This is an optimization exercise on Yosys and OpenROAD, whose aim is small area, not a production implementation. At most, simulation tests tie the RTL to the original design; equivalence was not proved. The series may have gaps, and a smaller design here may also do less where the tests do not look. Function not checked in runs 2 to 6: the RTL went through the layout flow alone.

Figure 1. Metal 4 (run 1).
Bar = 100 µm. Supply wires on this layer in grey.
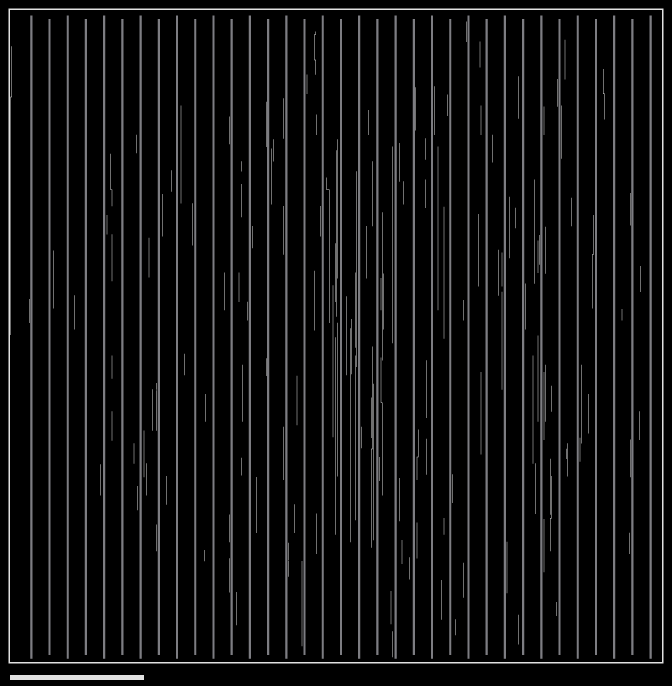
Figure 2. Wires at chosen ports, followed through buffers (run 1).
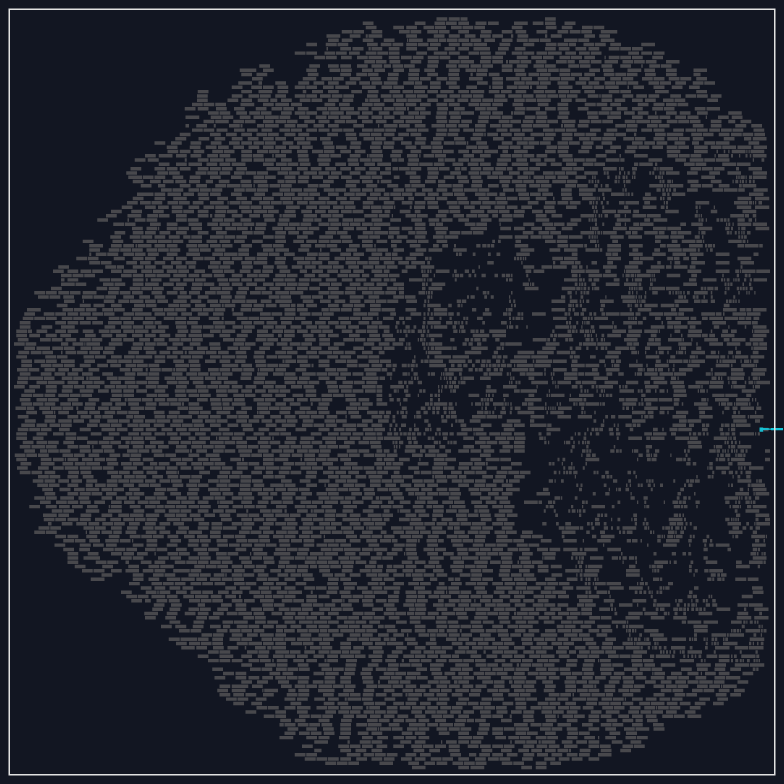
Figure 3. Signal wires on met3 (run 1).
Bar = 100 µm.
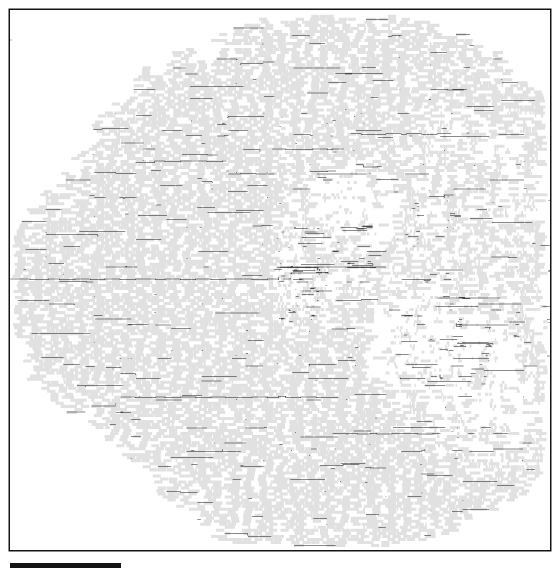
==> flow/design.v <==
module uart_rx(
    input           rst_n,
    input           mosi,
    input           start_rx,
    input           clk,
    input           tick,
    output          ok,
    output reg[7:0] data
);
reg[4:0] cnt,next_cnt;
reg      rx_ok,next_rx_ok;
reg[7:0] next_data;
reg[3:0] state,next_state;
reg[7:0] rx,next_rx;
assign ok  = rx_ok;
always@(posedge clk or negedge rst_n)begin
    if(!rst_n)begin
        state <= 0;
        cnt   <= 0;
        rx    <= 0;
        rx_ok <= 0;
        data  <= 0;
    end
    else if(tick)begin
        state <= next_state;
        rx_ok <= next_rx_ok;
        cnt   <= next_cnt;
        rx    <= next_rx;
        data  <= next_data;
    end
end
parameter idle     = 0;
parameter rec_data = 1;
parameter done     = 2;
parameter wait_dmy = 3;
always@(*)begin
    next_state = state;
    next_rx_ok = rx_ok;
    next_rx    = rx;
    next_data  = data;
    next_cnt   = cnt - |cnt;
    case(state)
        idle:begin
            next_rx_ok = 1'b0;
            if(start_rx&!mosi)begin
                next_state = rec_data;
                next_cnt   = 8;
            end
        end
        rec_data:begin
            if(|cnt)begin
                next_rx = {mosi,rx[7:1]};
            end
            else if(mosi)begin
                next_rx_ok = 1'b1;
                next_data  = rx;
                next_state = idle;
            end
            else begin 
                next_rx_ok = 1'b0;
                next_state = wait_dmy;
                next_cnt   = 8;
            end
        end
        wait_dmy:begin
            if(|cnt) next_state = idle;
        end        
    endcase
end
endmodule
module uart_tx(
    input      rst_n,
    input      clk,
    input      tick,
    input      start,
    input[7:0] data,
    output     miso,
    output reg ok
);
reg[7:0] tx_cnt,next_tx_cnt;
reg[2:0] state,next_state;
reg      tx,next_tx;
reg      next_ok;
reg[7:0] data_tmp,next_data_tmp;
assign miso = tx;
parameter idle      = 0;
parameter send_data = 1;
always@(posedge clk or negedge rst_n)begin
    if(!rst_n)begin
        state    <= idle; 
        tx_cnt   <= 0;
        tx       <= 1;
        data_tmp <= 0;
        ok       <= 1'b0;
    end
    else if(tick)begin
        state    <= next_state;
        tx_cnt   <= next_tx_cnt;
        tx       <= next_tx;
        data_tmp <= next_data_tmp;
        ok       <= next_ok;
    end
end
always@(*)begin
    next_state    = state;
    next_tx_cnt   = tx_cnt - |tx_cnt;
    next_tx       = tx;
    next_data_tmp = data_tmp;
    next_ok       = ok;
    case(state)
        idle:begin
            next_ok = 1'b0;
            if(start)begin
                next_state    = send_data;
                next_tx_cnt   = 8;
                next_tx       = 1'b0;
            end
        end
        send_data:begin
            if(|tx_cnt)begin
                next_tx    = data[8-tx_cnt];
            end
            else begin
                next_state = idle;
                next_ok    = 1'b1;
                next_tx    = 1'b1;
            end
        end
    endcase
end
endmodule
module baud_sel(
    input      clk,
    input      rst_n,
    output reg clk_bps,
    output     bps_tick, 
    input      mosi,
    input[2:0] mode
);
reg[12:0] cnt;
reg[7:0]  rx;
reg       clk_bps_q;
wire[12:0] cmp;
parameter bps9600=15;
assign cmp = mode==0 ? bps9600 : 0;
wire resync;
always@(posedge clk or negedge rst_n)begin
    if(!rst_n)begin
        cnt <= 0;
    end
    else if(resync)begin
        cnt <= 0;
    end
    else begin
        cnt <= cnt < cmp ? cnt + 1 : 0;
    end
end
always@(posedge clk or negedge rst_n)begin
    if(!rst_n)begin
        clk_bps <= 1'b0;
    end
    else if(resync)begin
        clk_bps <= 1'b0;
    end
    else begin
        clk_bps <= cnt==cmp ? ~clk_bps : clk_bps;
    end
end
always@(posedge clk or negedge rst_n)begin
    if(!rst_n)begin
        clk_bps_q <= 1'b0;
    end
    else begin
        clk_bps_q <= clk_bps;
    end
end
assign bps_tick = clk_bps & ~clk_bps_q & ~resync & ~(rx[0] & ~mosi);
always@(posedge clk or negedge rst_n)begin
    if(!rst_n)begin
        rx[7:0] <= 8'hff;     
    end
    else begin
        rx[7:0] <= {rx[6:0],mosi};
    end
end
assign resync = (|rx[7:1])&(~rx[0]); 
endmodule
module fifo(
    input           clk,
    input           wclk, 
    input           rclk, 
    input           rst_n,
    input[7:0]      mosi,
    output reg[7:0] miso,
    output          rdy
);
localparam RING  = 11;
localparam SLOTS = 47; 
reg[SLOTS*8-1:0] ring[0:RING-1];
reg[5:0] phase; 
always@(posedge clk)begin
    phase <= phase >= SLOTS-1 ? 6'd0 : phase + 6'd1;
end
reg[3:0] wr,rr;
reg[5:0] ws,rs;
reg      wclk_q,rclk_q;
wire     wen = wclk & ~wclk_q;
wire     ren = rclk & ~rclk_q;
always@(posedge clk or negedge rst_n)begin
    if(!rst_n)begin
        wclk_q <= 1'b0;
        rclk_q <= 1'b0;
    end
    else begin
        wclk_q <= wclk;
        rclk_q <= rclk;
    end
end
wire[3:0] wr_n = wr==RING-1 ? 4'd0 : wr + 4'd1;
wire[5:0] ws_n = wr!=RING-1 ? ws : ws==SLOTS-1 ? 6'd0 : ws + 6'd1;
wire[3:0] rr_n = rr==RING-1 ? 4'd0 : rr + 4'd1;
wire[5:0] rs_n = rr!=RING-1 ? rs : rs==SLOTS-1 ? 6'd0 : rs + 6'd1;
always@(posedge clk or negedge rst_n)begin
    if(!rst_n)begin
        wr <= 0;
        ws <= 0;
    end
    else if(wen)begin
        wr <= wr_n;
        ws <= ws_n;
    end
end
always@(posedge clk or negedge rst_n)begin
    if(!rst_n)begin
        rr <= 0;
        rs <= 0;
    end
    else if(ren)begin
        rr <= rr_n;
        rs <= rs_n;
    end
end
reg      pw;
reg[3:0] pwr;
reg[5:0] pws;
reg[7:0] pwd;
wire     commit = pw & (pws == phase);
always@(posedge clk)begin
    if(wen)begin
        pw  <= 1'b1;
        pwr <= wr;
        pws <= ws;
        pwd <= mosi;
    end
    else if(commit)begin
        pw  <= 1'b0;
    end
end
genvar g;
generate
    for(g=0;g<RING;g=g+1)begin:rings
        wire[7:0] tap = ring[g][SLOTS*8-1 -: 8];
        always@(posedge clk)begin
            ring[g] <= {ring[g][SLOTS*8-9:0], (commit & pwr==g) ? pwd : tap};
        end
    end
endgenerate
reg      pv;
reg[7:0] pre;
wire[7:0] tap_r = ring[rr][SLOTS*8-1 -: 8];
wire      fetch = ~pv & (rs == phase);
wire[7:0] fdata = (pw & pwr==rr & pws==rs) ? pwd : tap_r;
wire      w_at_r = ren ? (wr==rr_n & ws==rs_n) : (wr==rr & ws==rs);
always@(posedge clk or negedge rst_n)begin
    if(!rst_n)begin
        pv  <= 1'b0;
    end
    else if(wen & w_at_r)begin
        pv  <= 1'b1;
    end
    else if(ren)begin
        pv  <= 1'b0;
    end
    else if(fetch)begin
        pv  <= 1'b1;
    end
end
always@(posedge clk)begin
    if(wen & w_at_r)begin
        pre <= mosi;
    end
    else if(fetch)begin
        pre <= fdata;
    end
end
always@(posedge clk or negedge rst_n)begin
    if(!rst_n)begin
        miso <= 8'h00;
    end
    else if(ren)begin
        miso <= pre;
    end
end
assign rdy = wr==rr & ws==rs; 
endmodule
module fifo_top(
    input       clk,       
    input       rst_n,     
    input       mosi,      
    output      miso,      
    input       en_fifo,   
    output      clk_bps,   
    output      bps_tick,  
    output      rok,       
    output      wok,       
    input[2:0]  mode,      
    input[7:0]  mosi_data, 
    input[7:0]  miso_data, 
    output[7:0] miso_fifo,
    output[7:0] miso_rx,
    output      fifo_rdy,
    input       start_tx,
    input       start_rx,
    input       wclk,
    input       rclk
);
wire[7:0] miso_tx;
wire[7:0] mosi_fifo;
assign mosi_fifo = en_fifo ? mosi_data : miso_rx;
assign miso_tx   = en_fifo ? miso_data : miso_fifo;
baud_sel baud_sel(
     .clk    (clk    )
    ,.rst_n  (rst_n  )
    ,.clk_bps(clk_bps)
    ,.bps_tick(bps_tick)
    ,.mosi   (mosi   )
    ,.mode   (mode   )
);
uart_rx uart_rx(
     .clk      (clk       )
    ,.tick     (bps_tick  )
    ,.rst_n    (rst_n     )
    ,.mosi     (mosi      )
    ,.ok       (rok       )
    ,.data     (miso_rx   )
    ,.start_rx (start_rx  )
);
fifo fifo(
     .clk  (clk       )
    ,.wclk (wclk      )
    ,.rclk (rclk      )
    ,.rst_n(rst_n     )
    ,.mosi (mosi_fifo )
    ,.miso (miso_fifo )
    ,.rdy  (fifo_rdy  )
);
uart_tx uart_tx(
     .rst_n(rst_n          )
    ,.clk  (clk            )
    ,.tick (bps_tick       )
    ,.start(start_tx       )
    ,.data (miso_tx        )
    ,.miso (miso           )
    ,.ok   (wok            )
);
endmodule
module fifo_control(
    input       clk,   
    input       rst_n,
    input       mosi,
    output      miso,
    output[7:0] miso_rx,
    input[7:0]  cmd,
    output      fifo_done,
    output      fifo_busy,
    output      rok,
    output      clk_bps,
    output      bps_tick,
    input[15:0] rx_cnt,
    input       fe_done,
    output reg  sd_init,
    input       init_ok,
    output reg  sd_ren,
    output reg  sd_wen,
    input       sd_read_ok,
    input       sd_write_ok,
    input[7:0]  mosi_data,
    input       mosi_wclk,
    input       mosi_rclk,
    input       en_fc,
    output reg  set_fifo,
    output[7:0] miso_fifo,
    output      fifo_rdy
);
wire wok;
reg[7:0] state,next_state;
parameter idle       = 0,
          send_rx    = 1,
          send_tx    = 2,
          done       = 3,
          initial_sd = 4,
          sd_read    = 5,
          sd_write   = 6;
reg        start_rx,next_start_rx;
reg        start_tx,next_start_tx;
reg        en_fifo,next_en_fifo;
reg[15:0]  cnt,next_cnt;
reg        rclk,next_rclk;
reg        wclk,next_wclk;
reg        req,next_req;
reg        next_sd_init;
reg        next_sd_ren;
reg        next_sd_wen;
reg       fe_done_sync,fe_done_sync1;
always@(posedge clk or negedge rst_n)begin
    if(!rst_n)begin
        fe_done_sync  <= 1'b0;
        fe_done_sync1 <= 1'b0;
    end
    else begin
        fe_done_sync  <= fe_done;
        fe_done_sync1 <= fe_done_sync;
    end
end
reg next_set_fifo;
wire fifo_fe_done;
assign fifo_fe_done = fe_done_sync1&!fe_done_sync;
always@(posedge clk or negedge rst_n)begin
    if(!rst_n)begin
        state    <= idle;
        start_rx <= 1'b0;
        start_tx <= 1'b0;
        en_fifo  <= 1'b0;
        cnt      <= 0;
        req      <= 1'b0;
        wclk     <= 1'b0;
        rclk     <= 1'b0;
        sd_init  <= 1'b0;
        sd_ren   <= 1'b0;
        sd_wen   <= 1'b0;
        set_fifo <= 1'b0;
    end
    else begin
        state    <= next_state;
        start_rx <= next_start_rx;
        start_tx <= next_start_tx;
        en_fifo  <= next_en_fifo;
        cnt      <= next_cnt;
        req      <= next_req;
        wclk     <= next_wclk;
        rclk     <= next_rclk;
        sd_init  <= next_sd_init;
        sd_ren   <= next_sd_ren;
        sd_wen   <= next_sd_wen;
        set_fifo <= next_set_fifo;
    end
end
reg en;
always@(*)begin
    next_state    = state;
    next_start_rx = start_rx;
    next_start_tx = start_tx;
    next_en_fifo  = en_fifo;
    next_cnt      = cnt;
    next_req      = req;
    next_wclk     = wclk;
    next_rclk     = rclk;
    en            = 1'b0;
    next_sd_init  = sd_init;
    next_sd_ren   = sd_ren;
    next_sd_wen   = sd_wen;
    next_set_fifo = set_fifo;
    case(state)
        idle:begin
            next_start_rx = 1'b1;
            if(en_fc)begin
                if(cmd==8'h01)begin
                    next_state    = send_rx;
                    next_cnt      = rx_cnt;
                    next_set_fifo = 1'b0;
                end
                else if(cmd==8'h02)begin
                    next_state    = initial_sd;
                    next_cnt      = rx_cnt;
                end
                else if(cmd==8'h03)begin
                    next_state    = sd_read;
                    next_sd_ren   = 1'b1;
                end
                else if(cmd==8'h04)begin
                    next_state  = sd_write;
                    next_sd_wen = 1'b1;
                end
                else if(cmd==8'h06)begin
                    next_set_fifo = 1'b1;
                    next_state    = send_rx;
                    next_cnt      = rx_cnt;
                end
            end
        end
        send_rx:begin
            next_req      = rok;
            en            = !req&rok;
            next_cnt      = en ? cnt - |cnt : cnt;
            if(en&(|cnt))begin
                next_wclk = 1'b1;
            end
            else if(rok&(~|cnt))begin
                if(set_fifo)begin
                    next_state     = done;
                end
                else begin
                    next_state    = send_tx;
                    next_rclk     = 1'b1;
                end
                next_wclk     = 1'b0;
                next_start_tx = 1'b1;
            end
            else begin
                next_wclk = 1'b0;
            end
        end
        send_tx:begin
            next_req = wok;
            en       = !req&wok;
            if(fifo_rdy&en)begin
                next_rclk  = 1'b0;
                next_state = done;
            end
            else if(en)begin
                next_rclk = 1'b1;
            end
            else begin
                next_rclk = 1'b0;
            end
        end
        initial_sd:begin
            next_req = rok;
            en       = !req&rok;
            next_cnt = en ? cnt - |cnt : cnt;
            if(|cnt)begin
            end
            else if(init_ok)begin
                next_state   = done;
                next_sd_init = 1'b0;
            end
            else begin
                next_sd_init  = 1'b1;
            end
        end
        sd_read:begin
            next_wclk    = mosi_wclk;
            next_en_fifo = 1'b1;
            if(sd_read_ok)begin
                next_en_fifo = 1'b0;
                next_state   = send_tx;
                next_sd_ren  = 1'b0;
                next_rclk    = 1'b1;
                next_start_tx = 1'b1;
            end
        end
        sd_write:begin
            next_rclk     = mosi_rclk;
            if(sd_write_ok)begin
                next_state  = done;
                next_sd_wen = 1'b0;
            end
            else if(set_fifo)begin
            end
        end
        done:begin
            next_start_tx = 1'b0;
            if(fifo_fe_done)begin
                next_state   = idle;
            end
        end
    endcase
end
assign fifo_done =  state == done;
assign fifo_busy = !(state==idle);
fifo_top fifo_top(
     .clk       (clk       )
    ,.rst_n     (rst_n     )
    ,.mosi      (mosi      )
    ,.miso      (miso      )
    ,.en_fifo   (en_fifo   )
    ,.mode      (3'd0      ) 
    ,.mosi_data (mosi_data )
    ,.miso_data (8'd0      ) 
    ,.start_tx  (start_tx  )
    ,.start_rx  (start_rx  )
    ,.miso_rx   (miso_rx   )
    ,.fifo_rdy  (fifo_rdy  )
    ,.rok       (rok       )
    ,.wok       (wok       )
    ,.clk_bps   (clk_bps   )
    ,.bps_tick  (bps_tick  )
    ,.wclk      (wclk      )
    ,.rclk      (rclk      )
    ,.miso_fifo (miso_fifo )
);
endmodule
module FELOGIC(
    input             clk,
    input             tick,
    input             rst_n,
    input             rok,
    input             fifo_done,
    input[7:0]        mosi,
    output reg[7:0]   cmd,
    output reg[15:0]  rx_cnt,
    output            fe_done,
    input             fifo_busy,
    output reg[31:0]  sec,
    output reg        en_fc
);
    reg[6:0] rx_flag;
    reg      busy,busy_sync,busy_sync1;
    reg      cmd_05;
    always@(posedge clk or negedge rst_n)begin
        if(!rst_n)begin
            busy       <= 1'b0;
            busy_sync  <= 1'b0;
            busy_sync1 <= 1'b0;
        end
        else if(tick)begin
            busy       <= fifo_done;
            busy_sync  <= busy;
            busy_sync1 <= busy_sync;
        end
    end
    always@(posedge clk or negedge rst_n)begin
        if(!rst_n)begin
            en_fc <= 1'b0;
        end
        else if(tick&rok&rx_flag[2])begin
            en_fc <= 1'b1;
        end
        else if(tick&rx_flag[0])begin
            en_fc <= 1'b0;
        end
    end
    assign fe_done = !busy_sync1&busy_sync;
    always@(posedge clk or negedge rst_n)begin
        if(!rst_n)begin
            rx_cnt <= 0;
        end
        else if(tick&rok&(|rx_flag[1:0]))begin
            rx_cnt <= {rx_cnt[7:0],mosi};
        end
    end
    always@(posedge clk or negedge rst_n)begin
        if(!rst_n)begin
            rx_flag <= 1;
        end
        else if(tick&fifo_done)begin
            rx_flag <= 1;
        end
        else if(tick&rok&rx_flag[2]&mosi==8'h03)begin
            rx_flag <= 1'b1;
        end
        else if(tick&rok&cmd_05&rx_flag[6])begin
            rx_flag <= 1'b1;
        end
        else if(tick&rok)begin
            rx_flag <= rx_flag << 1;
        end
    end
    always@(posedge clk or negedge rst_n)begin
        if(!rst_n)begin
            cmd <= 0;
        end
        else if(tick&rok&rx_flag[2])begin
            cmd <= mosi;
        end
    end
    always@(posedge clk or negedge rst_n)begin
        if(!rst_n)begin
            cmd_05 <= 1'b0;
        end
        else if(tick&rok&rx_flag[2]&mosi==8'h05)begin
            cmd_05 <= 1'b1;
        end
        else if(tick&rok&rx_flag[0])begin
            cmd_05 <= 0;
        end
    end
    always@(posedge clk or negedge rst_n)begin
        if(!rst_n)begin
            sec <= 0;
        end
        else if(tick&cmd_05&rok)begin
            sec <= |rx_flag[6:3] ? {sec[23:0],mosi} : sec;
        end
    end
endmodule
module sd_initial(
    input           rst_n,
    input           clk,
    output reg      sd_ck,
    input           sd_miso,
    output reg      sd_mosi,
    output reg      sd_csn,
    input           sd_init, 
    output reg      init_ok,
    input           sd_ren,
    input           sd_wen,
    input           fifo_busy,
    output reg      wclk,
    output reg      rclk,
    output reg[7:0] miso_data,
    output reg      rd_ok,
    output reg      wr_ok,
    input[31:0]     sec,
    input           set_fifo,
    input[7:0]      mosi_data,
    input           fifo_rdy
);
wire[47:0] write_single_cmd;
wire[47:0] read_single_cmd;
assign read_single_cmd  = {8'h51,8'h0,8'h0,8'h0,8'h0,8'hff}|(sec<<8);
assign write_single_cmd = {8'h58,8'h0,8'h0,8'h0,8'h0,8'hff}|(sec<<8);
reg[3:0] cnt_clk;
reg      fifo_empty,next_fifo_empty;
always@(posedge clk or negedge rst_n)begin
    if(!rst_n)begin
        cnt_clk <= 0;
    end
    else begin
        cnt_clk <= cnt_clk==5 ? 0 :cnt_clk + 1;
    end
end
always@(posedge clk or negedge rst_n)begin
    if(!rst_n)begin
        sd_ck <= 1'b0;
    end
    else begin
        sd_ck <= cnt_clk==5 ? ~sd_ck : sd_ck;
    end
end
reg      en; 
reg      rx_valid;
reg[47:0]rx;
reg[7:0] next_miso_data;
reg[5:0] state,next_state;
reg      next_init_ok;
reg      next_sd_mosi;
reg      next_sd_csn;
reg[5:0] tx_cnt,next_tx_cnt;
reg[47:0]data,next_data;
reg[10:0]cnt,next_cnt;
reg[2:0] req,next_req;
reg[7:0] rx_cnt,next_rx_cnt;
reg      next_wclk;
reg      next_rclk;
reg      next_rd_ok;
reg      next_wr_ok;
reg      sd_ck_q;
wire     sd_rise = sd_ck & ~sd_ck_q; 
wire     sd_fall = ~sd_ck & sd_ck_q; 
always@(posedge clk or negedge rst_n)begin
    if(!rst_n)begin
        sd_ck_q <= 1'b0;
    end
    else begin
        sd_ck_q <= sd_ck;
    end
end
always@(posedge clk or negedge rst_n)begin
    if(!rst_n)begin
        rx <= 48'hff_ff_ff_ff_ff_ff;
    end
    else if(!sd_rise)begin
    end
    else if(!sd_mosi)begin
        rx <= 48'hff_ff_ff_ff_ff_ff;
    end
    else begin
        rx <= {rx[46:0],sd_miso};
    end
end
always@(posedge clk or negedge rst_n)begin
    if(!rst_n)begin
        state     <= 0;
        init_ok   <= 1'b0;
        sd_mosi   <= 1'b1;
        sd_csn    <= 1'b1;
        tx_cnt    <= 0;
        rx_cnt    <= 0;
        data      <= 0;
        cnt       <= 0;
        req       <= 0;
        miso_data <= 0;
        wclk      <= 0;
        rclk      <= 0;
        rd_ok     <= 0;
        wr_ok     <= 0;
        fifo_empty <= 1'b0;
    end
    else if(sd_fall)begin
        state     <= next_state;
        init_ok   <= next_init_ok;
        sd_mosi   <= next_sd_mosi;
        sd_csn    <= next_sd_csn;
        tx_cnt    <= next_tx_cnt;
        rx_cnt    <= next_rx_cnt;
        data      <= next_data;
        cnt       <= next_cnt;
        req       <= next_req;
        miso_data <= next_miso_data;
        wclk      <= next_wclk;
        rclk      <= next_rclk;
        rd_ok     <= next_rd_ok;
        wr_ok     <= next_wr_ok;
        fifo_empty <= next_fifo_empty;
    end
end
always@(*)begin
    next_state     = state;
    next_tx_cnt    = tx_cnt - |tx_cnt;
    next_rx_cnt    = rx_cnt - |rx_cnt;
    next_init_ok   = init_ok;
    next_sd_mosi   = sd_mosi;
    next_sd_csn    = sd_csn;
    next_data      = data;
    next_cnt       = cnt; 
    next_req       = req;
    next_miso_data = miso_data;
    next_wclk      = wclk;
    next_rclk      = rclk;
    next_rd_ok     = rd_ok;
    next_wr_ok     = wr_ok;
    next_fifo_empty = fifo_empty;
    case(state)
        0:begin
            next_sd_csn     = 1'b1;
            next_sd_mosi    = 1'b1;
            next_init_ok    = init_ok;
            if(!init_ok&sd_init)begin
                next_cnt       = 1023;
                next_state     = 1;
            end
            else if(init_ok&sd_ren)begin 
                next_state     = 5;
                next_sd_mosi   = read_single_cmd>>47;
                next_data      = read_single_cmd;
                next_tx_cnt    = 47;
                next_sd_csn    = 1'b0;
            end
            else if(init_ok&sd_wen)begin
                next_state     = 6;
                next_sd_mosi   = write_single_cmd>>47;
                next_data      = write_single_cmd;
                next_tx_cnt    = 47;
                next_sd_csn    = 1'b0;
            end
        end
        1:begin
            next_cnt       = cnt  - |cnt;
            if(|cnt)begin
                next_state = 1;
            end
            else begin
                next_sd_csn = 1'b1;
                next_state  = 8;
                next_data   = {8'h40,8'h00,8'h00,8'h00,8'h00,8'h95};
                next_tx_cnt = 48;
            end
        end
        8:begin 
            if(|tx_cnt)begin
                next_sd_csn  = 1'b0;
                next_sd_mosi = data[tx_cnt-1];
            end
            else if(rx[47:40]==8'h01)begin
                next_state   = 2;
                next_sd_mosi = {8'h48,8'h00,8'h00,8'h01,8'haa,8'h87}>>47;
                next_data    = {8'h48,8'h00,8'h00,8'h01,8'haa,8'h87};
                next_tx_cnt  = 47;
            end
            else begin
                next_sd_mosi = 1'b1;
            end
        end
        2:begin
            if(|tx_cnt)begin
                next_sd_mosi = data[tx_cnt-1];
            end
            else if(rx[47:40]==8'h01)begin
                next_state   = 3;
                next_sd_mosi = {8'h77,8'h00,8'h00,8'h00,8'h00,8'hff}>>47;
                next_data    = {8'h77,8'h00,8'h00,8'h00,8'h00,8'hff};
                next_tx_cnt  = 47;
            end
            else begin
                next_sd_mosi = 1'b1;
            end
        end
        3:begin
            if(|tx_cnt)begin
                next_sd_mosi = data[tx_cnt-1];
            end
            else if(rx[47:40]==8'h01)begin
                next_state   = 4;
                next_sd_mosi = {8'h69,8'h40,8'h00,8'h00,8'h00,8'hff}>>47;
                next_data    = {8'h69,8'h40,8'h00,8'h00,8'h00,8'hff};
                next_tx_cnt  = 47;
            end
            else begin
                next_sd_mosi = 1'b1;
            end
        end
        4:begin
            if(|tx_cnt)begin
                next_sd_mosi = data[tx_cnt-1];
            end
            else if(rx[47:40]==8'h00)begin
                next_state   = 8'ha;
                next_init_ok = 1'b1;
                next_sd_csn  = 1'b1;
                next_sd_mosi = 1'b1;
            end
            else if(rx[47:40]==8'h01)begin
                next_state   = 3;
                next_sd_mosi = {8'h77,8'h00,8'h00,8'h00,8'h00,8'hff}>>47;
                next_data    = {8'h77,8'h00,8'h00,8'h00,8'h00,8'hff};
                next_tx_cnt  = 47;
            end
            else begin
                next_sd_mosi = 1'b1;
            end
        end
        5:begin
            if(|tx_cnt)begin
                next_sd_mosi = data[tx_cnt-1];
            end
            else if(rx[47:40]==8'h0)begin
                 next_state = 7;
            end
            else begin
                next_sd_mosi = 1'b1;
            end
        end
        6:begin
            if(|tx_cnt)begin
                next_sd_mosi = data[tx_cnt-1];
            end
            else if(rx[47:40]==8'h0)begin
                 next_state      = 9;
                 next_sd_mosi    = 1'b1;
                 next_data       = 8'hfe;
                 next_tx_cnt     = 7;
                 next_rclk       = fifo_rdy ? 1'b0 : 1'b1;
                 next_fifo_empty = fifo_rdy;
            end
            else begin
                next_sd_mosi = 1'b1;
            end
        end
        9:begin
            next_rclk = 1'b0;
            if(req==1'b0)begin 
                if(|tx_cnt)begin
                    next_sd_mosi = data[tx_cnt-1];
                end
                else begin
                    next_fifo_empty = fifo_rdy;
                    next_sd_mosi    = fifo_empty ? 0  : mosi_data >>7;
                    next_data       = fifo_empty ? 0  : mosi_data;
                    next_tx_cnt     = 7;
                    next_req        = 1;
                    next_cnt        = 511;
                    next_rclk       = fifo_rdy ? 1'b0 : 1'b1;
                end
            end
            else if(req==1)begin 
                if(|tx_cnt)begin
                    next_sd_mosi = data[tx_cnt-1];
                end
                else if(|cnt)begin
                    next_fifo_empty = fifo_rdy;
                    next_sd_mosi    = fifo_empty ? 0  : mosi_data >>7;
                    next_data       = fifo_empty ? 0  : mosi_data;
                    next_tx_cnt     = 7;
                    next_cnt        = cnt - |cnt;
                    next_rclk       = fifo_rdy ? 1'b0 : 1'b1;
                end
                else begin
                    next_sd_mosi = 8'hff;
                    next_data    = 8'hff;
                    next_tx_cnt  = 7;
                    next_req     = 2;
                    next_cnt     = 1;
                end
            end
            else if(req==2)begin 
                if(|tx_cnt)begin
                    next_sd_mosi = data[tx_cnt-1];
                end
                else if(|cnt)begin
                    next_sd_mosi = 8'hff>>7;
                    next_data    = 8'hff;
                    next_tx_cnt  = 7;
                    next_cnt     = cnt - |cnt;
                end
                else begin
                    next_state  = 8'hc;
                    next_req    = 1'b0;
                    next_sd_csn = 1'b1;
                    next_wr_ok  = 1'b1;
                end
            end
        end
        7:begin
            if(req==1'b0&rx[7:0]==8'hfe)begin
                next_req    = 1'b1;
                next_rx_cnt = 7;
                next_cnt    = 512+2; 
            end
            else if(req==1'b1)begin
                next_cnt       =|rx_cnt ? cnt : cnt - 1;
                next_rx_cnt    = (|cnt)&rx_cnt==0 ? 7 :rx_cnt - |rx_cnt;
                next_wclk      = rx_cnt == 0;
                next_miso_data = rx_cnt==0 ? rx[7:0] : miso_data;
                next_req       = cnt==0&rx_cnt==0 ? 2'b10 : req;
                if(cnt==0&rx_cnt==0)begin
                    next_req    = 2'b10;
                    next_sd_csn = 1'b1;
                    next_cnt    = 7;
                end
            end
            else if(req==2'b10)begin
                next_wclk  = 1'b0;
                next_state = 8'hb;
                next_rd_ok = 1'b1;
                next_req   = 0;
            end
        end
        8'ha:begin
            if(fifo_busy)begin
                next_state = 0;
            end
        end
        8'hb:begin
            if(fifo_busy)begin
                next_state = 0;
                next_rd_ok = 1'b0;
            end
        end
        8'hc:begin
            if(fifo_busy)begin
                next_state = 0;
                next_wr_ok = 1'b0;
            end
        end
    endcase
end
endmodule
module ufc_top(
    input  clk,
    input  rst_n,
    input  mosi,
    output miso,
    output sd_ck,
    output sd_mosi,
    output sd_csn,
    input  sd_miso
);
wire[7:0]  mosi_rx;
wire[7:0]  cmd;
wire[15:0] rx_cnt;
wire[7:0]  mosi_data;
wire[31:0] sec;
wire[7:0]  miso_fifo;
wire       fifo_done,rok,clk_bps,bps_tick,sd_init,init_ok,fifo_busy,fe_done;
wire       sd_ren,sd_wen,rd_ok,wr_ok,wclk,rclk,en_fc,set_fifo,fifo_rdy;
fifo_control fifo_control(
     .clk        (clk         )
    ,.rst_n      (rst_n       )
    ,.mosi       (mosi        )
    ,.miso       (miso        )
    ,.miso_rx    (mosi_rx     )
    ,.cmd        (cmd         )
    ,.fifo_done  (fifo_done   )
    ,.rok        (rok         )
    ,.clk_bps    (clk_bps     )
    ,.bps_tick   (bps_tick    )
    ,.rx_cnt     (rx_cnt      )
    ,.sd_init    (sd_init     )
    ,.init_ok    (init_ok     )
    ,.fifo_busy  (fifo_busy   )
    ,.fe_done    (fe_done     )
    ,.sd_ren     (sd_ren      )
    ,.sd_wen     (sd_wen      )
    ,.sd_read_ok (rd_ok       )
    ,.sd_write_ok(wr_ok       )
    ,.mosi_data  (mosi_data   )
    ,.mosi_wclk  (wclk        )
    ,.mosi_rclk  (rclk        )
    ,.en_fc      (en_fc       )
    ,.set_fifo   (set_fifo    )
    ,.miso_fifo  (miso_fifo   )
    ,.fifo_rdy   (fifo_rdy    )
);
FELOGIC FELOGIC(
     .rst_n     (rst_n     )
    ,.rok       (rok       )
    ,.mosi      (mosi_rx   )
    ,.clk       (clk       )
    ,.tick      (bps_tick  )
    ,.cmd       (cmd       )
    ,.rx_cnt    (rx_cnt    )
    ,.fe_done   (fe_done   )
    ,.fifo_done (fifo_done )
    ,.fifo_busy (fifo_busy )
    ,.sec       (sec       )
    ,.en_fc     (en_fc     )
);
sd_initial sd_initial(
     .rst_n     (rst_n     )
    ,.clk       (clk       )
    ,.sd_ck     (sd_ck     )
    ,.sd_miso   (sd_miso   )
    ,.sd_mosi   (sd_mosi   )
    ,.sd_init   (sd_init   )
    ,.init_ok   (init_ok   )
    ,.sd_csn    (sd_csn    )
    ,.fifo_busy (fifo_busy )
    ,.sd_ren    (sd_ren    )
    ,.sd_wen    (sd_wen    )
    ,.wclk      (wclk      )
    ,.rclk      (rclk      )
    ,.miso_data (mosi_data )
    ,.rd_ok     (rd_ok     )
    ,.wr_ok     (wr_ok     )
    ,.sec       (sec       )
    ,.set_fifo  (set_fifo  )
    ,.mosi_data (miso_fifo )
    ,.fifo_rdy  (fifo_rdy  )
);
endmodule
==> flow/run.sh <==
#!/bin/bash
# synth_recipe.tcl (not shown) runs the flow's synth.tcl, then flattens the netlist and writes it again
# the make line also repeats each setting of config.mk as NAME=value (left out here)
make -C /OpenROAD-flow-scripts/flow DESIGN_CONFIG=/design/flow/config.mk WORK_HOME=/design/flow/orfs CLKGATE_MAP_FILE= SYNTH_SCRIPT=/design/flow/synth_recipe.tcl finish
==> flow/config.mk <==
export PLATFORM = sky130hd
export DESIGN_NAME = ufc_top
export DESIGN_NICKNAME = ufc_top
export VERILOG_FILES = /design/flow/design.v
export SDC_FILE = /design/flow/constraint.sdc
export NUM_CORES = 4
export LEC_CHECK = 0
export CAP_MARGIN = 20
export CORE_MARGIN = 2
export CORE_UTILIZATION = 45
export SLEW_MARGIN = 20
==> flow/constraint.sdc <==
create_clock -name core_clock -period 10.0 [get_ports {clk}]
set_input_delay 2.0000 -clock core_clock [delete_from_list [all_inputs] [get_ports {clk}]]
set_output_delay 2.0000 -clock core_clock [all_outputs]
set_load 0.01 [all_outputs]
==> results.sh, run 1 <==
export IMPL_drt_pass1_iter_count=5
export IMPL_dp_final_hpwl_mm=91.4
export IMPL_std_cell_rows=176
export IMPL_drt_iter0_markers=2111
export IMPL_vias_per_cell=4.33
export IMPL_synthArstFlopShare_pct=7.48
export IMPL_multi_input_area_um2=11300
export IMPL_slowest_stage="dfstp_2"
export IMPL_outcome="finished clean"
export IMPL_cp_end_kind="output pin"
export IMPL_yosysTopAreaCell="dfxtp_1"
export IMPL_design_die_area_um2=236000
export IMPL_register_area_um2=92200
export IMPL_grt_pass1_wl_mm=245
export IMPL_die_x_um=486
export IMPL_start_util_pct=45.3
export IMPL_worstMarginPinSlew_ns=1.11
export IMPL_die_y_um=486
export IMPL_critical_path_max_fanout=50
export IMPL_clock_latency_ns=0.96
export IMPL_fin_tns_setup_ns=0
export IMPL_crit_family="flip-flops"
export IMPL_clockBufferDepth=4
export IMPL_track_usage_pct=13.2
export IMPL_antenna_found_initial=4
export IMPL_synth_cells=6376
export IMPL_cp_required_ns=8.00
export IMPL_cts_htree_levels=5
export IMPL_layout_nets=6701
export IMPL_hold_viol_final=0
export IMPL_synthTopCellsByCount="dfxtp_1 (4,143), dfrtp_1 (277), nand2_1 (234), mux2_2 (202), o21ai_0 (166)"
export IMPL_finalSetupViolCount=0
export IMPL_skew_ns=0.0903
export IMPL_yosysMostFrequentCell="dfxtp_1"
export IMPL_synth_ff_type="dfxtp_1"
export IMPL_crit_type="flop to output pin"
export IMPL_relSlewSlack_pct=26.0
export IMPL_path_clk_slew_ns=0.06
export IMPL_yosys_top_cells_area="dfxtp_1 (79%), dfrtp_1 (6.6%), mux2_2 (2.2%)"
export IMPL_period_needed_ns=4.68
export IMPL_drive_gt1_share_pct=14.1
export IMPL_cts_sinks=4506
export IMPL_gp_congestion=0.827
export IMPL_cp_slowest_stage_delay_ns=1.10
export IMPL_synth_top_area_share_pct=79.4
export IMPL_area_growth_pct=16.5
export IMPL_syn_area_per_cell_um2=16.4
export IMPL_ant_nets=0
export IMPL_yosys_warnings=8
export IMPL_slew_violations=0
export IMPL_grt_max_degree=132
export IMPL_cts_made_buffers=404
export IMPL_critical_path_arrival_ns=2.68
export IMPL_yosysUniqueCellTypes=97
export IMPL_critPathBufInv=1
export IMPL_cts_repair_resized=0
export IMPL_ys_seq_elements=4506
export IMPL_hp_class="flop to flop"
export IMPL_fill_cells=18400
export IMPL_max_freq_mhz=214
export IMPL_holdBufCountCts=0
export IMPL_drc=0
export IMPL_fin_hold_ws_ns=0.241
export IMPL_clock_root_buffer="clkbuf_16"
export IMPL_gr_total_overflow=0
export IMPL_path_cells="clkdlybuf4s50_1"
export IMPL_cts_tree="built"
export IMPL_netlist_area_um2=104000
## Picture notes: Figure 1
nets with wire on the layer: 82
longest straight run: 177 µm
vias: 43,400
routed wire length: 155 mm

## Picture notes: Figure 2
| port | colour | direction | end cells | wire |
|---|---|---|---|---|
| sd_miso | cyan | input | 1 | 11.3 µm |
port bufs: 7
I/O pin cnt: 8

## Picture notes: Figure 3
share of all routed wire: 3.9%
wire length on this layer: 6,090 µm
main direction: horizontal
longest straight run: 60.5 µm
nets with wire on the layer: 187
met3 usage: 2.72%

run 1: per-stage QoR:
| stage | setup slack (ns) | std cells | cell area, µm² | util (%) |
|---|---|---|---|---|
| final | 5.32 | 10000 | 122000 | 52.8 |
| after global placement | 4.99 | 9288 | 108000 | 46.8 |
| after global routing | 4.99 | 10000 | 122000 | 52.8 |
| after CTS | 5.22 | 10000 | 122000 | 52.8 |
| after detailed placement | 5.02 | 9288 | 108000 | 46.8 |
| after floorplan | 6.43 | 6383 | 104000 | - |
run 1: cell families after synthesis:
group,count (synthesis),share of synthesized area [%]
other,1,0.00359
adders and majority gates,28,0.335
muxes,273,3.05
xor gates and xnor gates,63,0.528
DFF,4506,88.3
AOI/OAI and AO/OA,531,3.28
and+or+nand+nor,728,3.54
buffers and inverters,246,0.957
run 1: worst reg2reg max path, stage by stage (launching register included):
cell	delay, ns
dfrtp_1	0.73
inv_1	0.21
ha_1	0.26
or4b_1	0.48
nor2_1	0.12
buf_4	0.21
o22ai_1	0.16
a211oi_2	0.96
o2111a_2	0.35
buf_4	0.60
mux2_2	0.45
run 1: state kept, by name (all words and copies together) (netlist names), 11 cells and up:
name,cells
sd_initial.rx,48
sd_initial.data,46
FELOGIC.rx_cnt,16
FELOGIC.sec,32
fifo_control.cnt,16
fifo_control.fifo_top.baud_sel.cnt,13
sd_initial.cnt,11
fifo_control.fifo_top.fifo.ring,4136
run 1: path summary, 6_finish.rpt:
path | from | to | slack [ns] | depth (start not counted)
worst max-delay path | sd_initial.sd_mosi | sd_mosi | 5.32 | 1
worst min-delay path | fifo_control.fifo_top.fifo.ring[2][144] | fifo_control.fifo_top.fifo.ring[2][152] | 0.24 | 0
worst max register to register | sd_initial.tx_cnt[0] | sd_initial.data[38] | 5.35 | 10
worst min register to register | fifo_control.fifo_top.fifo.ring[2][144] | fifo_control.fifo_top.fifo.ring[2][152] | 0.24 | 0
max in group asynchronous | rst_n | fifo_control.cnt[5] | 7.36 | 3
min in group asynchronous | rst_n | FELOGIC.sec[17] | 0.99 | 1
run 1: layer usage:
metal	part of all wire [%]	track usage (%)	up-vias
met5	0	0	-
met4	4.0	6.08	0
met3	3.9	2.72	370
met2	42	19.4	769
met1	50	18.6	20800
li1	-	-	21500
run 1: cells in the final DEF, fill, tap and decap left out, types with 12 or more instances in the layout:
cell | Yosys | layout
and3_1 | 17 | 17
nand3_1 | 40 | 40
nand3b_1 | 12 | 12
nor4_1 | 14 | 12
xor2_1 | 19 | 19
o31ai_1 | 12 | 12
clkinvlp_4 | 0 | 12
buf_4 | 1 | 21
dfstp_2 | 60 | 60
clkbuf_16 | 0 | 415
dfxtp_1 | 4143 | 4143
clkbuf_1 | 118 | 84
bufinv_16 | 0 | 41
mux4_2 | 14 | 14
o22ai_1 | 21 | 21
mux2_2 | 202 | 202
o21ai_0 | 166 | 165
nor3_1 | 56 | 55
a22oi_1 | 15 | 15
nand2_1 | 234 | 234
ha_1 | 28 | 28
inv_1 | 94 | 94
a31oi_1 | 41 | 41
edfxtp_1 | 26 | 26
a21o_1 | 15 | 15
a21oi_1 | 109 | 109
nor2_1 | 129 | 129
nand4_1 | 24 | 24
mux2i_1 | 53 | 53
xnor2_1 | 44 | 44
or3_1 | 17 | 17
nor2b_1 | 78 | 78
and2_1 | 15 | 15
nand2b_1 | 28 | 27
dfrtp_1 | 277 | 277
clkinv_2 | 0 | 67
clkbuf_8 | 0 | 81
run 1: area by class of cell:
type,instances,share of cell area [%]
Inverter,96,0.298
Clock buffer,580,9.71
Clock inverter,146,1.58
Multi-Input combinational cell,1631,9.26
Sequential cell,4506,75.8
Tap cell,3026,3.11
Timing Repair Buffer,30,0.223
Antenna cell,4,0.00823
Figure 4. Routing view (run 1).
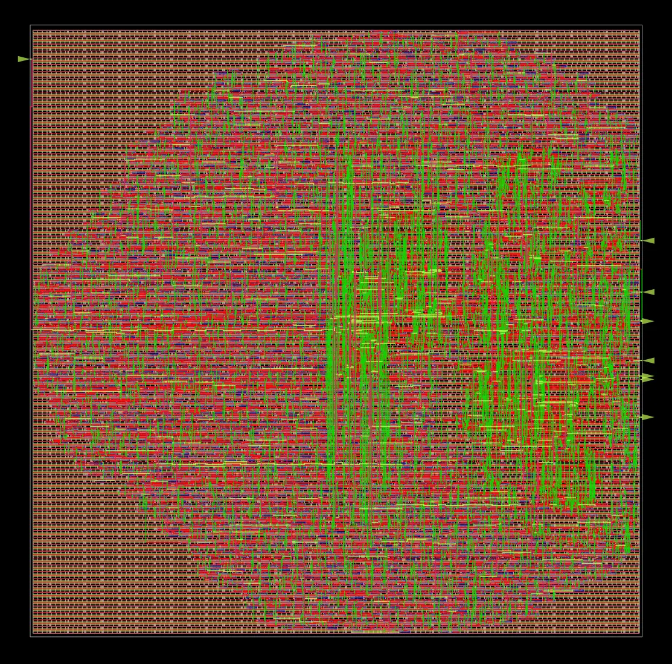

==> run 2, diff against run 1 <==
--- a/flow/design.v
+++ b/flow/design.v
@@ -196,11 +196,4 @@
 );
-localparam RING  = 11;
-localparam SLOTS = 47; 
-reg[SLOTS*8-1:0] ring[0:RING-1];
-reg[5:0] phase; 
-always@(posedge clk)begin
-    phase <= phase >= SLOTS-1 ? 6'd0 : phase + 6'd1;
-end
-reg[3:0] wr,rr;
-reg[5:0] ws,rs;
+reg[516:0][7:0] ram; 
+reg[9:0] wcnt;
 reg      wclk_q,rclk_q;
@@ -218,77 +211,27 @@
 end
-wire[3:0] wr_n = wr==RING-1 ? 4'd0 : wr + 4'd1;
-wire[5:0] ws_n = wr!=RING-1 ? ws : ws==SLOTS-1 ? 6'd0 : ws + 6'd1;
-wire[3:0] rr_n = rr==RING-1 ? 4'd0 : rr + 4'd1;
-wire[5:0] rs_n = rr!=RING-1 ? rs : rs==SLOTS-1 ? 6'd0 : rs + 6'd1;
 always@(posedge clk or negedge rst_n)begin
     if(!rst_n)begin
-        wr <= 0;
-        ws <= 0;
-    end
-    else if(wen)begin
-        wr <= wr_n;
-        ws <= ws_n;
+        wcnt <= 0;
     end
-end
-always@(posedge clk or negedge rst_n)begin
-    if(!rst_n)begin
-        rr <= 0;
-        rs <= 0;
+    else if(!wen)begin
     end
-    else if(ren)begin
-        rr <= rr_n;
-        rs <= rs_n;
-    end
-end
-reg      pw;
-reg[3:0] pwr;
-reg[5:0] pws;
-reg[7:0] pwd;
-wire     commit = pw & (pws == phase);
-always@(posedge clk)begin
-    if(wen)begin
-        pw  <= 1'b1;
-        pwr <= wr;
-        pws <= ws;
-        pwd <= mosi;
+    else if(wcnt==516)begin
+        wcnt <= 0;
     end
-    else if(commit)begin
-        pw  <= 1'b0;
+    else begin
+        wcnt <= wcnt + 1;
     end
 end
-genvar g;
-generate
-    for(g=0;g<RING;g=g+1)begin:rings
-        wire[7:0] tap = ring[g][SLOTS*8-1 -: 8];
-        always@(posedge clk)begin
-            ring[g] <= {ring[g][SLOTS*8-9:0], (commit & pwr==g) ? pwd : tap};
-        end
-    end
-endgenerate
-reg      pv;
-reg[7:0] pre;
-wire[7:0] tap_r = ring[rr][SLOTS*8-1 -: 8];
-wire      fetch = ~pv & (rs == phase);
-wire[7:0] fdata = (pw & pwr==rr & pws==rs) ? pwd : tap_r;
-wire      w_at_r = ren ? (wr==rr_n & ws==rs_n) : (wr==rr & ws==rs);
+reg[9:0] rcnt;
 always@(posedge clk or negedge rst_n)begin
     if(!rst_n)begin
-        pv  <= 1'b0;
-    end
-    else if(wen & w_at_r)begin
-        pv  <= 1'b1;
-    end
-    else if(ren)begin
-        pv  <= 1'b0;
+        rcnt <= 0;
     end
-    else if(fetch)begin
-        pv  <= 1'b1;
+    else if(!ren)begin
     end
-end
-always@(posedge clk)begin
-    if(wen & w_at_r)begin
-        pre <= mosi;
+    else if(rcnt==516)begin
+        rcnt <= 0;
     end
-    else if(fetch)begin
-        pre <= fdata;
+    else begin
+        rcnt <= rcnt + 1;
     end
@@ -300,6 +243,11 @@
     else if(ren)begin
-        miso <= pre;
+        miso <= ram[rcnt];
+    end
+end
+always@(posedge clk)begin
+    if(wen)begin
+        ram[wcnt] <= mosi;
     end
 end
-assign rdy = wr==rr & ws==rs; 
+assign rdy = wcnt == rcnt; 
 endmodule
Figure 5. Routing view (run 2).
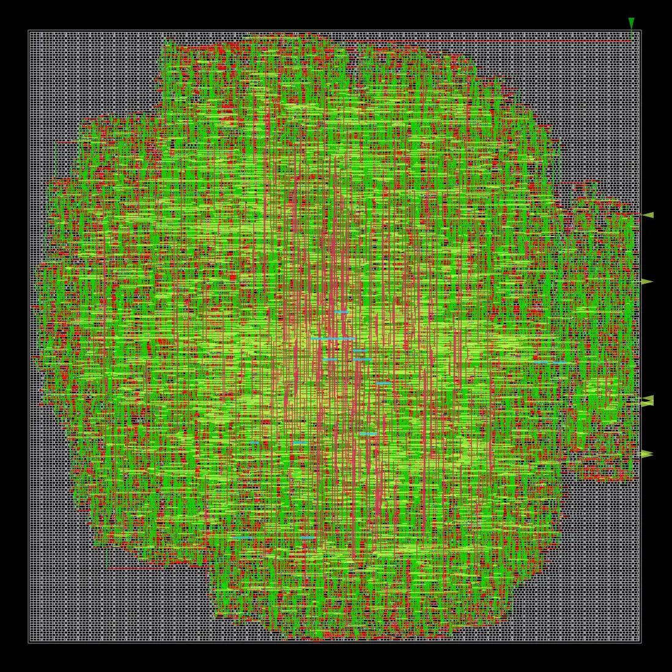
met2 routed WL: 311 mm
WL/cell: 28.3 µm
gr usage total: 27.8%

Figure 6. Worst path highlighted (run 2).
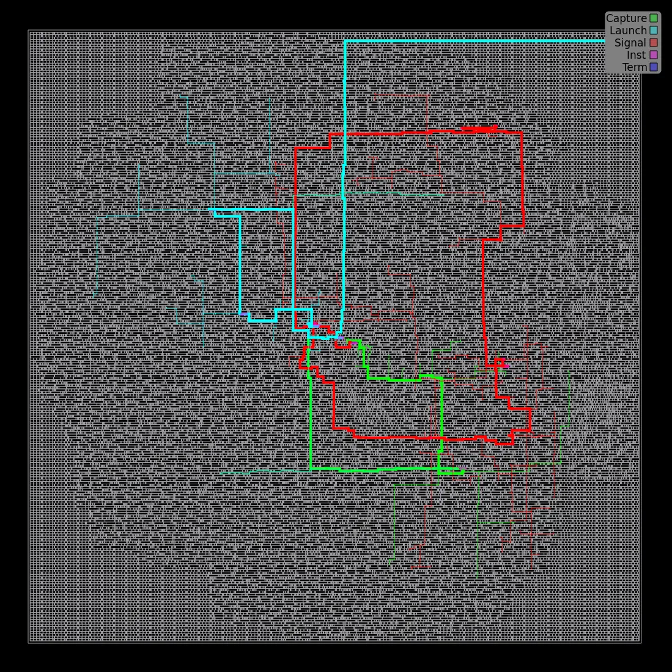
Core Util, Final: 49.4%
setup ws final: 4.33 ns
Finished Layout Cells: 24,800
setup TNS: 0 ns
Final min period: 5.67 ns

==> run 2 against run 1 <==
Effect of this change: synthesized cell count rose to 2.9 times the previous value; fmax down 17%; first-iteration DRC count rose to 10 times the previous value; critical path depth up 10; final area up 97%; area after synthesis up 110%; core utilization down 3.4 points; wire length rose to 4.5 times the previous value; setup slack worse by 0.99 ns; critical endpoint is now fifo_control.fifo_top.fifo.miso[6]; largest cell class unchanged.
==> results.sh, run 2 <==
export IMPL_outcome="finished clean"
export IMPL_hold_viol_final=0
export IMPL_std_cell_rows=256
export IMPL_post_cts_buffers=0
export IMPL_critical_path_max_fanout=62
export IMPL_finalSetupViolCount=0
export IMPL_synthArstFlopShare_pct=7.51
export IMPL_synth_edff_count=4136
export IMPL_use_met2_pct=41.5
export IMPL_design_die_area_um2=492000
export IMPL_core_area_um2=485000
export IMPL_yosys_warnings=7
export IMPL_drt_iter0_markers=21400
export IMPL_clock_root_buffer="clkbuf_16"
export IMPL_yosysUniqueCellTypes=90
export IMPL_cts_sinks=4472
export IMPL_syn_area_per_cell_um2=11.7
export IMPL_gr_total_overflow=0
export IMPL_cts_tree="built"
export IMPL_hp_class="flop to flop"
export IMPL_netlist_area_um2=219000
export IMPL_die_y_um=702
export IMPL_cts_htree_levels=5
export IMPL_crit_path_start_kind="flop"
export IMPL_rsz0062_at_grt="no"
export IMPL_yosys_top_cells_area="edfxtp_1 (57%), mux4_2 (9.5%), a21oi_1 (6.8%)"
export IMPL_gp_congestion=0.921
export IMPL_grt_max_degree=171
export IMPL_drc=0
export IMPL_met1_usage_pct=39.7
export IMPL_grt_pass1_wl_mm=1020
export IMPL_drt_pass1_iter_count=7
export IMPL_yosysMostFrequentCell="edfxtp_1"
export IMPL_crit_type="flop to flop"
export IMPL_cap_violations=0
export IMPL_drive_gt1_share_pct=13.7
export IMPL_synth_top_area_share_pct=56.7
export IMPL_busiest_layer="met2"
export IMPL_yosysTopAreaCell="edfxtp_1"
export IMPL_most_common_layout_cells="edfxtp_1 (4,136), nor2_1 (3,030), a21oi_1 (2,965), nand2_1 (1,731), o21ai_0 (1,687)"
export IMPL_path_clk_slew_ns=0.06
export IMPL_port_buffers=7
export IMPL_max_freq_mhz=177
export IMPL_worstMarginPinSlew_ns=1.24
export IMPL_antenna_found_initial=39
export IMPL_start_util_pct=45.1
export IMPL_synth_cells=18700
export IMPL_largest_reg_flops=4136
export IMPL_io_pins=8
export IMPL_slew_violations=0
export IMPL_regMostFlops="fifo_control.fifo_top.fifo.ram"
export IMPL_holdBufCountCts=0
export IMPL_cts_repair_resized=0
export IMPL_area_growth_pct=9.50
export IMPL_ant_nets=0
export IMPL_cp_required_ns=10.98
export IMPL_synthTopCellsByCount="edfxtp_1 (4,136), nor2_1 (3,113), a21oi_1 (2,966), nand2_1 (1,757), o21ai_0 (1,688)"
export IMPL_final_common_cell="edfxtp_1"
export IMPL_die_x_um=702
export IMPL_critical_path_arrival_ns=6.64
export IMPL_relSlewSlack_pct=17.2
export IMPL_fin_hold_ws_ns=0.358
export IMPL_synth_ff_type="edfxtp_1"
export IMPL_ys_seq_elements=4472
export IMPL_cp_end_kind="flop"
export IMPL_skew_ns=0.101
export IMPL_clockBufferDepth=4
export IMPL_grt_pass1_vias=142000
export IMPL_reg_largest_list="fifo_control.fifo_top.fifo.ram: 4136 flops, sd_initial.rx: 48 flops, sd_initial.data: 46 flops"
export IMPL_grt_use_met3_pct=6.15
export IMPL_cts_made_buffers=478
export IMPL_synth_seq_area_share_pct=60.6
export IMPL_dp_final_hpwl_mm=427
export IMPL_post_route_period_util_pct=56.7
export IMPL_vias_per_cell=6.18
export IMPL_fill_cells=42700
export IMPL_layout_nets=18000
Figure 7. Metal 4 (run 2).
Bar = 200 µm. Supply wires on this layer in grey.
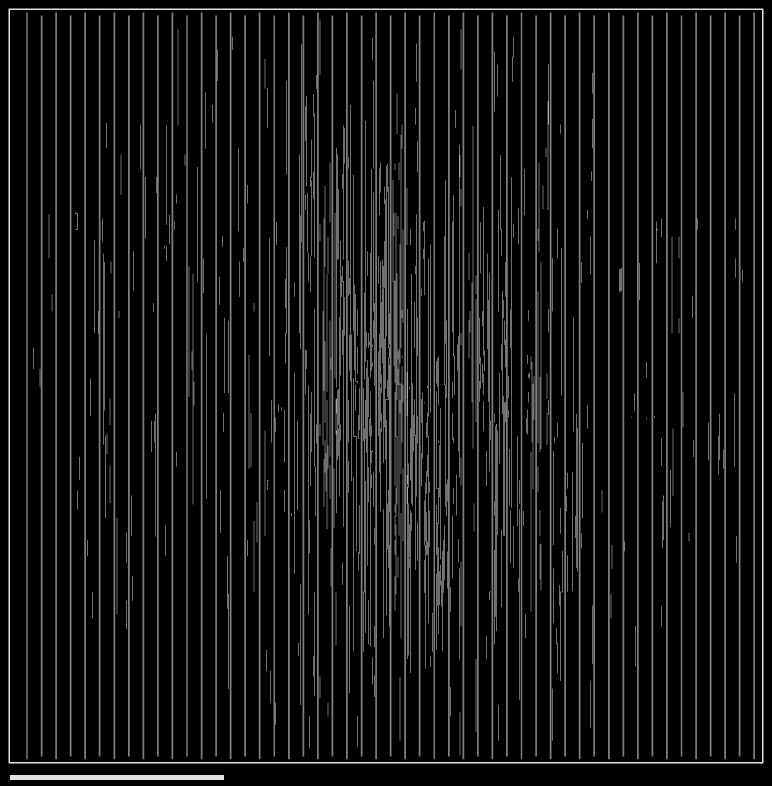
longest straight run: 310 µm
nets with wire on the layer: 270
main direction: vertical
share of all routed wire: 4.4%
vias: 153,000
routed wire length: 702 mm

Figure 8. Clock wires, drivers and flops (run 2).
Bar = 200 µm.
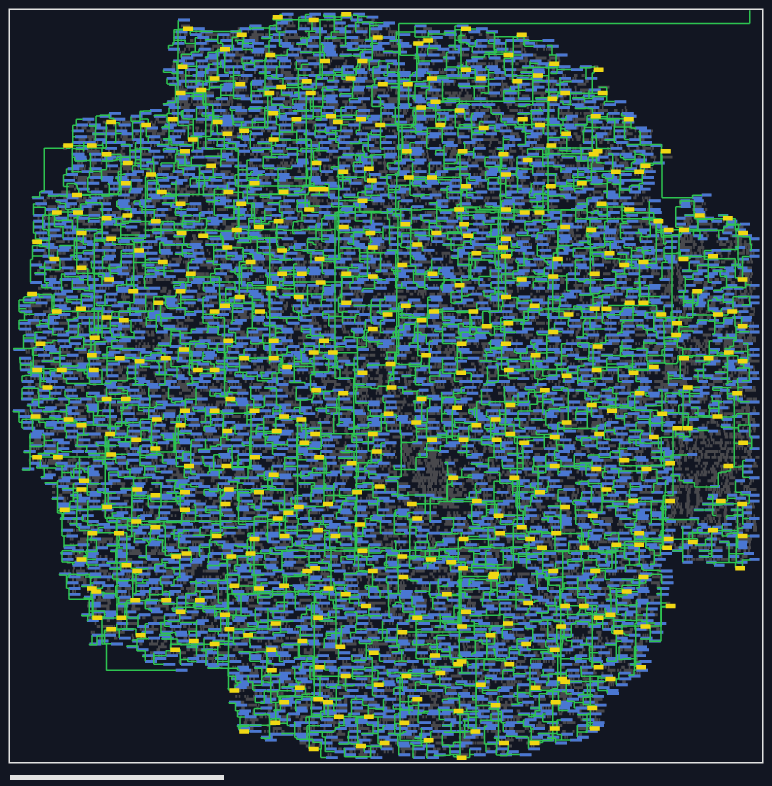
[clock wires] green | length: 60.2 mm
[flip-flops] blue | count: 4,472
[clock-net drivers] yellow | count: 478
routed clock nets: 479
flops lie: all over the die
clock latency on the worst-skew pair: 1.15 ns

run 2: cell types whose count changed after synthesis, moves of 1001 or more:
cell / change
nand2_1: +1523
a21oi_1: +2857
edfxtp_1: +4110
dfxtp_1: -4143
nor2_1: +2984
clkbuf_1: +1001
o21ai_0: +1522
run 2: cell type report:
class | count | area [µm²] | area share [%]
diodes | 29 | 72.6 | 0.0303
clock buffers | 608 | 12800 | 5.32
clock inverters | 263 | 2480 | 1.03
inverters | 47 | 216 | 0.0903
multi-input cells | 12600 | 80000 | 33.3
flip-flops and latches | 4472 | 133000 | 55.3
well taps | 6450 | 8070 | 3.37
repair buffers | 366 | 3560 | 1.48
run 2: final timing paths:
check                                                             to  slack (ns)  depth (start not counted)                                  from
min in group asynchronous                       sd_initial.tx_cnt[5]        0.82                          1                                 rst_n
worst max-delay path              fifo_control.fifo_top.fifo.miso[6]        4.33                         11    fifo_control.fifo_top.fifo.rcnt[1]
worst max register to register    fifo_control.fifo_top.fifo.miso[6]        4.33                         11    fifo_control.fifo_top.fifo.rcnt[1]
worst min-delay path            fifo_control.fifo_top.baud_sel.rx[6]        0.36                          0  fifo_control.fifo_top.baud_sel.rx[5]
worst min register to register  fifo_control.fifo_top.baud_sel.rx[6]        0.36                          0  fifo_control.fifo_top.baud_sel.rx[5]
max in group asynchronous         fifo_control.fifo_top.fifo.rcnt[1]        7.69                          2                                 rst_n
run 2: critical path: stages (launching register included):
cell and delay (ns):
dfrtp_4 0.66, buf_4 0.37, buf_4 0.40, nor2_4 0.57, buf_12 0.51, a221oi_1 0.29, a22oi_1 0.24, nand2_1 0.15
o211ai_1 0.92, nand3_1 0.43, a211oi_1 0.65, o21ai_0 0.17
run 2: per-stage QoR:
stage | instances | area (µm²) | setup WS, ns
after floorplan | 18700 | 219000 | 0.485
after global placement | 23900 | 224000 | 3.97
after detailed placement | 23900 | 224000 | 4.41
after CTS | 24800 | 239000 | 4.32
after global routing | 24800 | 240000 | 4.46
final | 24800 | 240000 | 4.33
run 2: routing by layer:
layer,up-vias,part of all wire (%)
met3,1262,11
met5,-,0.032
met4,26,4.4
li1,68200,-
met1,76100,41
met2,7781,44
run 2: logic make-up (layout without fill, tap and decap cells):
| logic type | Yosys count | count (layout) | synth area share, % |
|---|---|---|---|
| simple gates | 5735 | 5735 | 10.8 |
| compound gates | 5313 | 5313 | 13.0 |
| flops | 4472 | 4472 | 60.6 |
| buf+inv | 1673 | 1284 | 3.30 |
| mux | 1426 | 1426 | 11.9 |
| xor+xnor | 49 | 49 | 0.196 |
| fa+ha+maj | 28 | 28 | 0.160 |
| other cells | 1 | 37 | 0.00171 |
Figure 9. Signal wires on met3 (run 2).
Bar = 200 µm.
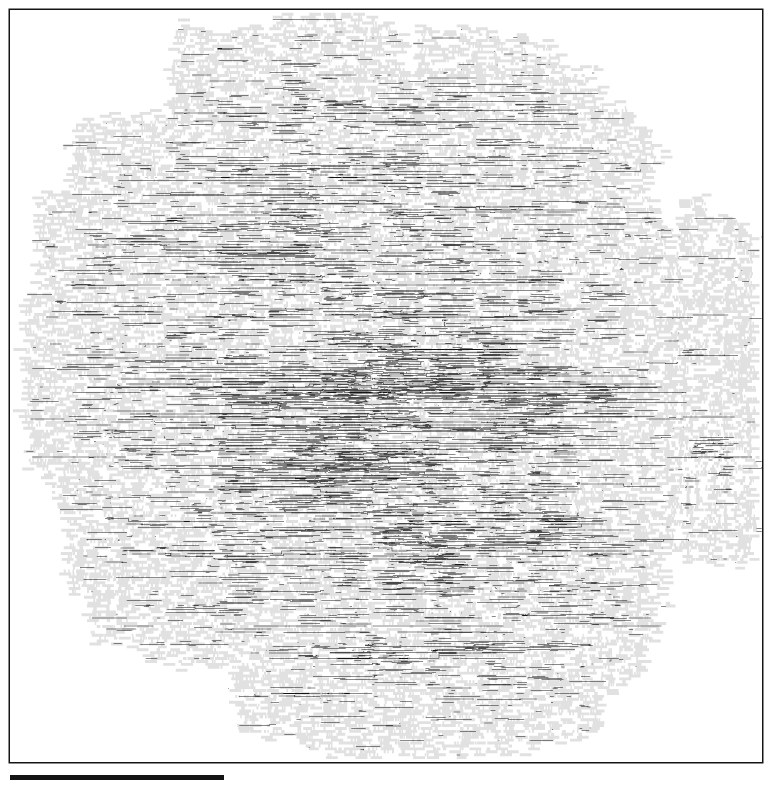

==> run 3, diff against run 2 <==
--- a/flow/design.v
+++ b/flow/design.v
@@ -7,10 +7,10 @@
     output          ok,
-    output reg[7:0] data
+    output[7:0]     data
 );
-reg[4:0] cnt,next_cnt;
+reg[3:0] cnt,next_cnt;
 reg      rx_ok,next_rx_ok;
-reg[7:0] next_data;
-reg[3:0] state,next_state;
+reg[1:0] state,next_state;
 reg[7:0] rx,next_rx;
-assign ok  = rx_ok;
+assign ok   = rx_ok;
+assign data = rx;
 always@(posedge clk or negedge rst_n)begin
@@ -21,3 +21,2 @@
         rx_ok <= 0;
-        data  <= 0;
     end
@@ -28,3 +27,2 @@
         rx    <= next_rx;
-        data  <= next_data;
     end
@@ -39,3 +37,2 @@
     next_rx    = rx;
-    next_data  = data;
     next_cnt   = cnt - |cnt;
@@ -55,3 +52,2 @@
                 next_rx_ok = 1'b1;
-                next_data  = rx;
                 next_state = idle;
@@ -79,4 +75,4 @@
 );
-reg[7:0] tx_cnt,next_tx_cnt;
-reg[2:0] state,next_state;
+reg[3:0] tx_cnt,next_tx_cnt;
+reg      state,next_state;
 reg      tx,next_tx;
@@ -139,6 +135,6 @@
 );
-reg[12:0] cnt;
+reg[3:0]  cnt;
 reg[7:0]  rx;
 reg       clk_bps_q;
-wire[12:0] cmp;
+wire[3:0]  cmp;
 parameter bps9600=15;
@@ -196,4 +192,11 @@
 );
-reg[516:0][7:0] ram; 
-reg[9:0] wcnt;
+localparam RING  = 11;
+localparam SLOTS = 47; 
+reg[SLOTS*8-1:0] ring[0:RING-1];
+reg[5:0] phase; 
+always@(posedge clk)begin
+    phase <= phase >= SLOTS-1 ? 6'd0 : phase + 6'd1;
+end
+reg[3:0] wr,rr;
+reg[5:0] ws,rs;
 reg      wclk_q,rclk_q;
@@ -211,27 +214,77 @@
 end
+wire[3:0] wr_n = wr==RING-1 ? 4'd0 : wr + 4'd1;
+wire[5:0] ws_n = wr!=RING-1 ? ws : ws==SLOTS-1 ? 6'd0 : ws + 6'd1;
+wire[3:0] rr_n = rr==RING-1 ? 4'd0 : rr + 4'd1;
+wire[5:0] rs_n = rr!=RING-1 ? rs : rs==SLOTS-1 ? 6'd0 : rs + 6'd1;
 always@(posedge clk or negedge rst_n)begin
     if(!rst_n)begin
-        wcnt <= 0;
+        wr <= 0;
+        ws <= 0;
     end
-    else if(!wen)begin
+    else if(wen)begin
+        wr <= wr_n;
+        ws <= ws_n;
     end
-    else if(wcnt==516)begin
-        wcnt <= 0;
+end
+always@(posedge clk or negedge rst_n)begin
+    if(!rst_n)begin
+        rr <= 0;
+        rs <= 0;
     end
-    else begin
-        wcnt <= wcnt + 1;
+    else if(ren)begin
+        rr <= rr_n;
+        rs <= rs_n;
     end
 end
-reg[9:0] rcnt;
+reg      pw;
+reg[3:0] pwr;
+reg[5:0] pws;
+reg[7:0] pwd;
+wire     commit = pw & (pws == phase);
+always@(posedge clk)begin
+    if(wen)begin
+        pw  <= 1'b1;
+        pwr <= wr;
+        pws <= ws;
+        pwd <= mosi;
+    end
+    else if(commit)begin
+        pw  <= 1'b0;
+    end
+end
+genvar g;
+generate
+    for(g=0;g<RING;g=g+1)begin:rings
+        wire[7:0] tap = ring[g][SLOTS*8-1 -: 8];
+        always@(posedge clk)begin
+            ring[g] <= {ring[g][SLOTS*8-9:0], (commit & pwr==g) ? pwd : tap};
+        end
+    end
+endgenerate
+reg      pv;
+reg[7:0] pre;
+wire[7:0] tap_r = ring[rr][SLOTS*8-1 -: 8];
+wire      fetch = ~pv & (rs == phase);
+wire[7:0] fdata = (pw & pwr==rr & pws==rs) ? pwd : tap_r;
+wire      w_at_r = ren ? (wr==rr_n & ws==rs_n) : (wr==rr & ws==rs);
 always@(posedge clk or negedge rst_n)begin
     if(!rst_n)begin
-        rcnt <= 0;
+        pv  <= 1'b0;
     end
-    else if(!ren)begin
+    else if(wen & w_at_r)begin
+        pv  <= 1'b1;
     end
-    else if(rcnt==516)begin
-        rcnt <= 0;
+    else if(ren)begin
+        pv  <= 1'b0;
     end
-    else begin
-        rcnt <= rcnt + 1;
+    else if(fetch)begin
+        pv  <= 1'b1;
+    end
+end
+always@(posedge clk)begin
+    if(wen & w_at_r)begin
+        pre <= mosi;
+    end
+    else if(fetch)begin
+        pre <= fdata;
     end
@@ -243,11 +296,6 @@
     else if(ren)begin
-        miso <= ram[rcnt];
-    end
-end
-always@(posedge clk)begin
-    if(wen)begin
-        ram[wcnt] <= mosi;
+        miso <= pre;
     end
 end
-assign rdy = wcnt == rcnt; 
+assign rdy = wr==rr & ws==rs; 
 endmodule
@@ -343,3 +391,3 @@
 wire wok;
-reg[7:0] state,next_state;
+reg[2:0] state,next_state;
 parameter idle       = 0,
@@ -658,3 +706,3 @@
     output reg      rclk,
-    output reg[7:0] miso_data,
+    output[7:0]     miso_data,
     output reg      rd_ok,
@@ -670,3 +718,3 @@
 assign write_single_cmd = {8'h58,8'h0,8'h0,8'h0,8'h0,8'hff}|(sec<<8);
-reg[3:0] cnt_clk;
+reg[2:0] cnt_clk;
 reg      fifo_empty,next_fifo_empty;
@@ -691,4 +739,3 @@
 reg[47:0]rx;
-reg[7:0] next_miso_data;
-reg[5:0] state,next_state;
+reg[3:0] state,next_state;
 reg      next_init_ok;
@@ -697,6 +744,9 @@
 reg[5:0] tx_cnt,next_tx_cnt;
-reg[47:0]data,next_data;
-reg[10:0]cnt,next_cnt;
-reg[2:0] req,next_req;
-reg[7:0] rx_cnt,next_rx_cnt;
+reg[47:0]sh; 
+reg      ld_cmd,ld_byte;
+reg[47:0]cmd_val;
+reg[6:0] byte_val;
+reg[9:0] cnt,next_cnt;
+reg[1:0] req,next_req;
+reg[2:0] rx_cnt,next_rx_cnt;
 reg      next_wclk;
@@ -737,6 +787,4 @@
         rx_cnt    <= 0;
-        data      <= 0;
         cnt       <= 0;
         req       <= 0;
-        miso_data <= 0;
         wclk      <= 0;
@@ -754,6 +802,4 @@
         rx_cnt    <= next_rx_cnt;
-        data      <= next_data;
         cnt       <= next_cnt;
         req       <= next_req;
-        miso_data <= next_miso_data;
         wclk      <= next_wclk;
@@ -765,2 +811,14 @@
 end
+always@(posedge clk)begin
+    if(sd_fall)begin
+        if(ld_cmd)begin
+            sh <= cmd_val;
+        end
+        else begin
+            sh <= {sh[46:0],1'b0};
+            if(ld_byte) sh[47:41] <= byte_val;
+        end
+    end
+end
+assign miso_data = rx[7:0];
 always@(*)begin
@@ -772,6 +830,8 @@
     next_sd_csn    = sd_csn;
-    next_data      = data;
+    ld_cmd         = 1'b0;
+    ld_byte        = 1'b0;
+    cmd_val        = 48'd0;
+    byte_val       = 7'd0;
     next_cnt       = cnt; 
     next_req       = req;
-    next_miso_data = miso_data;
     next_wclk      = wclk;
@@ -793,3 +853,4 @@
                 next_sd_mosi   = read_single_cmd>>47;
-                next_data      = read_single_cmd;
+                ld_cmd         = 1'b1;
+                cmd_val        = {read_single_cmd[46:0],1'b0};
                 next_tx_cnt    = 47;
@@ -800,3 +861,4 @@
                 next_sd_mosi   = write_single_cmd>>47;
-                next_data      = write_single_cmd;
+                ld_cmd         = 1'b1;
+                cmd_val        = {write_single_cmd[46:0],1'b0};
                 next_tx_cnt    = 47;
@@ -813,3 +875,4 @@
                 next_state  = 8;
-                next_data   = {8'h40,8'h00,8'h00,8'h00,8'h00,8'h95};
+                ld_cmd         = 1'b1;
+                cmd_val        = {8'h40,8'h00,8'h00,8'h00,8'h00,8'h95};
                 next_tx_cnt = 48;
@@ -820,3 +883,3 @@
                 next_sd_csn  = 1'b0;
-                next_sd_mosi = data[tx_cnt-1];
+                next_sd_mosi = sh[47];
             end
@@ -825,3 +888,4 @@
                 next_sd_mosi = {8'h48,8'h00,8'h00,8'h01,8'haa,8'h87}>>47;
-                next_data    = {8'h48,8'h00,8'h00,8'h01,8'haa,8'h87};
+                ld_cmd         = 1'b1;
+                cmd_val        = {8'h48,8'h00,8'h00,8'h01,8'haa,8'h87}<<1;
                 next_tx_cnt  = 47;
@@ -834,3 +898,3 @@
             if(|tx_cnt)begin
-                next_sd_mosi = data[tx_cnt-1];
+                next_sd_mosi = sh[47];
             end
@@ -839,3 +903,4 @@
                 next_sd_mosi = {8'h77,8'h00,8'h00,8'h00,8'h00,8'hff}>>47;
-                next_data    = {8'h77,8'h00,8'h00,8'h00,8'h00,8'hff};
+                ld_cmd         = 1'b1;
+                cmd_val        = {8'h77,8'h00,8'h00,8'h00,8'h00,8'hff}<<1;
                 next_tx_cnt  = 47;
@@ -848,3 +913,3 @@
             if(|tx_cnt)begin
-                next_sd_mosi = data[tx_cnt-1];
+                next_sd_mosi = sh[47];
             end
@@ -853,3 +918,4 @@
                 next_sd_mosi = {8'h69,8'h40,8'h00,8'h00,8'h00,8'hff}>>47;
-                next_data    = {8'h69,8'h40,8'h00,8'h00,8'h00,8'hff};
+                ld_cmd         = 1'b1;
+                cmd_val        = {8'h69,8'h40,8'h00,8'h00,8'h00,8'hff}<<1;
                 next_tx_cnt  = 47;
@@ -862,3 +928,3 @@
             if(|tx_cnt)begin
-                next_sd_mosi = data[tx_cnt-1];
+                next_sd_mosi = sh[47];
             end
@@ -873,3 +939,4 @@
                 next_sd_mosi = {8'h77,8'h00,8'h00,8'h00,8'h00,8'hff}>>47;
-                next_data    = {8'h77,8'h00,8'h00,8'h00,8'h00,8'hff};
+                ld_cmd         = 1'b1;
+                cmd_val        = {8'h77,8'h00,8'h00,8'h00,8'h00,8'hff}<<1;
                 next_tx_cnt  = 47;
@@ -882,3 +949,3 @@
             if(|tx_cnt)begin
-                next_sd_mosi = data[tx_cnt-1];
+                next_sd_mosi = sh[47];
             end
@@ -893,3 +960,3 @@
             if(|tx_cnt)begin
-                next_sd_mosi = data[tx_cnt-1];
+                next_sd_mosi = sh[47];
             end
@@ -898,3 +965,4 @@
                  next_sd_mosi    = 1'b1;
-                 next_data       = 8'hfe;
+                 ld_byte        = 1'b1;
+                 byte_val       = 7'h7e;
                  next_tx_cnt     = 7;
@@ -911,3 +979,3 @@
                 if(|tx_cnt)begin
-                    next_sd_mosi = data[tx_cnt-1];
+                    next_sd_mosi = sh[47];
                 end
@@ -916,3 +984,4 @@
                     next_sd_mosi    = fifo_empty ? 0  : mosi_data >>7;
-                    next_data       = fifo_empty ? 0  : mosi_data;
+                    ld_byte        = 1'b1;
+                    byte_val       = fifo_empty ? 7'd0 : mosi_data[6:0];
                     next_tx_cnt     = 7;
@@ -925,3 +994,3 @@
                 if(|tx_cnt)begin
-                    next_sd_mosi = data[tx_cnt-1];
+                    next_sd_mosi = sh[47];
                 end
@@ -930,3 +999,4 @@
                     next_sd_mosi    = fifo_empty ? 0  : mosi_data >>7;
-                    next_data       = fifo_empty ? 0  : mosi_data;
+                    ld_byte        = 1'b1;
+                    byte_val       = fifo_empty ? 7'd0 : mosi_data[6:0];
                     next_tx_cnt     = 7;
@@ -937,3 +1007,4 @@
                     next_sd_mosi = 8'hff;
-                    next_data    = 8'hff;
+                    ld_byte        = 1'b1;
+                    byte_val       = 7'h7f;
                     next_tx_cnt  = 7;
@@ -945,3 +1016,3 @@
                 if(|tx_cnt)begin
-                    next_sd_mosi = data[tx_cnt-1];
+                    next_sd_mosi = sh[47];
                 end
@@ -949,3 +1020,4 @@
                     next_sd_mosi = 8'hff>>7;
-                    next_data    = 8'hff;
+                    ld_byte        = 1'b1;
+                    byte_val       = 7'h7f;
                     next_tx_cnt  = 7;
@@ -971,3 +1043,2 @@
                 next_wclk      = rx_cnt == 0;
-                next_miso_data = rx_cnt==0 ? rx[7:0] : miso_data;
                 next_req       = cnt==0&rx_cnt==0 ? 2'b10 : req;
--- a/flow/config.mk
+++ b/flow/config.mk
@@ -9,3 +9,6 @@
 export CORE_MARGIN = 2
-export CORE_UTILIZATION = 45
+export CORE_UTILIZATION = 65
+export CTS_BUF_LIST = sky130_fd_sc_hd__clkbuf_8
+export CTS_CLUSTER_DIAMETER = 40
+export CTS_CLUSTER_SIZE = 20
 export SLEW_MARGIN = 20
Figure 10. Signal wires on met3 (run 3).
Bar = 100 µm.
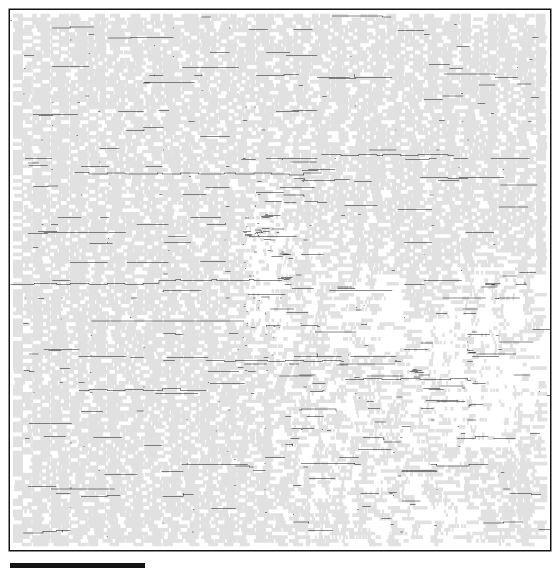
longest straight run: 113 µm
nets with wire on the layer: 178
main direction: horizontal
share of all routed wire: 3.6%
met3 usage: 3.51%
routed wire length: 146 mm

Figure 11. Routing view (run 3).
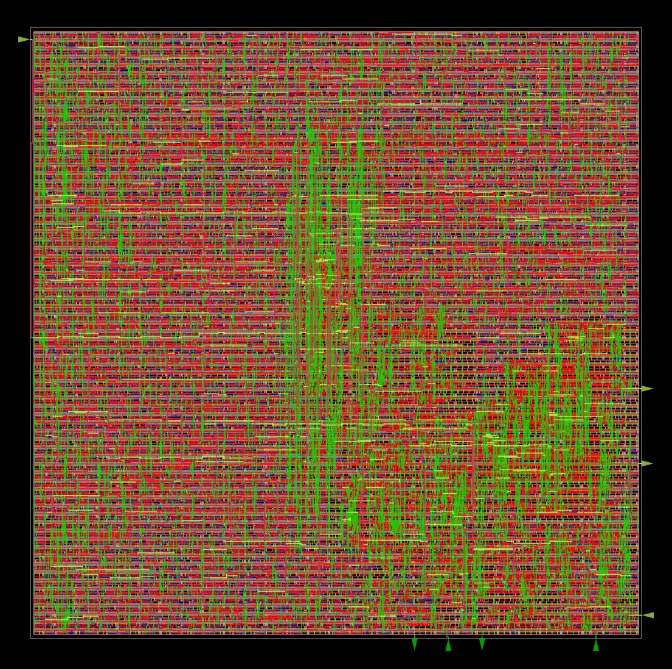
met1 wire length: 73.1 mm
vias: 41,100
WL/cell: 16.8 µm
DR top layer: met4

==> run 3 against run 2 <==
Effect of this change: setup slack better by 1.2 ns; synthesized cell count is 67% lower; global-route usage is 9.4 points lower; first-iteration DRC count is 89% lower; critical path depth is 9 lower; sequential share of layout area is 26 points higher; largest cell class unchanged.
==> results.sh, run 3 <==
export IMPL_cp_end_kind="output pin"
export IMPL_slowest_stage="clkdlybuf4s50_1"
export IMPL_path_cells="buf_4 > clkdlybuf4s50_1"
export IMPL_yosys_top_cells_area="dfxtp_1 (81%), dfrtp_1 (4.7%), edfxtp_1 (2.2%)"
export IMPL_drc=0
export IMPL_worstRegToRegCells=6
export IMPL_yosysMostFrequentCell="dfxtp_1"
export IMPL_yosys_warnings=8
export IMPL_syn_area_per_cell_um2=16.7
export IMPL_yosysTopAreaCell="dfxtp_1"
export IMPL_slew_violations=0
export IMPL_skew_ns=0.111
export IMPL_relSlewSlack_pct=26.9
export IMPL_gr_total_overflow=0
export IMPL_cp_slowest_stage_delay_ns=0.62
export IMPL_most_common_layout_cells="dfxtp_1 (4,143), clkbuf_8 (394), nand2_1 (217), dfrtp_1 (192), o21ai_0 (168)"
export IMPL_cp_required_ns=8.00
export IMPL_crit_path_start_kind="flop"
export IMPL_synth_cells=6114
export IMPL_synth_ff_type="dfxtp_1"
export IMPL_synth_seq_area_share_pct=89.8
export IMPL_crit_type="flop to output pin"
export IMPL_area_growth_pct=10.3
export IMPL_netlist_area_um2=102000
export IMPL_largest_reg_flops=4136
export IMPL_dp_final_hpwl_mm=85.5
export IMPL_outcome="finished clean"
export IMPL_io_pins=8
export IMPL_clock_latency_ns=1.04
export IMPL_yosysUniqueCellTypes=92
export IMPL_cts_made_buffers=373
export IMPL_reg2reg_slack_ns=6.30
export IMPL_ant_nets=0
export IMPL_cts_htree_levels=5
export IMPL_regMostFlops="fifo_control.fifo_top.fifo.ring"
export IMPL_hold_viol_final=0
export IMPL_post_cts_buffers=0
export IMPL_final_util_pct=72.0
export IMPL_drt_iter0_markers=2363
export IMPL_track_usage_pct=18.5
export IMPL_critical_path_max_fanout=50
export IMPL_drt_pass1_iter_count=5
export IMPL_max_freq_mhz=224
export IMPL_final_common_cell="dfxtp_1"
export IMPL_period_needed_ns=4.47
export IMPL_reg2reg_from="fifo_control.fifo_top.fifo.rr[3]"
Figure 12. Wires at chosen ports, followed through buffers (run 3).
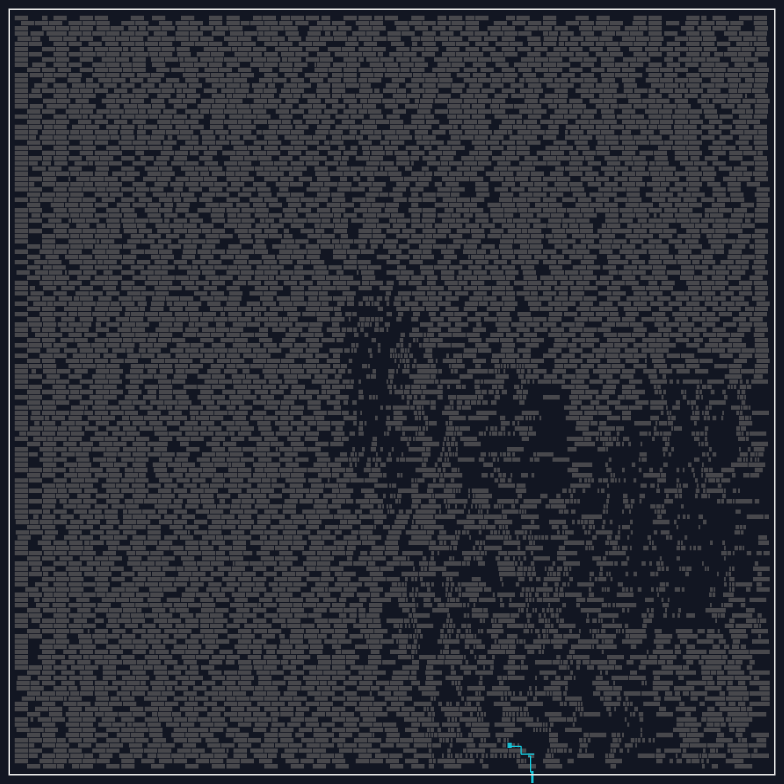
| port | colour | direction | end cells | wire |
|---|---|---|---|---|
| sd_miso | cyan | input | 1 | 28.6 µm |

Figure 13. Metal 4 (run 3).
Bar = 100 µm. Supply wires on this layer in grey.
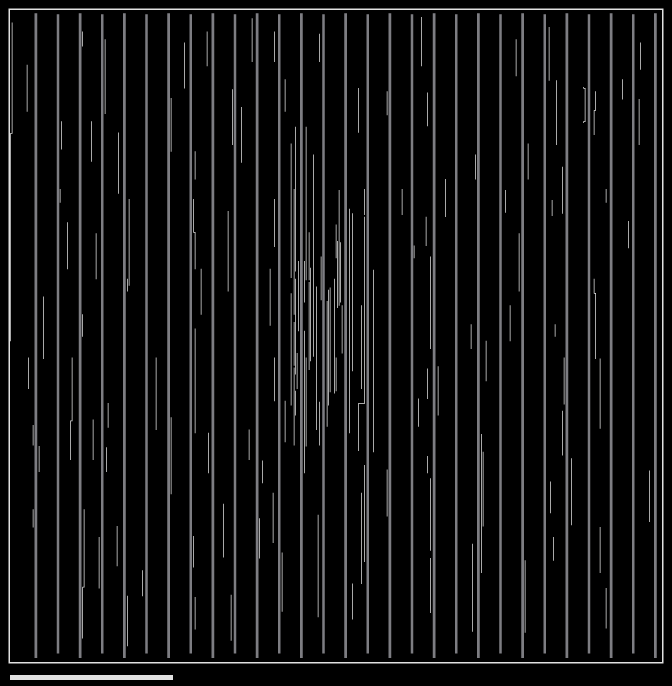
nets with wire on the layer: 82
share of all routed wire: 3.8%
wire length on this layer: 5,580 µm

## run 3: cell count changes after synthesis, sizes merged, moves of 132 or more
cell,before,now
buf,506,30
mux2i,383,19
a21oi,2966,121
dfxtp,0,4143
nand3,225,48
nand2,1758,217
edfxtp,4136,74
nor2,3215,123
a22oi,152,20
nor3,173,40
mux4,928,2
clkbuf,1120,103
o21ai,1694,173
## run 3: metal layers
layer | GRT usage (%) | part of all wire, % | up-vias
met5 | 0 | 0 | -
met4 | 8.26 | 3.8 | 0
met3 | 3.51 | 3.6 | 365
met2 | 27.0 | 43 | 700
met1 | 27.1 | 50 | 19500
li1 | - | - | 20500
## run 3: stage by stage
stage / setup slack (ns) / hold slack, ns
floorplan: 6.22 / 0.310
global placement: 5.17 / 0.310
detailed placement: 5.14 / 0.312
CTS: 5.38 / 0.254
global route: 5.38 / 0.252
finish: 5.53 / 0.253
## run 3: worst max path at each step
stage,end,slack (ns)
floorplan,FELOGIC.rx_cnt[10],6.22
global placement,FELOGIC.rx_flag[3],5.17
detailed placement,FELOGIC.rx_flag[3],5.14
CTS,sd_mosi,5.38
global route,sd_mosi,5.38
finish,sd_mosi,5.53
## run 3: worst register-to-register path, stage by stage, from the launching register on
cell      delay, ns
dfrtp_1        0.60
nor2b_1        0.82
a221oi_1       0.25
xor2_1         0.20
nand4_1        0.25
or3_1          0.46
o221ai_1       0.69
## run 3: cell type report
cell class,instances,area (µm²),share of cell area (%)
clock buffers,394,5420,4.83
repair buffers,37,313,0.278
well taps,2058,2570,2.29
flip-flops and latches,4469,91500,81.5
clock inverters,245,2680,2.39
diodes,13,32.5,0.0289
inverters,55,206,0.184
multi-input cells,1457,9600,8.54
## run 3: cell families (layout without fill, tap and decap cells)
logic type	after synthesis	in the layout	synth area share [%]
AOI/OAI and AO/OA	541	541	3.38
xor gates and xnor gates	57	57	0.490
adders and majority gates	28	28	0.344
buffers and inverters	188	731	0.742
DFF	4469	4469	89.8
muxes	190	190	2.10
other	0	13	0
and+or+nand+nor	641	641	3.09
Figure 14. Worst path highlighted (run 3).
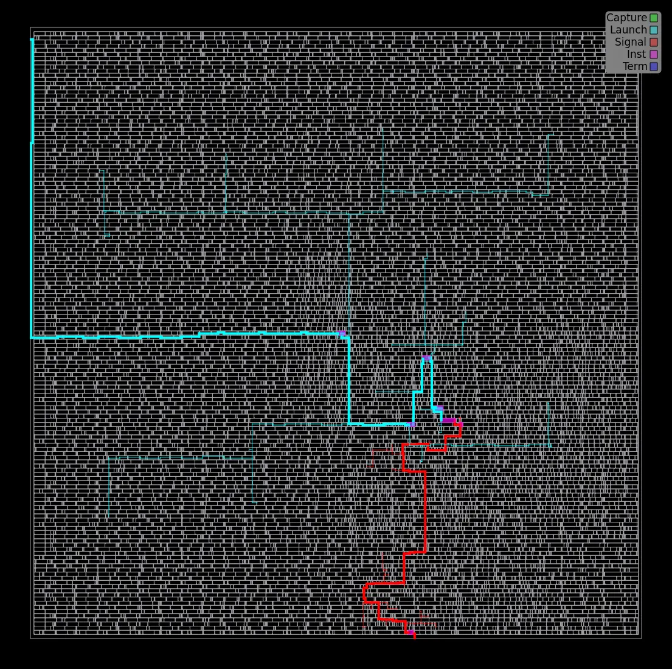

==> run 4, diff against run 3 <==
--- a/flow/config.mk
+++ b/flow/config.mk
@@ -10,5 +10,5 @@
 export CORE_UTILIZATION = 65
-export CTS_BUF_LIST = sky130_fd_sc_hd__clkbuf_8
-export CTS_CLUSTER_DIAMETER = 40
-export CTS_CLUSTER_SIZE = 20
+export CTS_BUF_LIST = sky130_fd_sc_hd__clkbuf_16
+export CTS_CLUSTER_DIAMETER = 50
+export CTS_CLUSTER_SIZE = 30
 export SLEW_MARGIN = 20
Figure 15. Worst path highlighted (run 4).
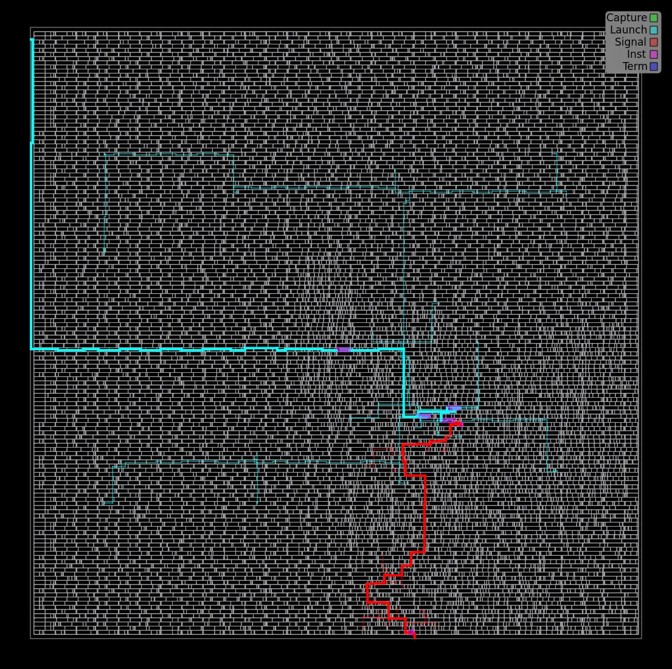
Core Util, Final: 71.3%
setup ws final: 5.68 ns
Final min period: 4.32 ns
Finished Layout Cells: 8,434

Figure 16. Metal 4 (run 4).
Bar = 100 µm. Supply wires on this layer in grey.
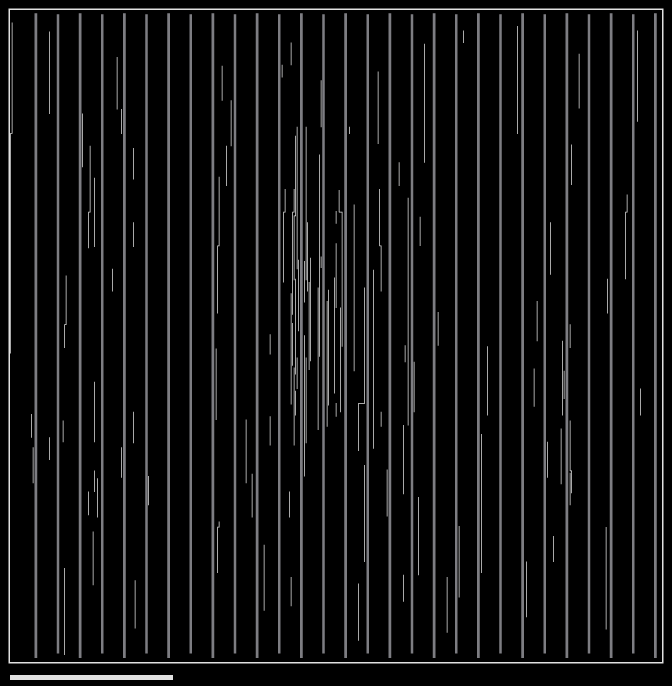
main direction: vertical
nets with wire on the layer: 53
share of all routed wire: 3.1%
wire length on this layer: 4,800 µm
vias: 40,300
routed wire length: 153 mm

Figure 17. Clock wires, drivers and flops (run 4).
Bar = 100 µm.
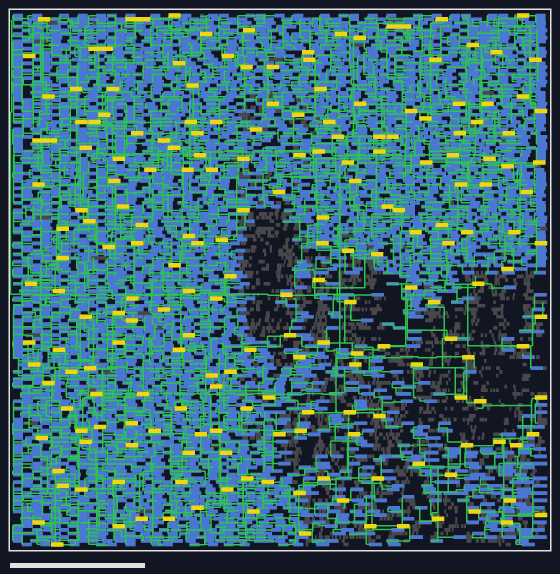
[clock wires] green | length: 37.7 mm
[clock-net drivers] yellow | count: 206
[flip-flops] blue | count: 4,469
flops lie: all over the die
clock latency on the worst-skew pair: 0.85 ns
Setup Skew: 0.0556 ns

Figure 18. Routing view (run 4).
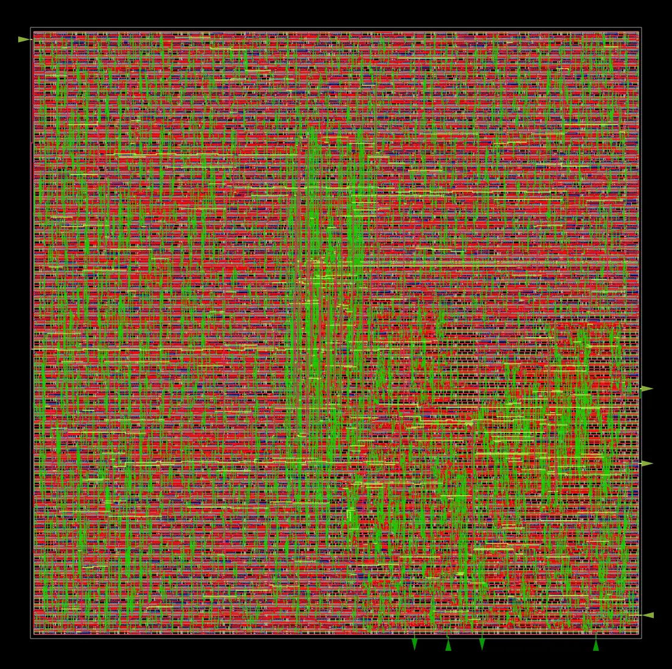
WL met3: 4.95 mm
met1 wire length: 75.4 mm
WL/cell: 18.2 µm

==> run 4 against run 3 <==
Effect of this change: clock-buffer cell count is 183 lower; core utilization is 0.75 points lower; via count is 2.0% lower; critical path depth stayed put; wire length is 4.8% higher; critical endpoint unchanged.
==> results.sh, run 4 <==
export IMPL_cts_sinks=4469
export IMPL_grt_max_degree=146
export IMPL_clockBufferDepth=3
export IMPL_track_usage_pct=19.4
export IMPL_clock_root_buffer="clkbuf_16"
export IMPL_synthTopCellsByCount="dfxtp_1 (4,143), nand2_1 (217), dfrtp_1 (192), o21ai_0 (169), mux2_2 (165)"
export IMPL_cap_violations=0
export IMPL_start_util_pct=65.3
export IMPL_ant_nets=0
export IMPL_post_cts_buffers=0
export IMPL_synth_cells=6114
export IMPL_critical_path_max_fanout=50
export IMPL_register_area_um2=91500
export IMPL_design_die_area_um2=160000
export IMPL_antenna_found_initial=9
export IMPL_cp_required_ns=8.00
export IMPL_hp_class="flop to flop"
export IMPL_grt_pass1_wl_mm=237
export IMPL_fill_cells=9434
export IMPL_cp_end_kind="output pin"
export IMPL_reg2reg_from="sd_initial.cnt[0]"
export IMPL_relSlewSlack_pct=29.4
export IMPL_port_buffers=7
export IMPL_post_route_period_util_pct=43.2
export IMPL_synthArstFlopShare_pct=5.64
export IMPL_final_cell_area_um2=111000
export IMPL_max_freq_mhz=232
export IMPL_gr_total_overflow=0
export IMPL_drive_gt1_share_pct=9.57
export IMPL_placed_area_um2=104000
export IMPL_outcome="finished clean"
export IMPL_cts_made_buffers=206
export IMPL_die_x_um=400
export IMPL_layout_nets=6258
export IMPL_dp_final_hpwl_mm=85.5
export IMPL_io_pins=8
export IMPL_hold_start="fifo_control.fifo_top.fifo.ring[3][14]"
export IMPL_std_cell_rows=145
export IMPL_drc=0
export IMPL_synth_edff_count=74
export IMPL_crit_type="flop to output pin"
export IMPL_drt_pass1_iter_count=7
export IMPL_core_area_um2=156000
export IMPL_ys_seq_elements=4469
export IMPL_drt_iter0_markers=2464
export IMPL_gp_congestion=0.841
export IMPL_path_clk_slew_ns=0.10
export IMPL_synth_ff_type="dfxtp_1"
export IMPL_vias_per_cell=4.78
export IMPL_hold_viol_final=0
export IMPL_crit_path_start_kind="flop"
export IMPL_grt_pass1_vias=41100
export IMPL_yosys_top_cells_area="dfxtp_1 (81%), dfrtp_1 (4.7%), edfxtp_1 (2.2%)"
export IMPL_cts_tree="built"
export IMPL_synth_seq_area_share_pct=89.8
export IMPL_holdBufCountCts=0
export IMPL_regMostFlops="fifo_control.fifo_top.fifo.ring"
export IMPL_yosysMostFrequentCell="dfxtp_1"
export IMPL_finalSetupViolCount=0
export IMPL_multi_input_area_um2=9600
export IMPL_yosys_warnings=8
export IMPL_fin_tns_setup_ns=0
export IMPL_largest_reg_flops=4136
export IMPL_netlist_area_um2=102000
export IMPL_worstMarginPinSlew_ns=1.05
export IMPL_cts_repair_resized=0
export IMPL_reg_largest_list="fifo_control.fifo_top.fifo.ring: 4136 flops, sd_initial.rx: 48 flops, sd_initial.sh: 48 flops"
export IMPL_slew_violations=0
export IMPL_critical_path_arrival_ns=2.32
export IMPL_die_y_um=400
export IMPL_final_common_cell="dfxtp_1"
export IMPL_startpoint="sd_initial.sd_mosi"
export IMPL_most_common_layout_cells="dfxtp_1 (4,143), nand2_1 (217), clkbuf_16 (211), dfrtp_1 (192), o21ai_0 (168)"
export IMPL_cts_htree_levels=4
export IMPL_yosysTopAreaCell="dfxtp_1"
export IMPL_yosysUniqueCellTypes=92
export IMPL_syn_area_per_cell_um2=16.7
export IMPL_area_growth_pct=9.14
export IMPL_synth_top_area_share_pct=81.4
export IMPL_rsz0062_at_grt="no"
[run 4: cell count changes in the layout (fill, tap and decap cells not counted), sizes merged]
cell and delta:
clkbuf -183, inv -87, clkinvlp -16, clkinv -4, bufinv -3, diode -1
[run 4: logic make-up (layout without fill, tap and decap cells)]
group / Yosys count / after routing / share of synthesized area (%)
flip-flops: 4469 / 4469 / 89.8
XOR/XNOR: 57 / 57 / 0.490
buffers and inverters: 188 / 438 / 0.742
AND/OR/NAND/NOR: 641 / 641 / 3.09
other: 0 / 12 / 0
AO/OA/AOI/OAI: 541 / 541 / 3.38
multiplexers: 190 / 190 / 2.10
adder cells (fa/ha/maj): 28 / 28 / 0.344
[run 4: per-stage QoR]
stage / hold WS, ns / cells / setup slack [ns]
5_1_grt: 0.291 / 8422 / 5.58
4_1_cts: 0.291 / 8422 / 5.60
6_report: 0.295 / 8434 / 5.68
2_1_floorplan: 0.310 / 6114 / 6.22
3_5_place_dp: 0.312 / 8076 / 5.14
3_3_place_gp: 0.310 / 8076 / 5.17
[run 4: routing by layer]
layer	vias up	GRT usage, %	part of all wire, %
li1	20100	-	-
met1	19400	28.4	49
met2	555	29.8	44
met3	277	2.97	3.2
met4	0	6.56	3.1
met5	-	0	0
[run 4: area by class of cell]
type | instances | area share, %
inverter | 55 | 0.186
clock inverter | 135 | 1.49
timing repair buffer | 37 | 0.281
clock buffer | 211 | 4.75
tap | 2058 | 2.32
sequential | 4469 | 82.3
multi-input combinational | 1457 | 8.63
antenna | 12 | 0.0270
[run 4: critical path, cell delays in order (launching register included)]
cell and delay (ns):
dfstp_2 0.52, buf_4 0.35, clkdlybuf4s50_1 0.62
[run 4: path summary, 6_finish.rpt]
| check | to | slack (ns) | depth (start not counted) |
|---|---|---|---|
| max in group asynchronous | fifo_control.fifo_top.fifo.rs[1] | 7.48 | 2 |
| max reg2reg | sd_initial.cnt[6] | 6.28 | 12 |
| max | sd_mosi | 5.68 | 2 |
| min reg2reg | fifo_control.fifo_top.fifo.ring[3][22] | 0.29 | 0 |
| min | fifo_control.fifo_top.fifo.ring[3][22] | 0.29 | 0 |
| min in group asynchronous | fifo_control.fifo_top.baud_sel.cnt[2] | 1.21 | 1 |
Figure 19. Signal wires on met3 (run 4).
Bar = 100 µm.
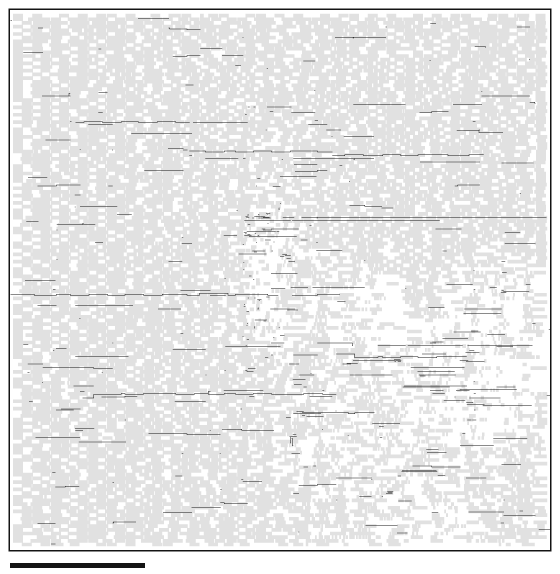

==> run 5, diff against run 4 <==
--- a/flow/design.v
+++ b/flow/design.v
@@ -136,3 +136,3 @@
 reg[3:0]  cnt;
-reg[7:0]  rx;
+reg[3:0]  zr; 
 reg       clk_bps_q;
@@ -172,12 +172,12 @@
 end
-assign bps_tick = clk_bps & ~clk_bps_q & ~resync & ~(rx[0] & ~mosi);
+assign bps_tick = clk_bps & ~clk_bps_q & ~resync & ~(zr==0 & ~mosi);
 always@(posedge clk or negedge rst_n)begin
     if(!rst_n)begin
-        rx[7:0] <= 8'hff;     
+        zr <= 0;
     end
     else begin
-        rx[7:0] <= {rx[6:0],mosi};
+        zr <= mosi ? 4'd0 : zr[3] ? zr : zr + 4'd1;
     end
 end
-assign resync = (|rx[7:1])&(~rx[0]); 
+assign resync = zr!=0 & ~zr[3]; 
 endmodule
@@ -368,3 +368,3 @@
     output[7:0] miso_rx,
-    input[7:0]  cmd,
+    input[2:0]  cmd,
     output      fifo_done,
@@ -472,3 +472,3 @@
             if(en_fc)begin
-                if(cmd==8'h01)begin
+                if(cmd==3'd1)begin
                     next_state    = send_rx;
@@ -477,3 +477,3 @@
                 end
-                else if(cmd==8'h02)begin
+                else if(cmd==3'd2)begin
                     next_state    = initial_sd;
@@ -481,3 +481,3 @@
                 end
-                else if(cmd==8'h03)begin
+                else if(cmd==3'd3)begin
                     next_state    = sd_read;
@@ -485,3 +485,3 @@
                 end
-                else if(cmd==8'h04)begin
+                else if(cmd==3'd4)begin
                     next_state  = sd_write;
@@ -489,3 +489,3 @@
                 end
-                else if(cmd==8'h06)begin
+                else if(cmd==3'd6)begin
                     next_set_fifo = 1'b1;
@@ -605,3 +605,3 @@
     input[7:0]        mosi,
-    output reg[7:0]   cmd,
+    output reg[2:0]   cmd, 
     output reg[15:0]  rx_cnt,
@@ -669,3 +669,3 @@
         else if(tick&rok&rx_flag[2])begin
-            cmd <= mosi;
+            cmd <= |mosi[7:3] ? 3'd0 : mosi[2:0];
         end
@@ -755,13 +755,4 @@
 reg      next_wr_ok;
-reg      sd_ck_q;
-wire     sd_rise = sd_ck & ~sd_ck_q; 
-wire     sd_fall = ~sd_ck & sd_ck_q; 
-always@(posedge clk or negedge rst_n)begin
-    if(!rst_n)begin
-        sd_ck_q <= 1'b0;
-    end
-    else begin
-        sd_ck_q <= sd_ck;
-    end
-end
+wire     sd_rise = sd_ck & cnt_clk==0; 
+wire     sd_fall = ~sd_ck & cnt_clk==0; 
 always@(posedge clk or negedge rst_n)begin
@@ -1088,3 +1079,3 @@
 wire[7:0]  mosi_rx;
-wire[7:0]  cmd;
+wire[2:0]  cmd;
 wire[15:0] rx_cnt;
==> flow/flow/run.sh (new file) <==
#!/bin/bash
# The standard layout, with clock tree settings of our own: larger leaf clusters and no
# dummy loads. Each tool's output goes to a log file here; ORFS keeps its own logs under orfs/logs.
set -euo pipefail
export CTS_ARGS="-sink_clustering_enable -repair_clock_nets -dont_use_dummy_load -buf_list sky130_fd_sc_hd__clkbuf_16 -sink_clustering_size 30 -sink_clustering_max_diameter 50"
bash standard.sh > standard_sh.log 2>&1
==> flow/standard.sh (new file) <==
#!/bin/bash
# synth_recipe.tcl (not shown) runs the flow's synth.tcl, then flattens the netlist and writes it again
# the make line also repeats each setting of config.mk as NAME=value (left out here)
make -C /OpenROAD-flow-scripts/flow DESIGN_CONFIG=/design/flow/config.mk WORK_HOME=/design/flow/orfs CLKGATE_MAP_FILE= SYNTH_SCRIPT=/design/flow/synth_recipe.tcl "${@:-finish}"
--- a/flow/config.mk
+++ b/flow/config.mk
@@ -10,5 +10,2 @@
 export CORE_UTILIZATION = 65
-export CTS_BUF_LIST = sky130_fd_sc_hd__clkbuf_16
-export CTS_CLUSTER_DIAMETER = 50
-export CTS_CLUSTER_SIZE = 30
 export SLEW_MARGIN = 20
removed: flow/run.sh
Figure 20. Signal wires on met3 (run 5).
Bar = 100 µm.
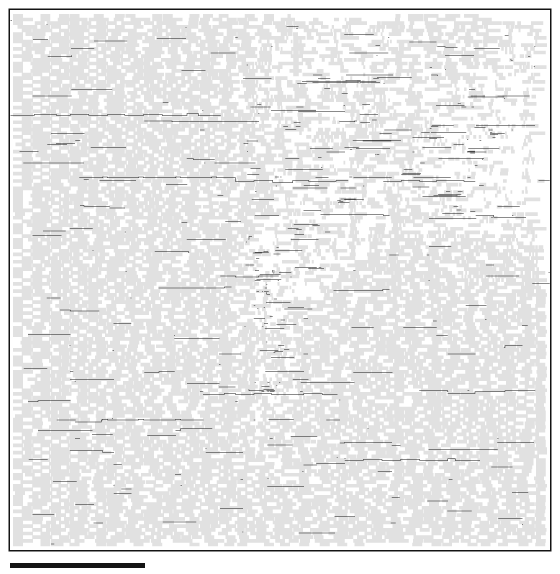
main direction: horizontal
wire length on this layer: 4,970 µm
nets with wire on the layer: 167
longest straight run: 64.2 µm
share of all routed wire: 3.5%
vias: 40,100
routed wire length: 144 mm
met3 usage: 3.01%

Figure 21. Worst path highlighted (run 5).
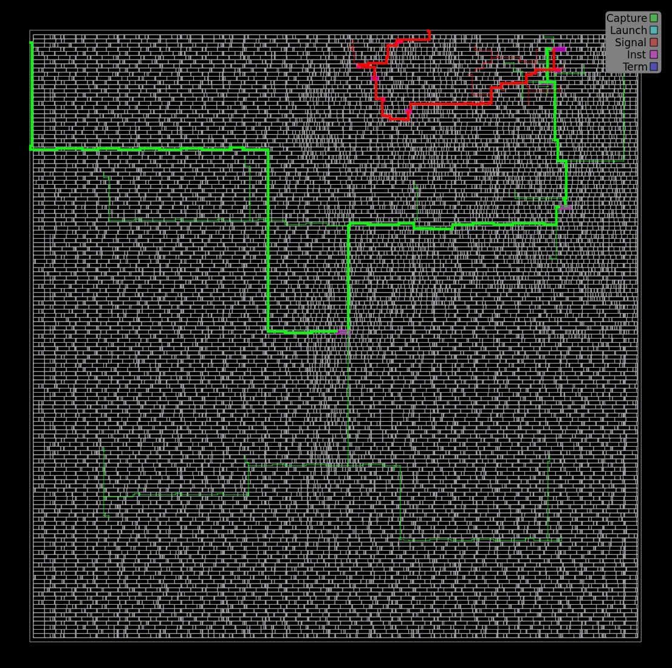
Finished Layout Cells: 8,311
setup ws final: 5.99 ns
Core Util, Final: 70.1%
Final min period: 4.01 ns

Figure 22. Clock wires, drivers and flops (run 5).
Bar = 100 µm.
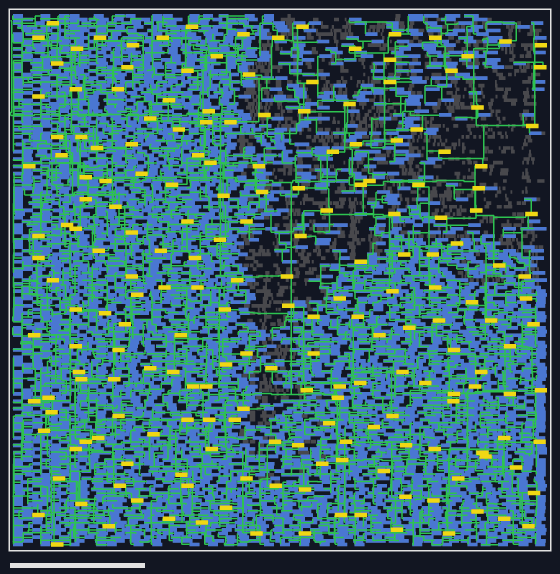
[clock wires] green | length: 36.4 mm
[flip-flops] blue | count: 4,459
[clock-net drivers] yellow | count: 203
routed clock nets: 204
Setup Skew: 0.119 ns

Figure 23. Metal 4 (run 5).
Bar = 100 µm. Supply wires on this layer in grey.
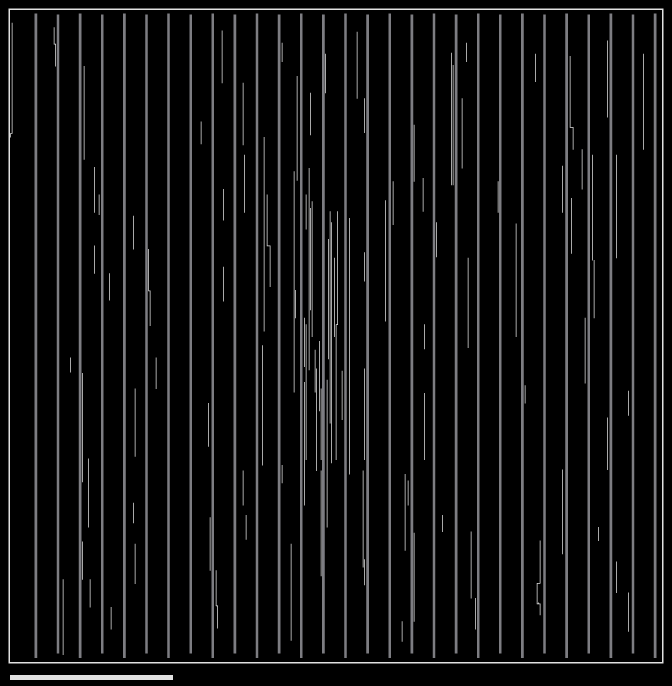
longest straight run: 157 µm
wire length on this layer: 4,720 µm
main direction: vertical

==> run 5 against run 4 <==
Effect of this change: non-clock buffer count is 4 lower; flip-flop and latch count is 10 lower; global-route usage is 1.3 points lower; wire length is 6.1% lower; die area hardly changed; cell count is 1.5% lower; critical path type is now input pin to flop; critical endpoint is now FELOGIC.sec[30]; largest cell class unchanged.
==> results.sh, run 5 <==
export IMPL_start_util_pct=65.3
export IMPL_critical_path_arrival_ns=4.66
export IMPL_die_x_um=400
export IMPL_reg2reg_from="sd_initial.req[1]"
export IMPL_hold_viol_final=0
export IMPL_yosysMostFrequentCell="dfxtp_1"
export IMPL_netlist_area_um2=102000
export IMPL_hp_class="flop to flop"
export IMPL_cp_end_kind="flop"
export IMPL_yosysTopAreaCell="dfxtp_1"
export IMPL_regMostFlops="fifo_control.fifo_top.fifo.ring"
export IMPL_slowest_stage="nand3_2"
export IMPL_io_pins=8
export IMPL_yosysUniqueCellTypes=97
export IMPL_drt_pass1_iter_count=7
export IMPL_rsz0062_at_grt="no"
export IMPL_vias_per_cell=4.82
export IMPL_clock_latency_ns=0.85
export IMPL_final_cell_area_um2=109000
export IMPL_synth_seq_area_share_pct=89.5
export IMPL_gr_total_overflow=0
export IMPL_synthArstFlopShare_pct=5.43
export IMPL_reg2reg_to="sd_initial.cnt[8]"
export IMPL_grt_max_degree=100
export IMPL_drive_gt1_share_pct=7.59
export IMPL_drt_iter0_markers=2440
export IMPL_worstSetupEndpoint="FELOGIC.sec[30]"
export IMPL_die_y_um=400
export IMPL_synth_top_area_share_pct=81.3
export IMPL_relSlewSlack_pct=34.4
export IMPL_dp_final_hpwl_mm=85.6
export IMPL_syn_area_per_cell_um2=16.6
export IMPL_dp_slack_ns=5.17
export IMPL_antenna_found_initial=10
export IMPL_wire_per_inst_um=17.3
export IMPL_largest_reg_flops=4136
export IMPL_path_cells="clkdlybuf4s50_1 > a21oi_1 > nor3b_2 > and2_1 > nand3_2 > mux2_2"
export IMPL_fin_hold_ws_ns=0.273
export IMPL_finalSetupViolCount=0
export IMPL_fill_cells=9937
export IMPL_placed_area_um2=104000
export IMPL_synth_edff_count=74
export IMPL_outcome="finished clean"
export IMPL_grt_pass1_vias=39100
export IMPL_holdBufCountCts=0
export IMPL_register_area_um2=91300
export IMPL_critical_path_max_fanout=33
export IMPL_slew_violations=0
export IMPL_cp_num_cells=6
export IMPL_reg2reg_slack_ns=6.38
export IMPL_cts_sinks=4459
export IMPL_crit_type="input pin to flop"
export IMPL_fin_tns_setup_ns=0
export IMPL_cts_made_buffers=203
export IMPL_synthTopCellsByCount="dfxtp_1 (4,143), o21ai_0 (225), dfrtp_1 (190), nand2_1 (169), mux2_2 (142)"
export IMPL_grt_pass1_wl_mm=222
export IMPL_synth_cells=6158
export IMPL_post_cts_buffers=0
export IMPL_startpoint="mosi"
export IMPL_synth_ff_type="dfxtp_1"
export IMPL_gp_congestion=0.833
export IMPL_yosys_top_cells_area="dfxtp_1 (81%), dfrtp_1 (4.7%), edfxtp_1 (2.2%)"
export IMPL_std_cell_rows=145
export IMPL_multi_input_area_um2=9690
export IMPL_area_growth_pct=7.21
export IMPL_track_usage_pct=18.1
export IMPL_layout_nets=6283
export IMPL_post_route_period_util_pct=40.1
export IMPL_crit_path_start_kind="input pin"
export IMPL_core_area_um2=156000
-- run 5: cell types whose count changed after synthesis, moves of 11 or more --
cell      before  now
mux2_2       165  142
nand2b_1      27   15
o22ai_1       30   18
inv_1         52  102
o31ai_1        7   19
buf_2         13   33
a21oi_1      121  132
o21ai_0      169  225
mux2_1         4   18
nor2b_1       72   31
nand2_1      217  169
-- run 5: worst min path at each step --
stage                                                          to                                     from  cells after the start
after floorplan           fifo_control.fifo_top.fifo.ring[0][100]   fifo_control.fifo_top.fifo.ring[0][92]                      0
after global placement    fifo_control.fifo_top.fifo.ring[6][215]  fifo_control.fifo_top.fifo.ring[6][207]                      0
after detailed placement   fifo_control.fifo_top.fifo.ring[3][14]    fifo_control.fifo_top.fifo.ring[3][6]                      0
after CTS                  fifo_control.fifo_top.fifo.ring[5][42]   fifo_control.fifo_top.fifo.ring[5][34]                      0
after global routing       fifo_control.fifo_top.fifo.ring[5][42]   fifo_control.fifo_top.fifo.ring[5][34]                      0
final                      fifo_control.fifo_top.fifo.ring[5][42]   fifo_control.fifo_top.fifo.ring[5][34]                      0
-- run 5: kinds of logic after synthesis --
logic type                 count (synthesis)  share of synthesized area (%)
xor gates and xnor gates                  58                          0.498
AOI/OAI and AO/OA                        625                           3.86
buffers and inverters                    253                          0.999
adders and majority gates                 30                          0.368
DFF                                     4459                           89.5
muxes                                    181                           2.00
and+or+nand+nor                          552                           2.74
-- run 5: layer usage --
metal	wire length (µm)	vias up	GRT usage, %
li1	-	20000	-
met1	72700	19200	27.1
met2	61600	597	26.9
met3	4970	274	3.01
met4	4720	0	6.41
met5	0	-	0
-- run 5: worst register-to-register path: cells and delay by family, from the launching register on --
kind	cells	cell delay [ns]
flops	1	0.39
compound gates	5	1.29
simple gates	2	1.12
fa+ha+maj	1	0.34
buf+inv	2	0.31
-- run 5: layout make-up --
| class | instances | share of cell area, % |
|---|---|---|
| inverter | 106 | 0.369 |
| multi-input combinational | 1446 | 8.86 |
| sequential | 4459 | 83.5 |
| antenna | 6 | 0.0137 |
| clock buffer | 203 | 4.65 |
| tap | 2058 | 2.36 |
| timing repair buffer | 33 | 0.245 |
-- run 5: through the flow --
step	instances	util [%]
2_1_floorplan	6158	-
3_3_place_gp	8101	66.8
3_5_place_dp	8101	66.8
4_1_cts	8304	70.0
5_1_grt	8305	70.0
6_report	8311	70.1
Figure 24. Routing view (run 5).
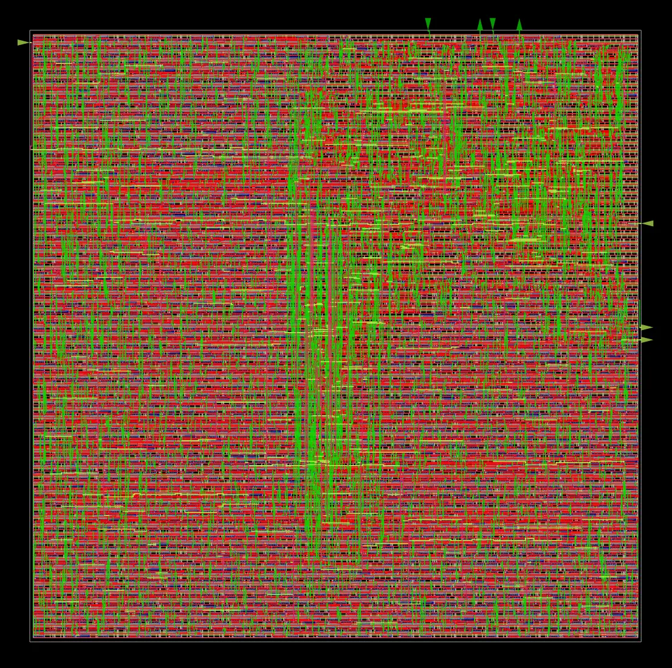

==> run 6, diff against run 5 <==
--- a/flow/design.v
+++ b/flow/design.v
@@ -192,11 +192,12 @@
 );
-localparam RING  = 11;
-localparam SLOTS = 47; 
+localparam RING  = 6;
+localparam SLOTS = 86; 
 reg[SLOTS*8-1:0] ring[0:RING-1];
-reg[5:0] phase; 
+reg[7:0]         last; 
+reg[6:0] phase; 
 always@(posedge clk)begin
-    phase <= phase >= SLOTS-1 ? 6'd0 : phase + 6'd1;
+    phase <= phase >= SLOTS-1 ? 7'd0 : phase + 7'd1;
 end
-reg[3:0] wr,rr;
-reg[5:0] ws,rs;
+reg[2:0] wr,rr;
+reg[6:0] ws,rs;
 reg      wclk_q,rclk_q;
@@ -214,6 +215,6 @@
 end
-wire[3:0] wr_n = wr==RING-1 ? 4'd0 : wr + 4'd1;
-wire[5:0] ws_n = wr!=RING-1 ? ws : ws==SLOTS-1 ? 6'd0 : ws + 6'd1;
-wire[3:0] rr_n = rr==RING-1 ? 4'd0 : rr + 4'd1;
-wire[5:0] rs_n = rr!=RING-1 ? rs : rs==SLOTS-1 ? 6'd0 : rs + 6'd1;
+wire[2:0] wr_n = wr==RING ? 3'd0 : wr!=RING-1 ? wr + 3'd1 : ws==SLOTS-1 ? RING : 3'd0;
+wire[6:0] ws_n = wr==RING ? 7'd0 : wr!=RING-1 ? ws : ws==SLOTS-1 ? 7'd0 : ws + 7'd1;
+wire[2:0] rr_n = rr==RING ? 3'd0 : rr!=RING-1 ? rr + 3'd1 : rs==SLOTS-1 ? RING : 3'd0;
+wire[6:0] rs_n = rr==RING ? 7'd0 : rr!=RING-1 ? rs : rs==SLOTS-1 ? 7'd0 : rs + 7'd1;
 always@(posedge clk or negedge rst_n)begin
@@ -239,6 +240,6 @@
 reg      pw;
-reg[3:0] pwr;
-reg[5:0] pws;
+reg[2:0] pwr;
+reg[6:0] pws;
 reg[7:0] pwd;
-wire     commit = pw & (pws == phase);
+wire     commit = pw & (pwr==RING | pws==phase);
 always@(posedge clk)begin
@@ -263,6 +264,11 @@
 endgenerate
+always@(posedge clk)begin
+    if(commit & pwr==RING)begin
+        last <= pwd;
+    end
+end
 reg      pv;
 reg[7:0] pre;
-wire[7:0] tap_r = ring[rr][SLOTS*8-1 -: 8];
-wire      fetch = ~pv & (rs == phase);
+wire[7:0] tap_r = rr==RING ? last : ring[rr][SLOTS*8-1 -: 8];
+wire      fetch = ~pv & (rr==RING | rs==phase);
 wire[7:0] fdata = (pw & pwr==rr & pws==rs) ? pwd : tap_r;
==> flow/flow/run.sh (replaced) <==
#!/bin/bash
# The standard layout, with clock tree settings of our own: larger leaf clusters and no
# dummy loads. Each tool's output goes to a log file here; ORFS keeps its own logs under orfs/logs.
set -euo pipefail
export CTS_ARGS="-sink_clustering_enable -repair_clock_nets -dont_use_dummy_load -buf_list sky130_fd_sc_hd__clkbuf_16 -sink_clustering_size 34 -sink_clustering_max_diameter 45"
bash standard.sh > standard_sh.log 2>&1
Figure 25. Routing view (run 6).
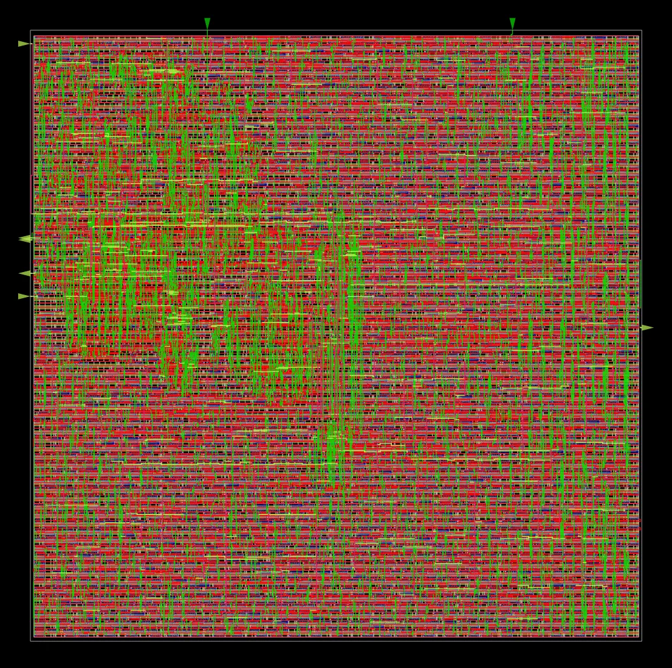
met1 wire length: 69.8 mm
vias: 39,600
met2 routed WL: 57.3 mm
routed wire length: 136 mm

Figure 26. Clock wires, drivers and flops (run 6).
Bar = 100 µm.
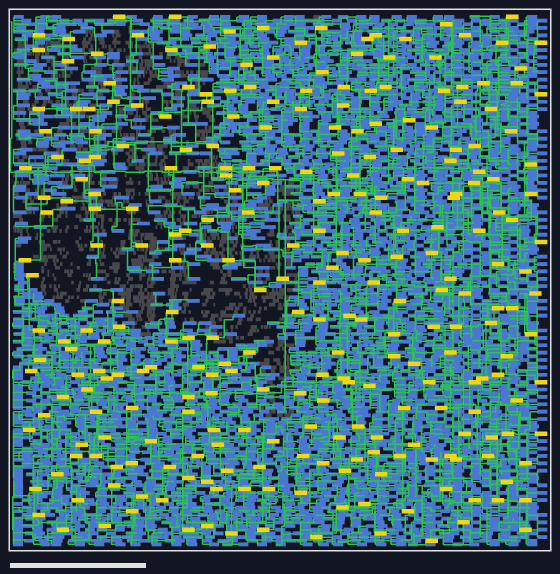
[clock-net drivers] yellow | count: 277
[flip-flops] blue | count: 4,460
[clock wires] green | length: 38.2 mm
routed clock nets: 278
clock latency on the worst-skew pair: 0.88 ns

Figure 27. Metal 4 (run 6).
Bar = 100 µm. Supply wires on this layer in grey.
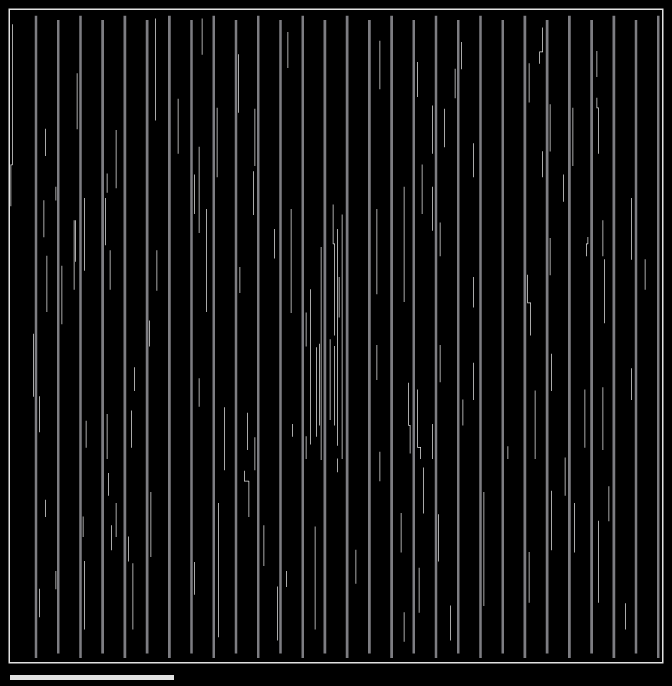
longest straight run: 149 µm
nets with wire on the layer: 66
wire length on this layer: 4,190 µm
share of all routed wire: 3.1%
main direction: vertical

Figure 28. Signal wires on met3 (run 6).
Bar = 100 µm.
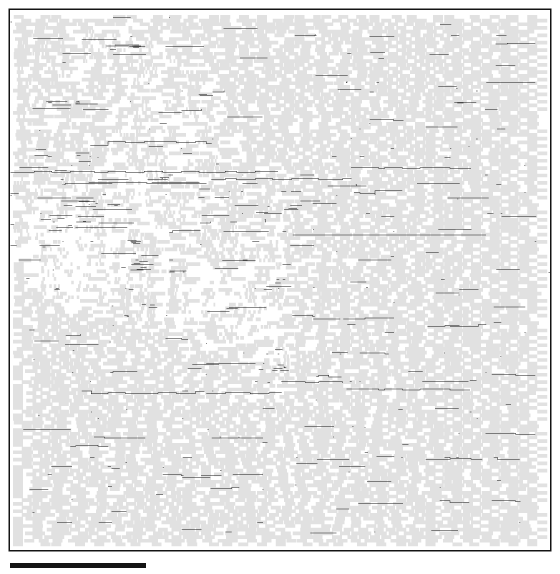
main direction: horizontal
share of all routed wire: 3.3%
wire length on this layer: 4,430 µm
met3 usage: 2.90%

==> run 6 against run 5 <==
Effect of this change: sequential share of layout area shrank 0.61 points; via count decreased by 1.2%; global-route usage shrank 0.67 points; critical path type unchanged; critical endpoint unchanged; highest routed layer unchanged; still clean on timing, DRC and antenna; cell count down 0.65%; clock skew shrank 0.031 ns; fmax decreased by 5.3%; synthesized cell count shrank 2.2%; flip-flop and latch count up 1.
==> results.sh, run 6 <==
export IMPL_clock_root_buffer="clkbuf_16"
export IMPL_area_growth_pct=9.19
export IMPL_holdBufCountCts=0
export IMPL_grt_max_degree=97
export IMPL_grt_pass1_vias=40100
export IMPL_ys_seq_elements=4460
export IMPL_post_route_period_util_pct=42.3
export IMPL_track_usage_pct=17.4
export IMPL_synthArstFlopShare_pct=5.43
export IMPL_crit_path_start_kind="input pin"
export IMPL_clockBufferDepth=4
export IMPL_cts_sinks=4460
export IMPL_final_cell_area_um2=110000
export IMPL_netlist_area_um2=101000
export IMPL_most_common_layout_cells="dfxtp_1 (4,136), clkbuf_16 (277), o21ai_0 (209), dfrtp_1 (190), nand2_1 (168)"
export IMPL_cts_tree="built"
export IMPL_synth_cells=6021
export IMPL_cp_end_kind="flop"
export IMPL_maxUsedRoutingLayer="met4"
export IMPL_worstMarginPinSlew_ns=1.05
export IMPL_skew_ns=0.0878
export IMPL_synth_seq_area_share_pct=90.5
export IMPL_final_util_pct=71.5
export IMPL_slew_violations=0
export IMPL_io_pins=8
export IMPL_core_area_um2=154000
export IMPL_drc=0
export IMPL_yosysMostFrequentCell="dfxtp_1"
export IMPL_grt_pass1_wl_mm=220
export IMPL_synthTopCellsByCount="dfxtp_1 (4,136), o21ai_0 (211), dfrtp_1 (190), nand2_1 (168), nor2_1 (142)"
export IMPL_cts_htree_levels=5
export IMPL_yosysTopAreaCell="dfxtp_1"
export IMPL_cp_required_ns=10.70
export IMPL_route_met3_wl_mm=4.43
export IMPL_reg2reg_slack_ns=5.98
export IMPL_synth_fa_ha_area_share_pct=0.471
export IMPL_yosys_warnings=8
export IMPL_port_buffers=7
export IMPL_path_clk_slew_ns=0.11
export IMPL_drt_pass1_iter_count=5
export IMPL_start_util_pct=65.5
export IMPL_cts_made_buffers=277
export IMPL_largest_reg_flops=4128
export IMPL_max_freq_mhz=236
export IMPL_dp_final_hpwl_mm=70.9
export IMPL_wire_per_inst_um=16.4
export IMPL_gp_congestion=0.838
export IMPL_synth_top_area_share_pct=82.0
export IMPL_post_cts_buffers=0
export IMPL_synth_compound_area_share_pct=3.44
export IMPL_reg_largest_list="fifo_control.fifo_top.fifo.ring: 4128 flops, sd_initial.rx: 48 flops, sd_initial.sh: 48 flops"
export IMPL_placed_area_um2=103000
export IMPL_drt_iter0_markers=2313
export IMPL_antenna_found_initial=5
export IMPL_layout_nets=6255
export IMPL_synthSimpleGateAreaFrac_pct=2.64
export IMPL_finalSetupViolCount=0
export IMPL_period_needed_ns=4.23
export IMPL_cts_repair_resized=0
export IMPL_synthMuxAreaShare_pct=1.52
export IMPL_fin_tns_setup_ns=0
export IMPL_crit_type="input pin to flop"
export IMPL_vias_per_cell=4.80
export IMPL_final_common_cell="dfxtp_1"
export IMPL_yosys_top_cells_area="dfxtp_1 (82%), dfrtp_1 (4.7%), edfxtp_1 (2.4%)"
export IMPL_outcome="finished clean"
run 6: kinds of logic after synthesis:
family | Yosys count
AO/OA/AOI/OAI | 557
buffers and inverters | 224
flip-flops | 4460
AND/OR/NAND/NOR | 544
multiplexers | 135
XOR/XNOR | 63
adder cells (fa/ha/maj) | 38
run 6: cell type report:
class                           count  area, µm²
Sequential cell                  4460      91400
Fill cell                        9678      44000
Timing Repair Buffer               28        236
Antenna cell                        2       5.00
Multi-Input combinational cell   1337       8710
Tap cell                         2044       2560
Clock buffer                      277       6930
Inverter                          109        409
run 6: through the flow:
step	std cells	worst slack (ns)
2_1_floorplan	6021	6.20
3_3_place_gp	7978	4.94
3_5_place_dp	7978	4.94
4_1_cts	8255	5.77
5_1_grt	8255	5.61
6_report	8257	5.77
run 6: worst paths after layout:
path / cells after the start / startpoint / endpoint
setup / recovery: 7 / mosi / FELOGIC.sec[30]
hold / removal: 0 / fifo_control.fifo_top.fifo.ring[2][581] / fifo_control.fifo_top.fifo.ring[2][589]
setup reg to reg: 7 / sd_initial.cnt_clk[0] / sd_initial.cnt[6]
hold reg to reg: 0 / fifo_control.fifo_top.fifo.ring[2][581] / fifo_control.fifo_top.fifo.ring[2][589]
max in group asynchronous: 2 / rst_n / fifo_control.cnt[13]
min in group asynchronous: 1 / rst_n / fifo_control.fifo_top.baud_sel.zr[3]
run 6: worst max-delay path, cell delays in order:
cell and delay [ns]:
clkdlybuf4s50_1 0.70, a21oi_1 0.14, nor3b_1 0.20, buf_4 0.24, and2_1 0.37, nand3_2 0.73, mux2_2 0.54
run 6: routing by layer:
metal / track usage (%) / vias to the layer above
met5: 0 / -
met4: 6.19 / 0
met3: 2.90 / 313
met2: 25.3 / 568
met1: 26.6 / 19100
li1: - / 19700

[afterwards: timing with drivers on the ports]
How much do the figures lean on ideal ports? The routed layouts below were timed once more, with nothing changed but the port constraints. Step 1: set_driving_cell puts a clkbuf_16 on clk and a buf_2 on each other input, an assumption about the parent block. Step 2 moves the port delays by t, midway between the first and last clock arrival at a register: inputs arrive t later, outputs are due t later. That takes back most of the time a late clock gives input paths. a / b / c = ideal ports / drivers / drivers and shift; a / b = the first two.
run | shift t [ns] | setup WS [ns] | latest minus earliest clock arrival (ns) | slew at the worst register clock pin (ns)
run 1 | 0.996 | 5.323 / 5.240 / 5.008 | 0.096 / 0.095 | 0.07 / 0.07
run 2 | 1.190 | 4.335 / 4.335 / 4.335 | 0.105 / 0.104 | 0.07 / 0.07
run 3 | 1.060 | 5.532 / 5.458 / 5.124 | 0.112 / 0.112 | 0.12 / 0.12
run 4 | 0.899 | 5.682 / 5.603 / 5.097 | 0.056 / 0.057 | 0.12 / 0.12
run 5 | 0.875 | 5.993 / 6.003 / 5.156 | 0.121 / 0.121 | 0.11 / 0.11
run 6 | 0.924 | 5.769 / 5.732 / 4.886 | 0.114 / 0.114 | 0.11 / 0.11
After both steps setup and hold are still met in every run listed. For run 6, which loses most, drivers alone change the setup slack by -0.037 ns; drivers and shift together by -0.883 ns.
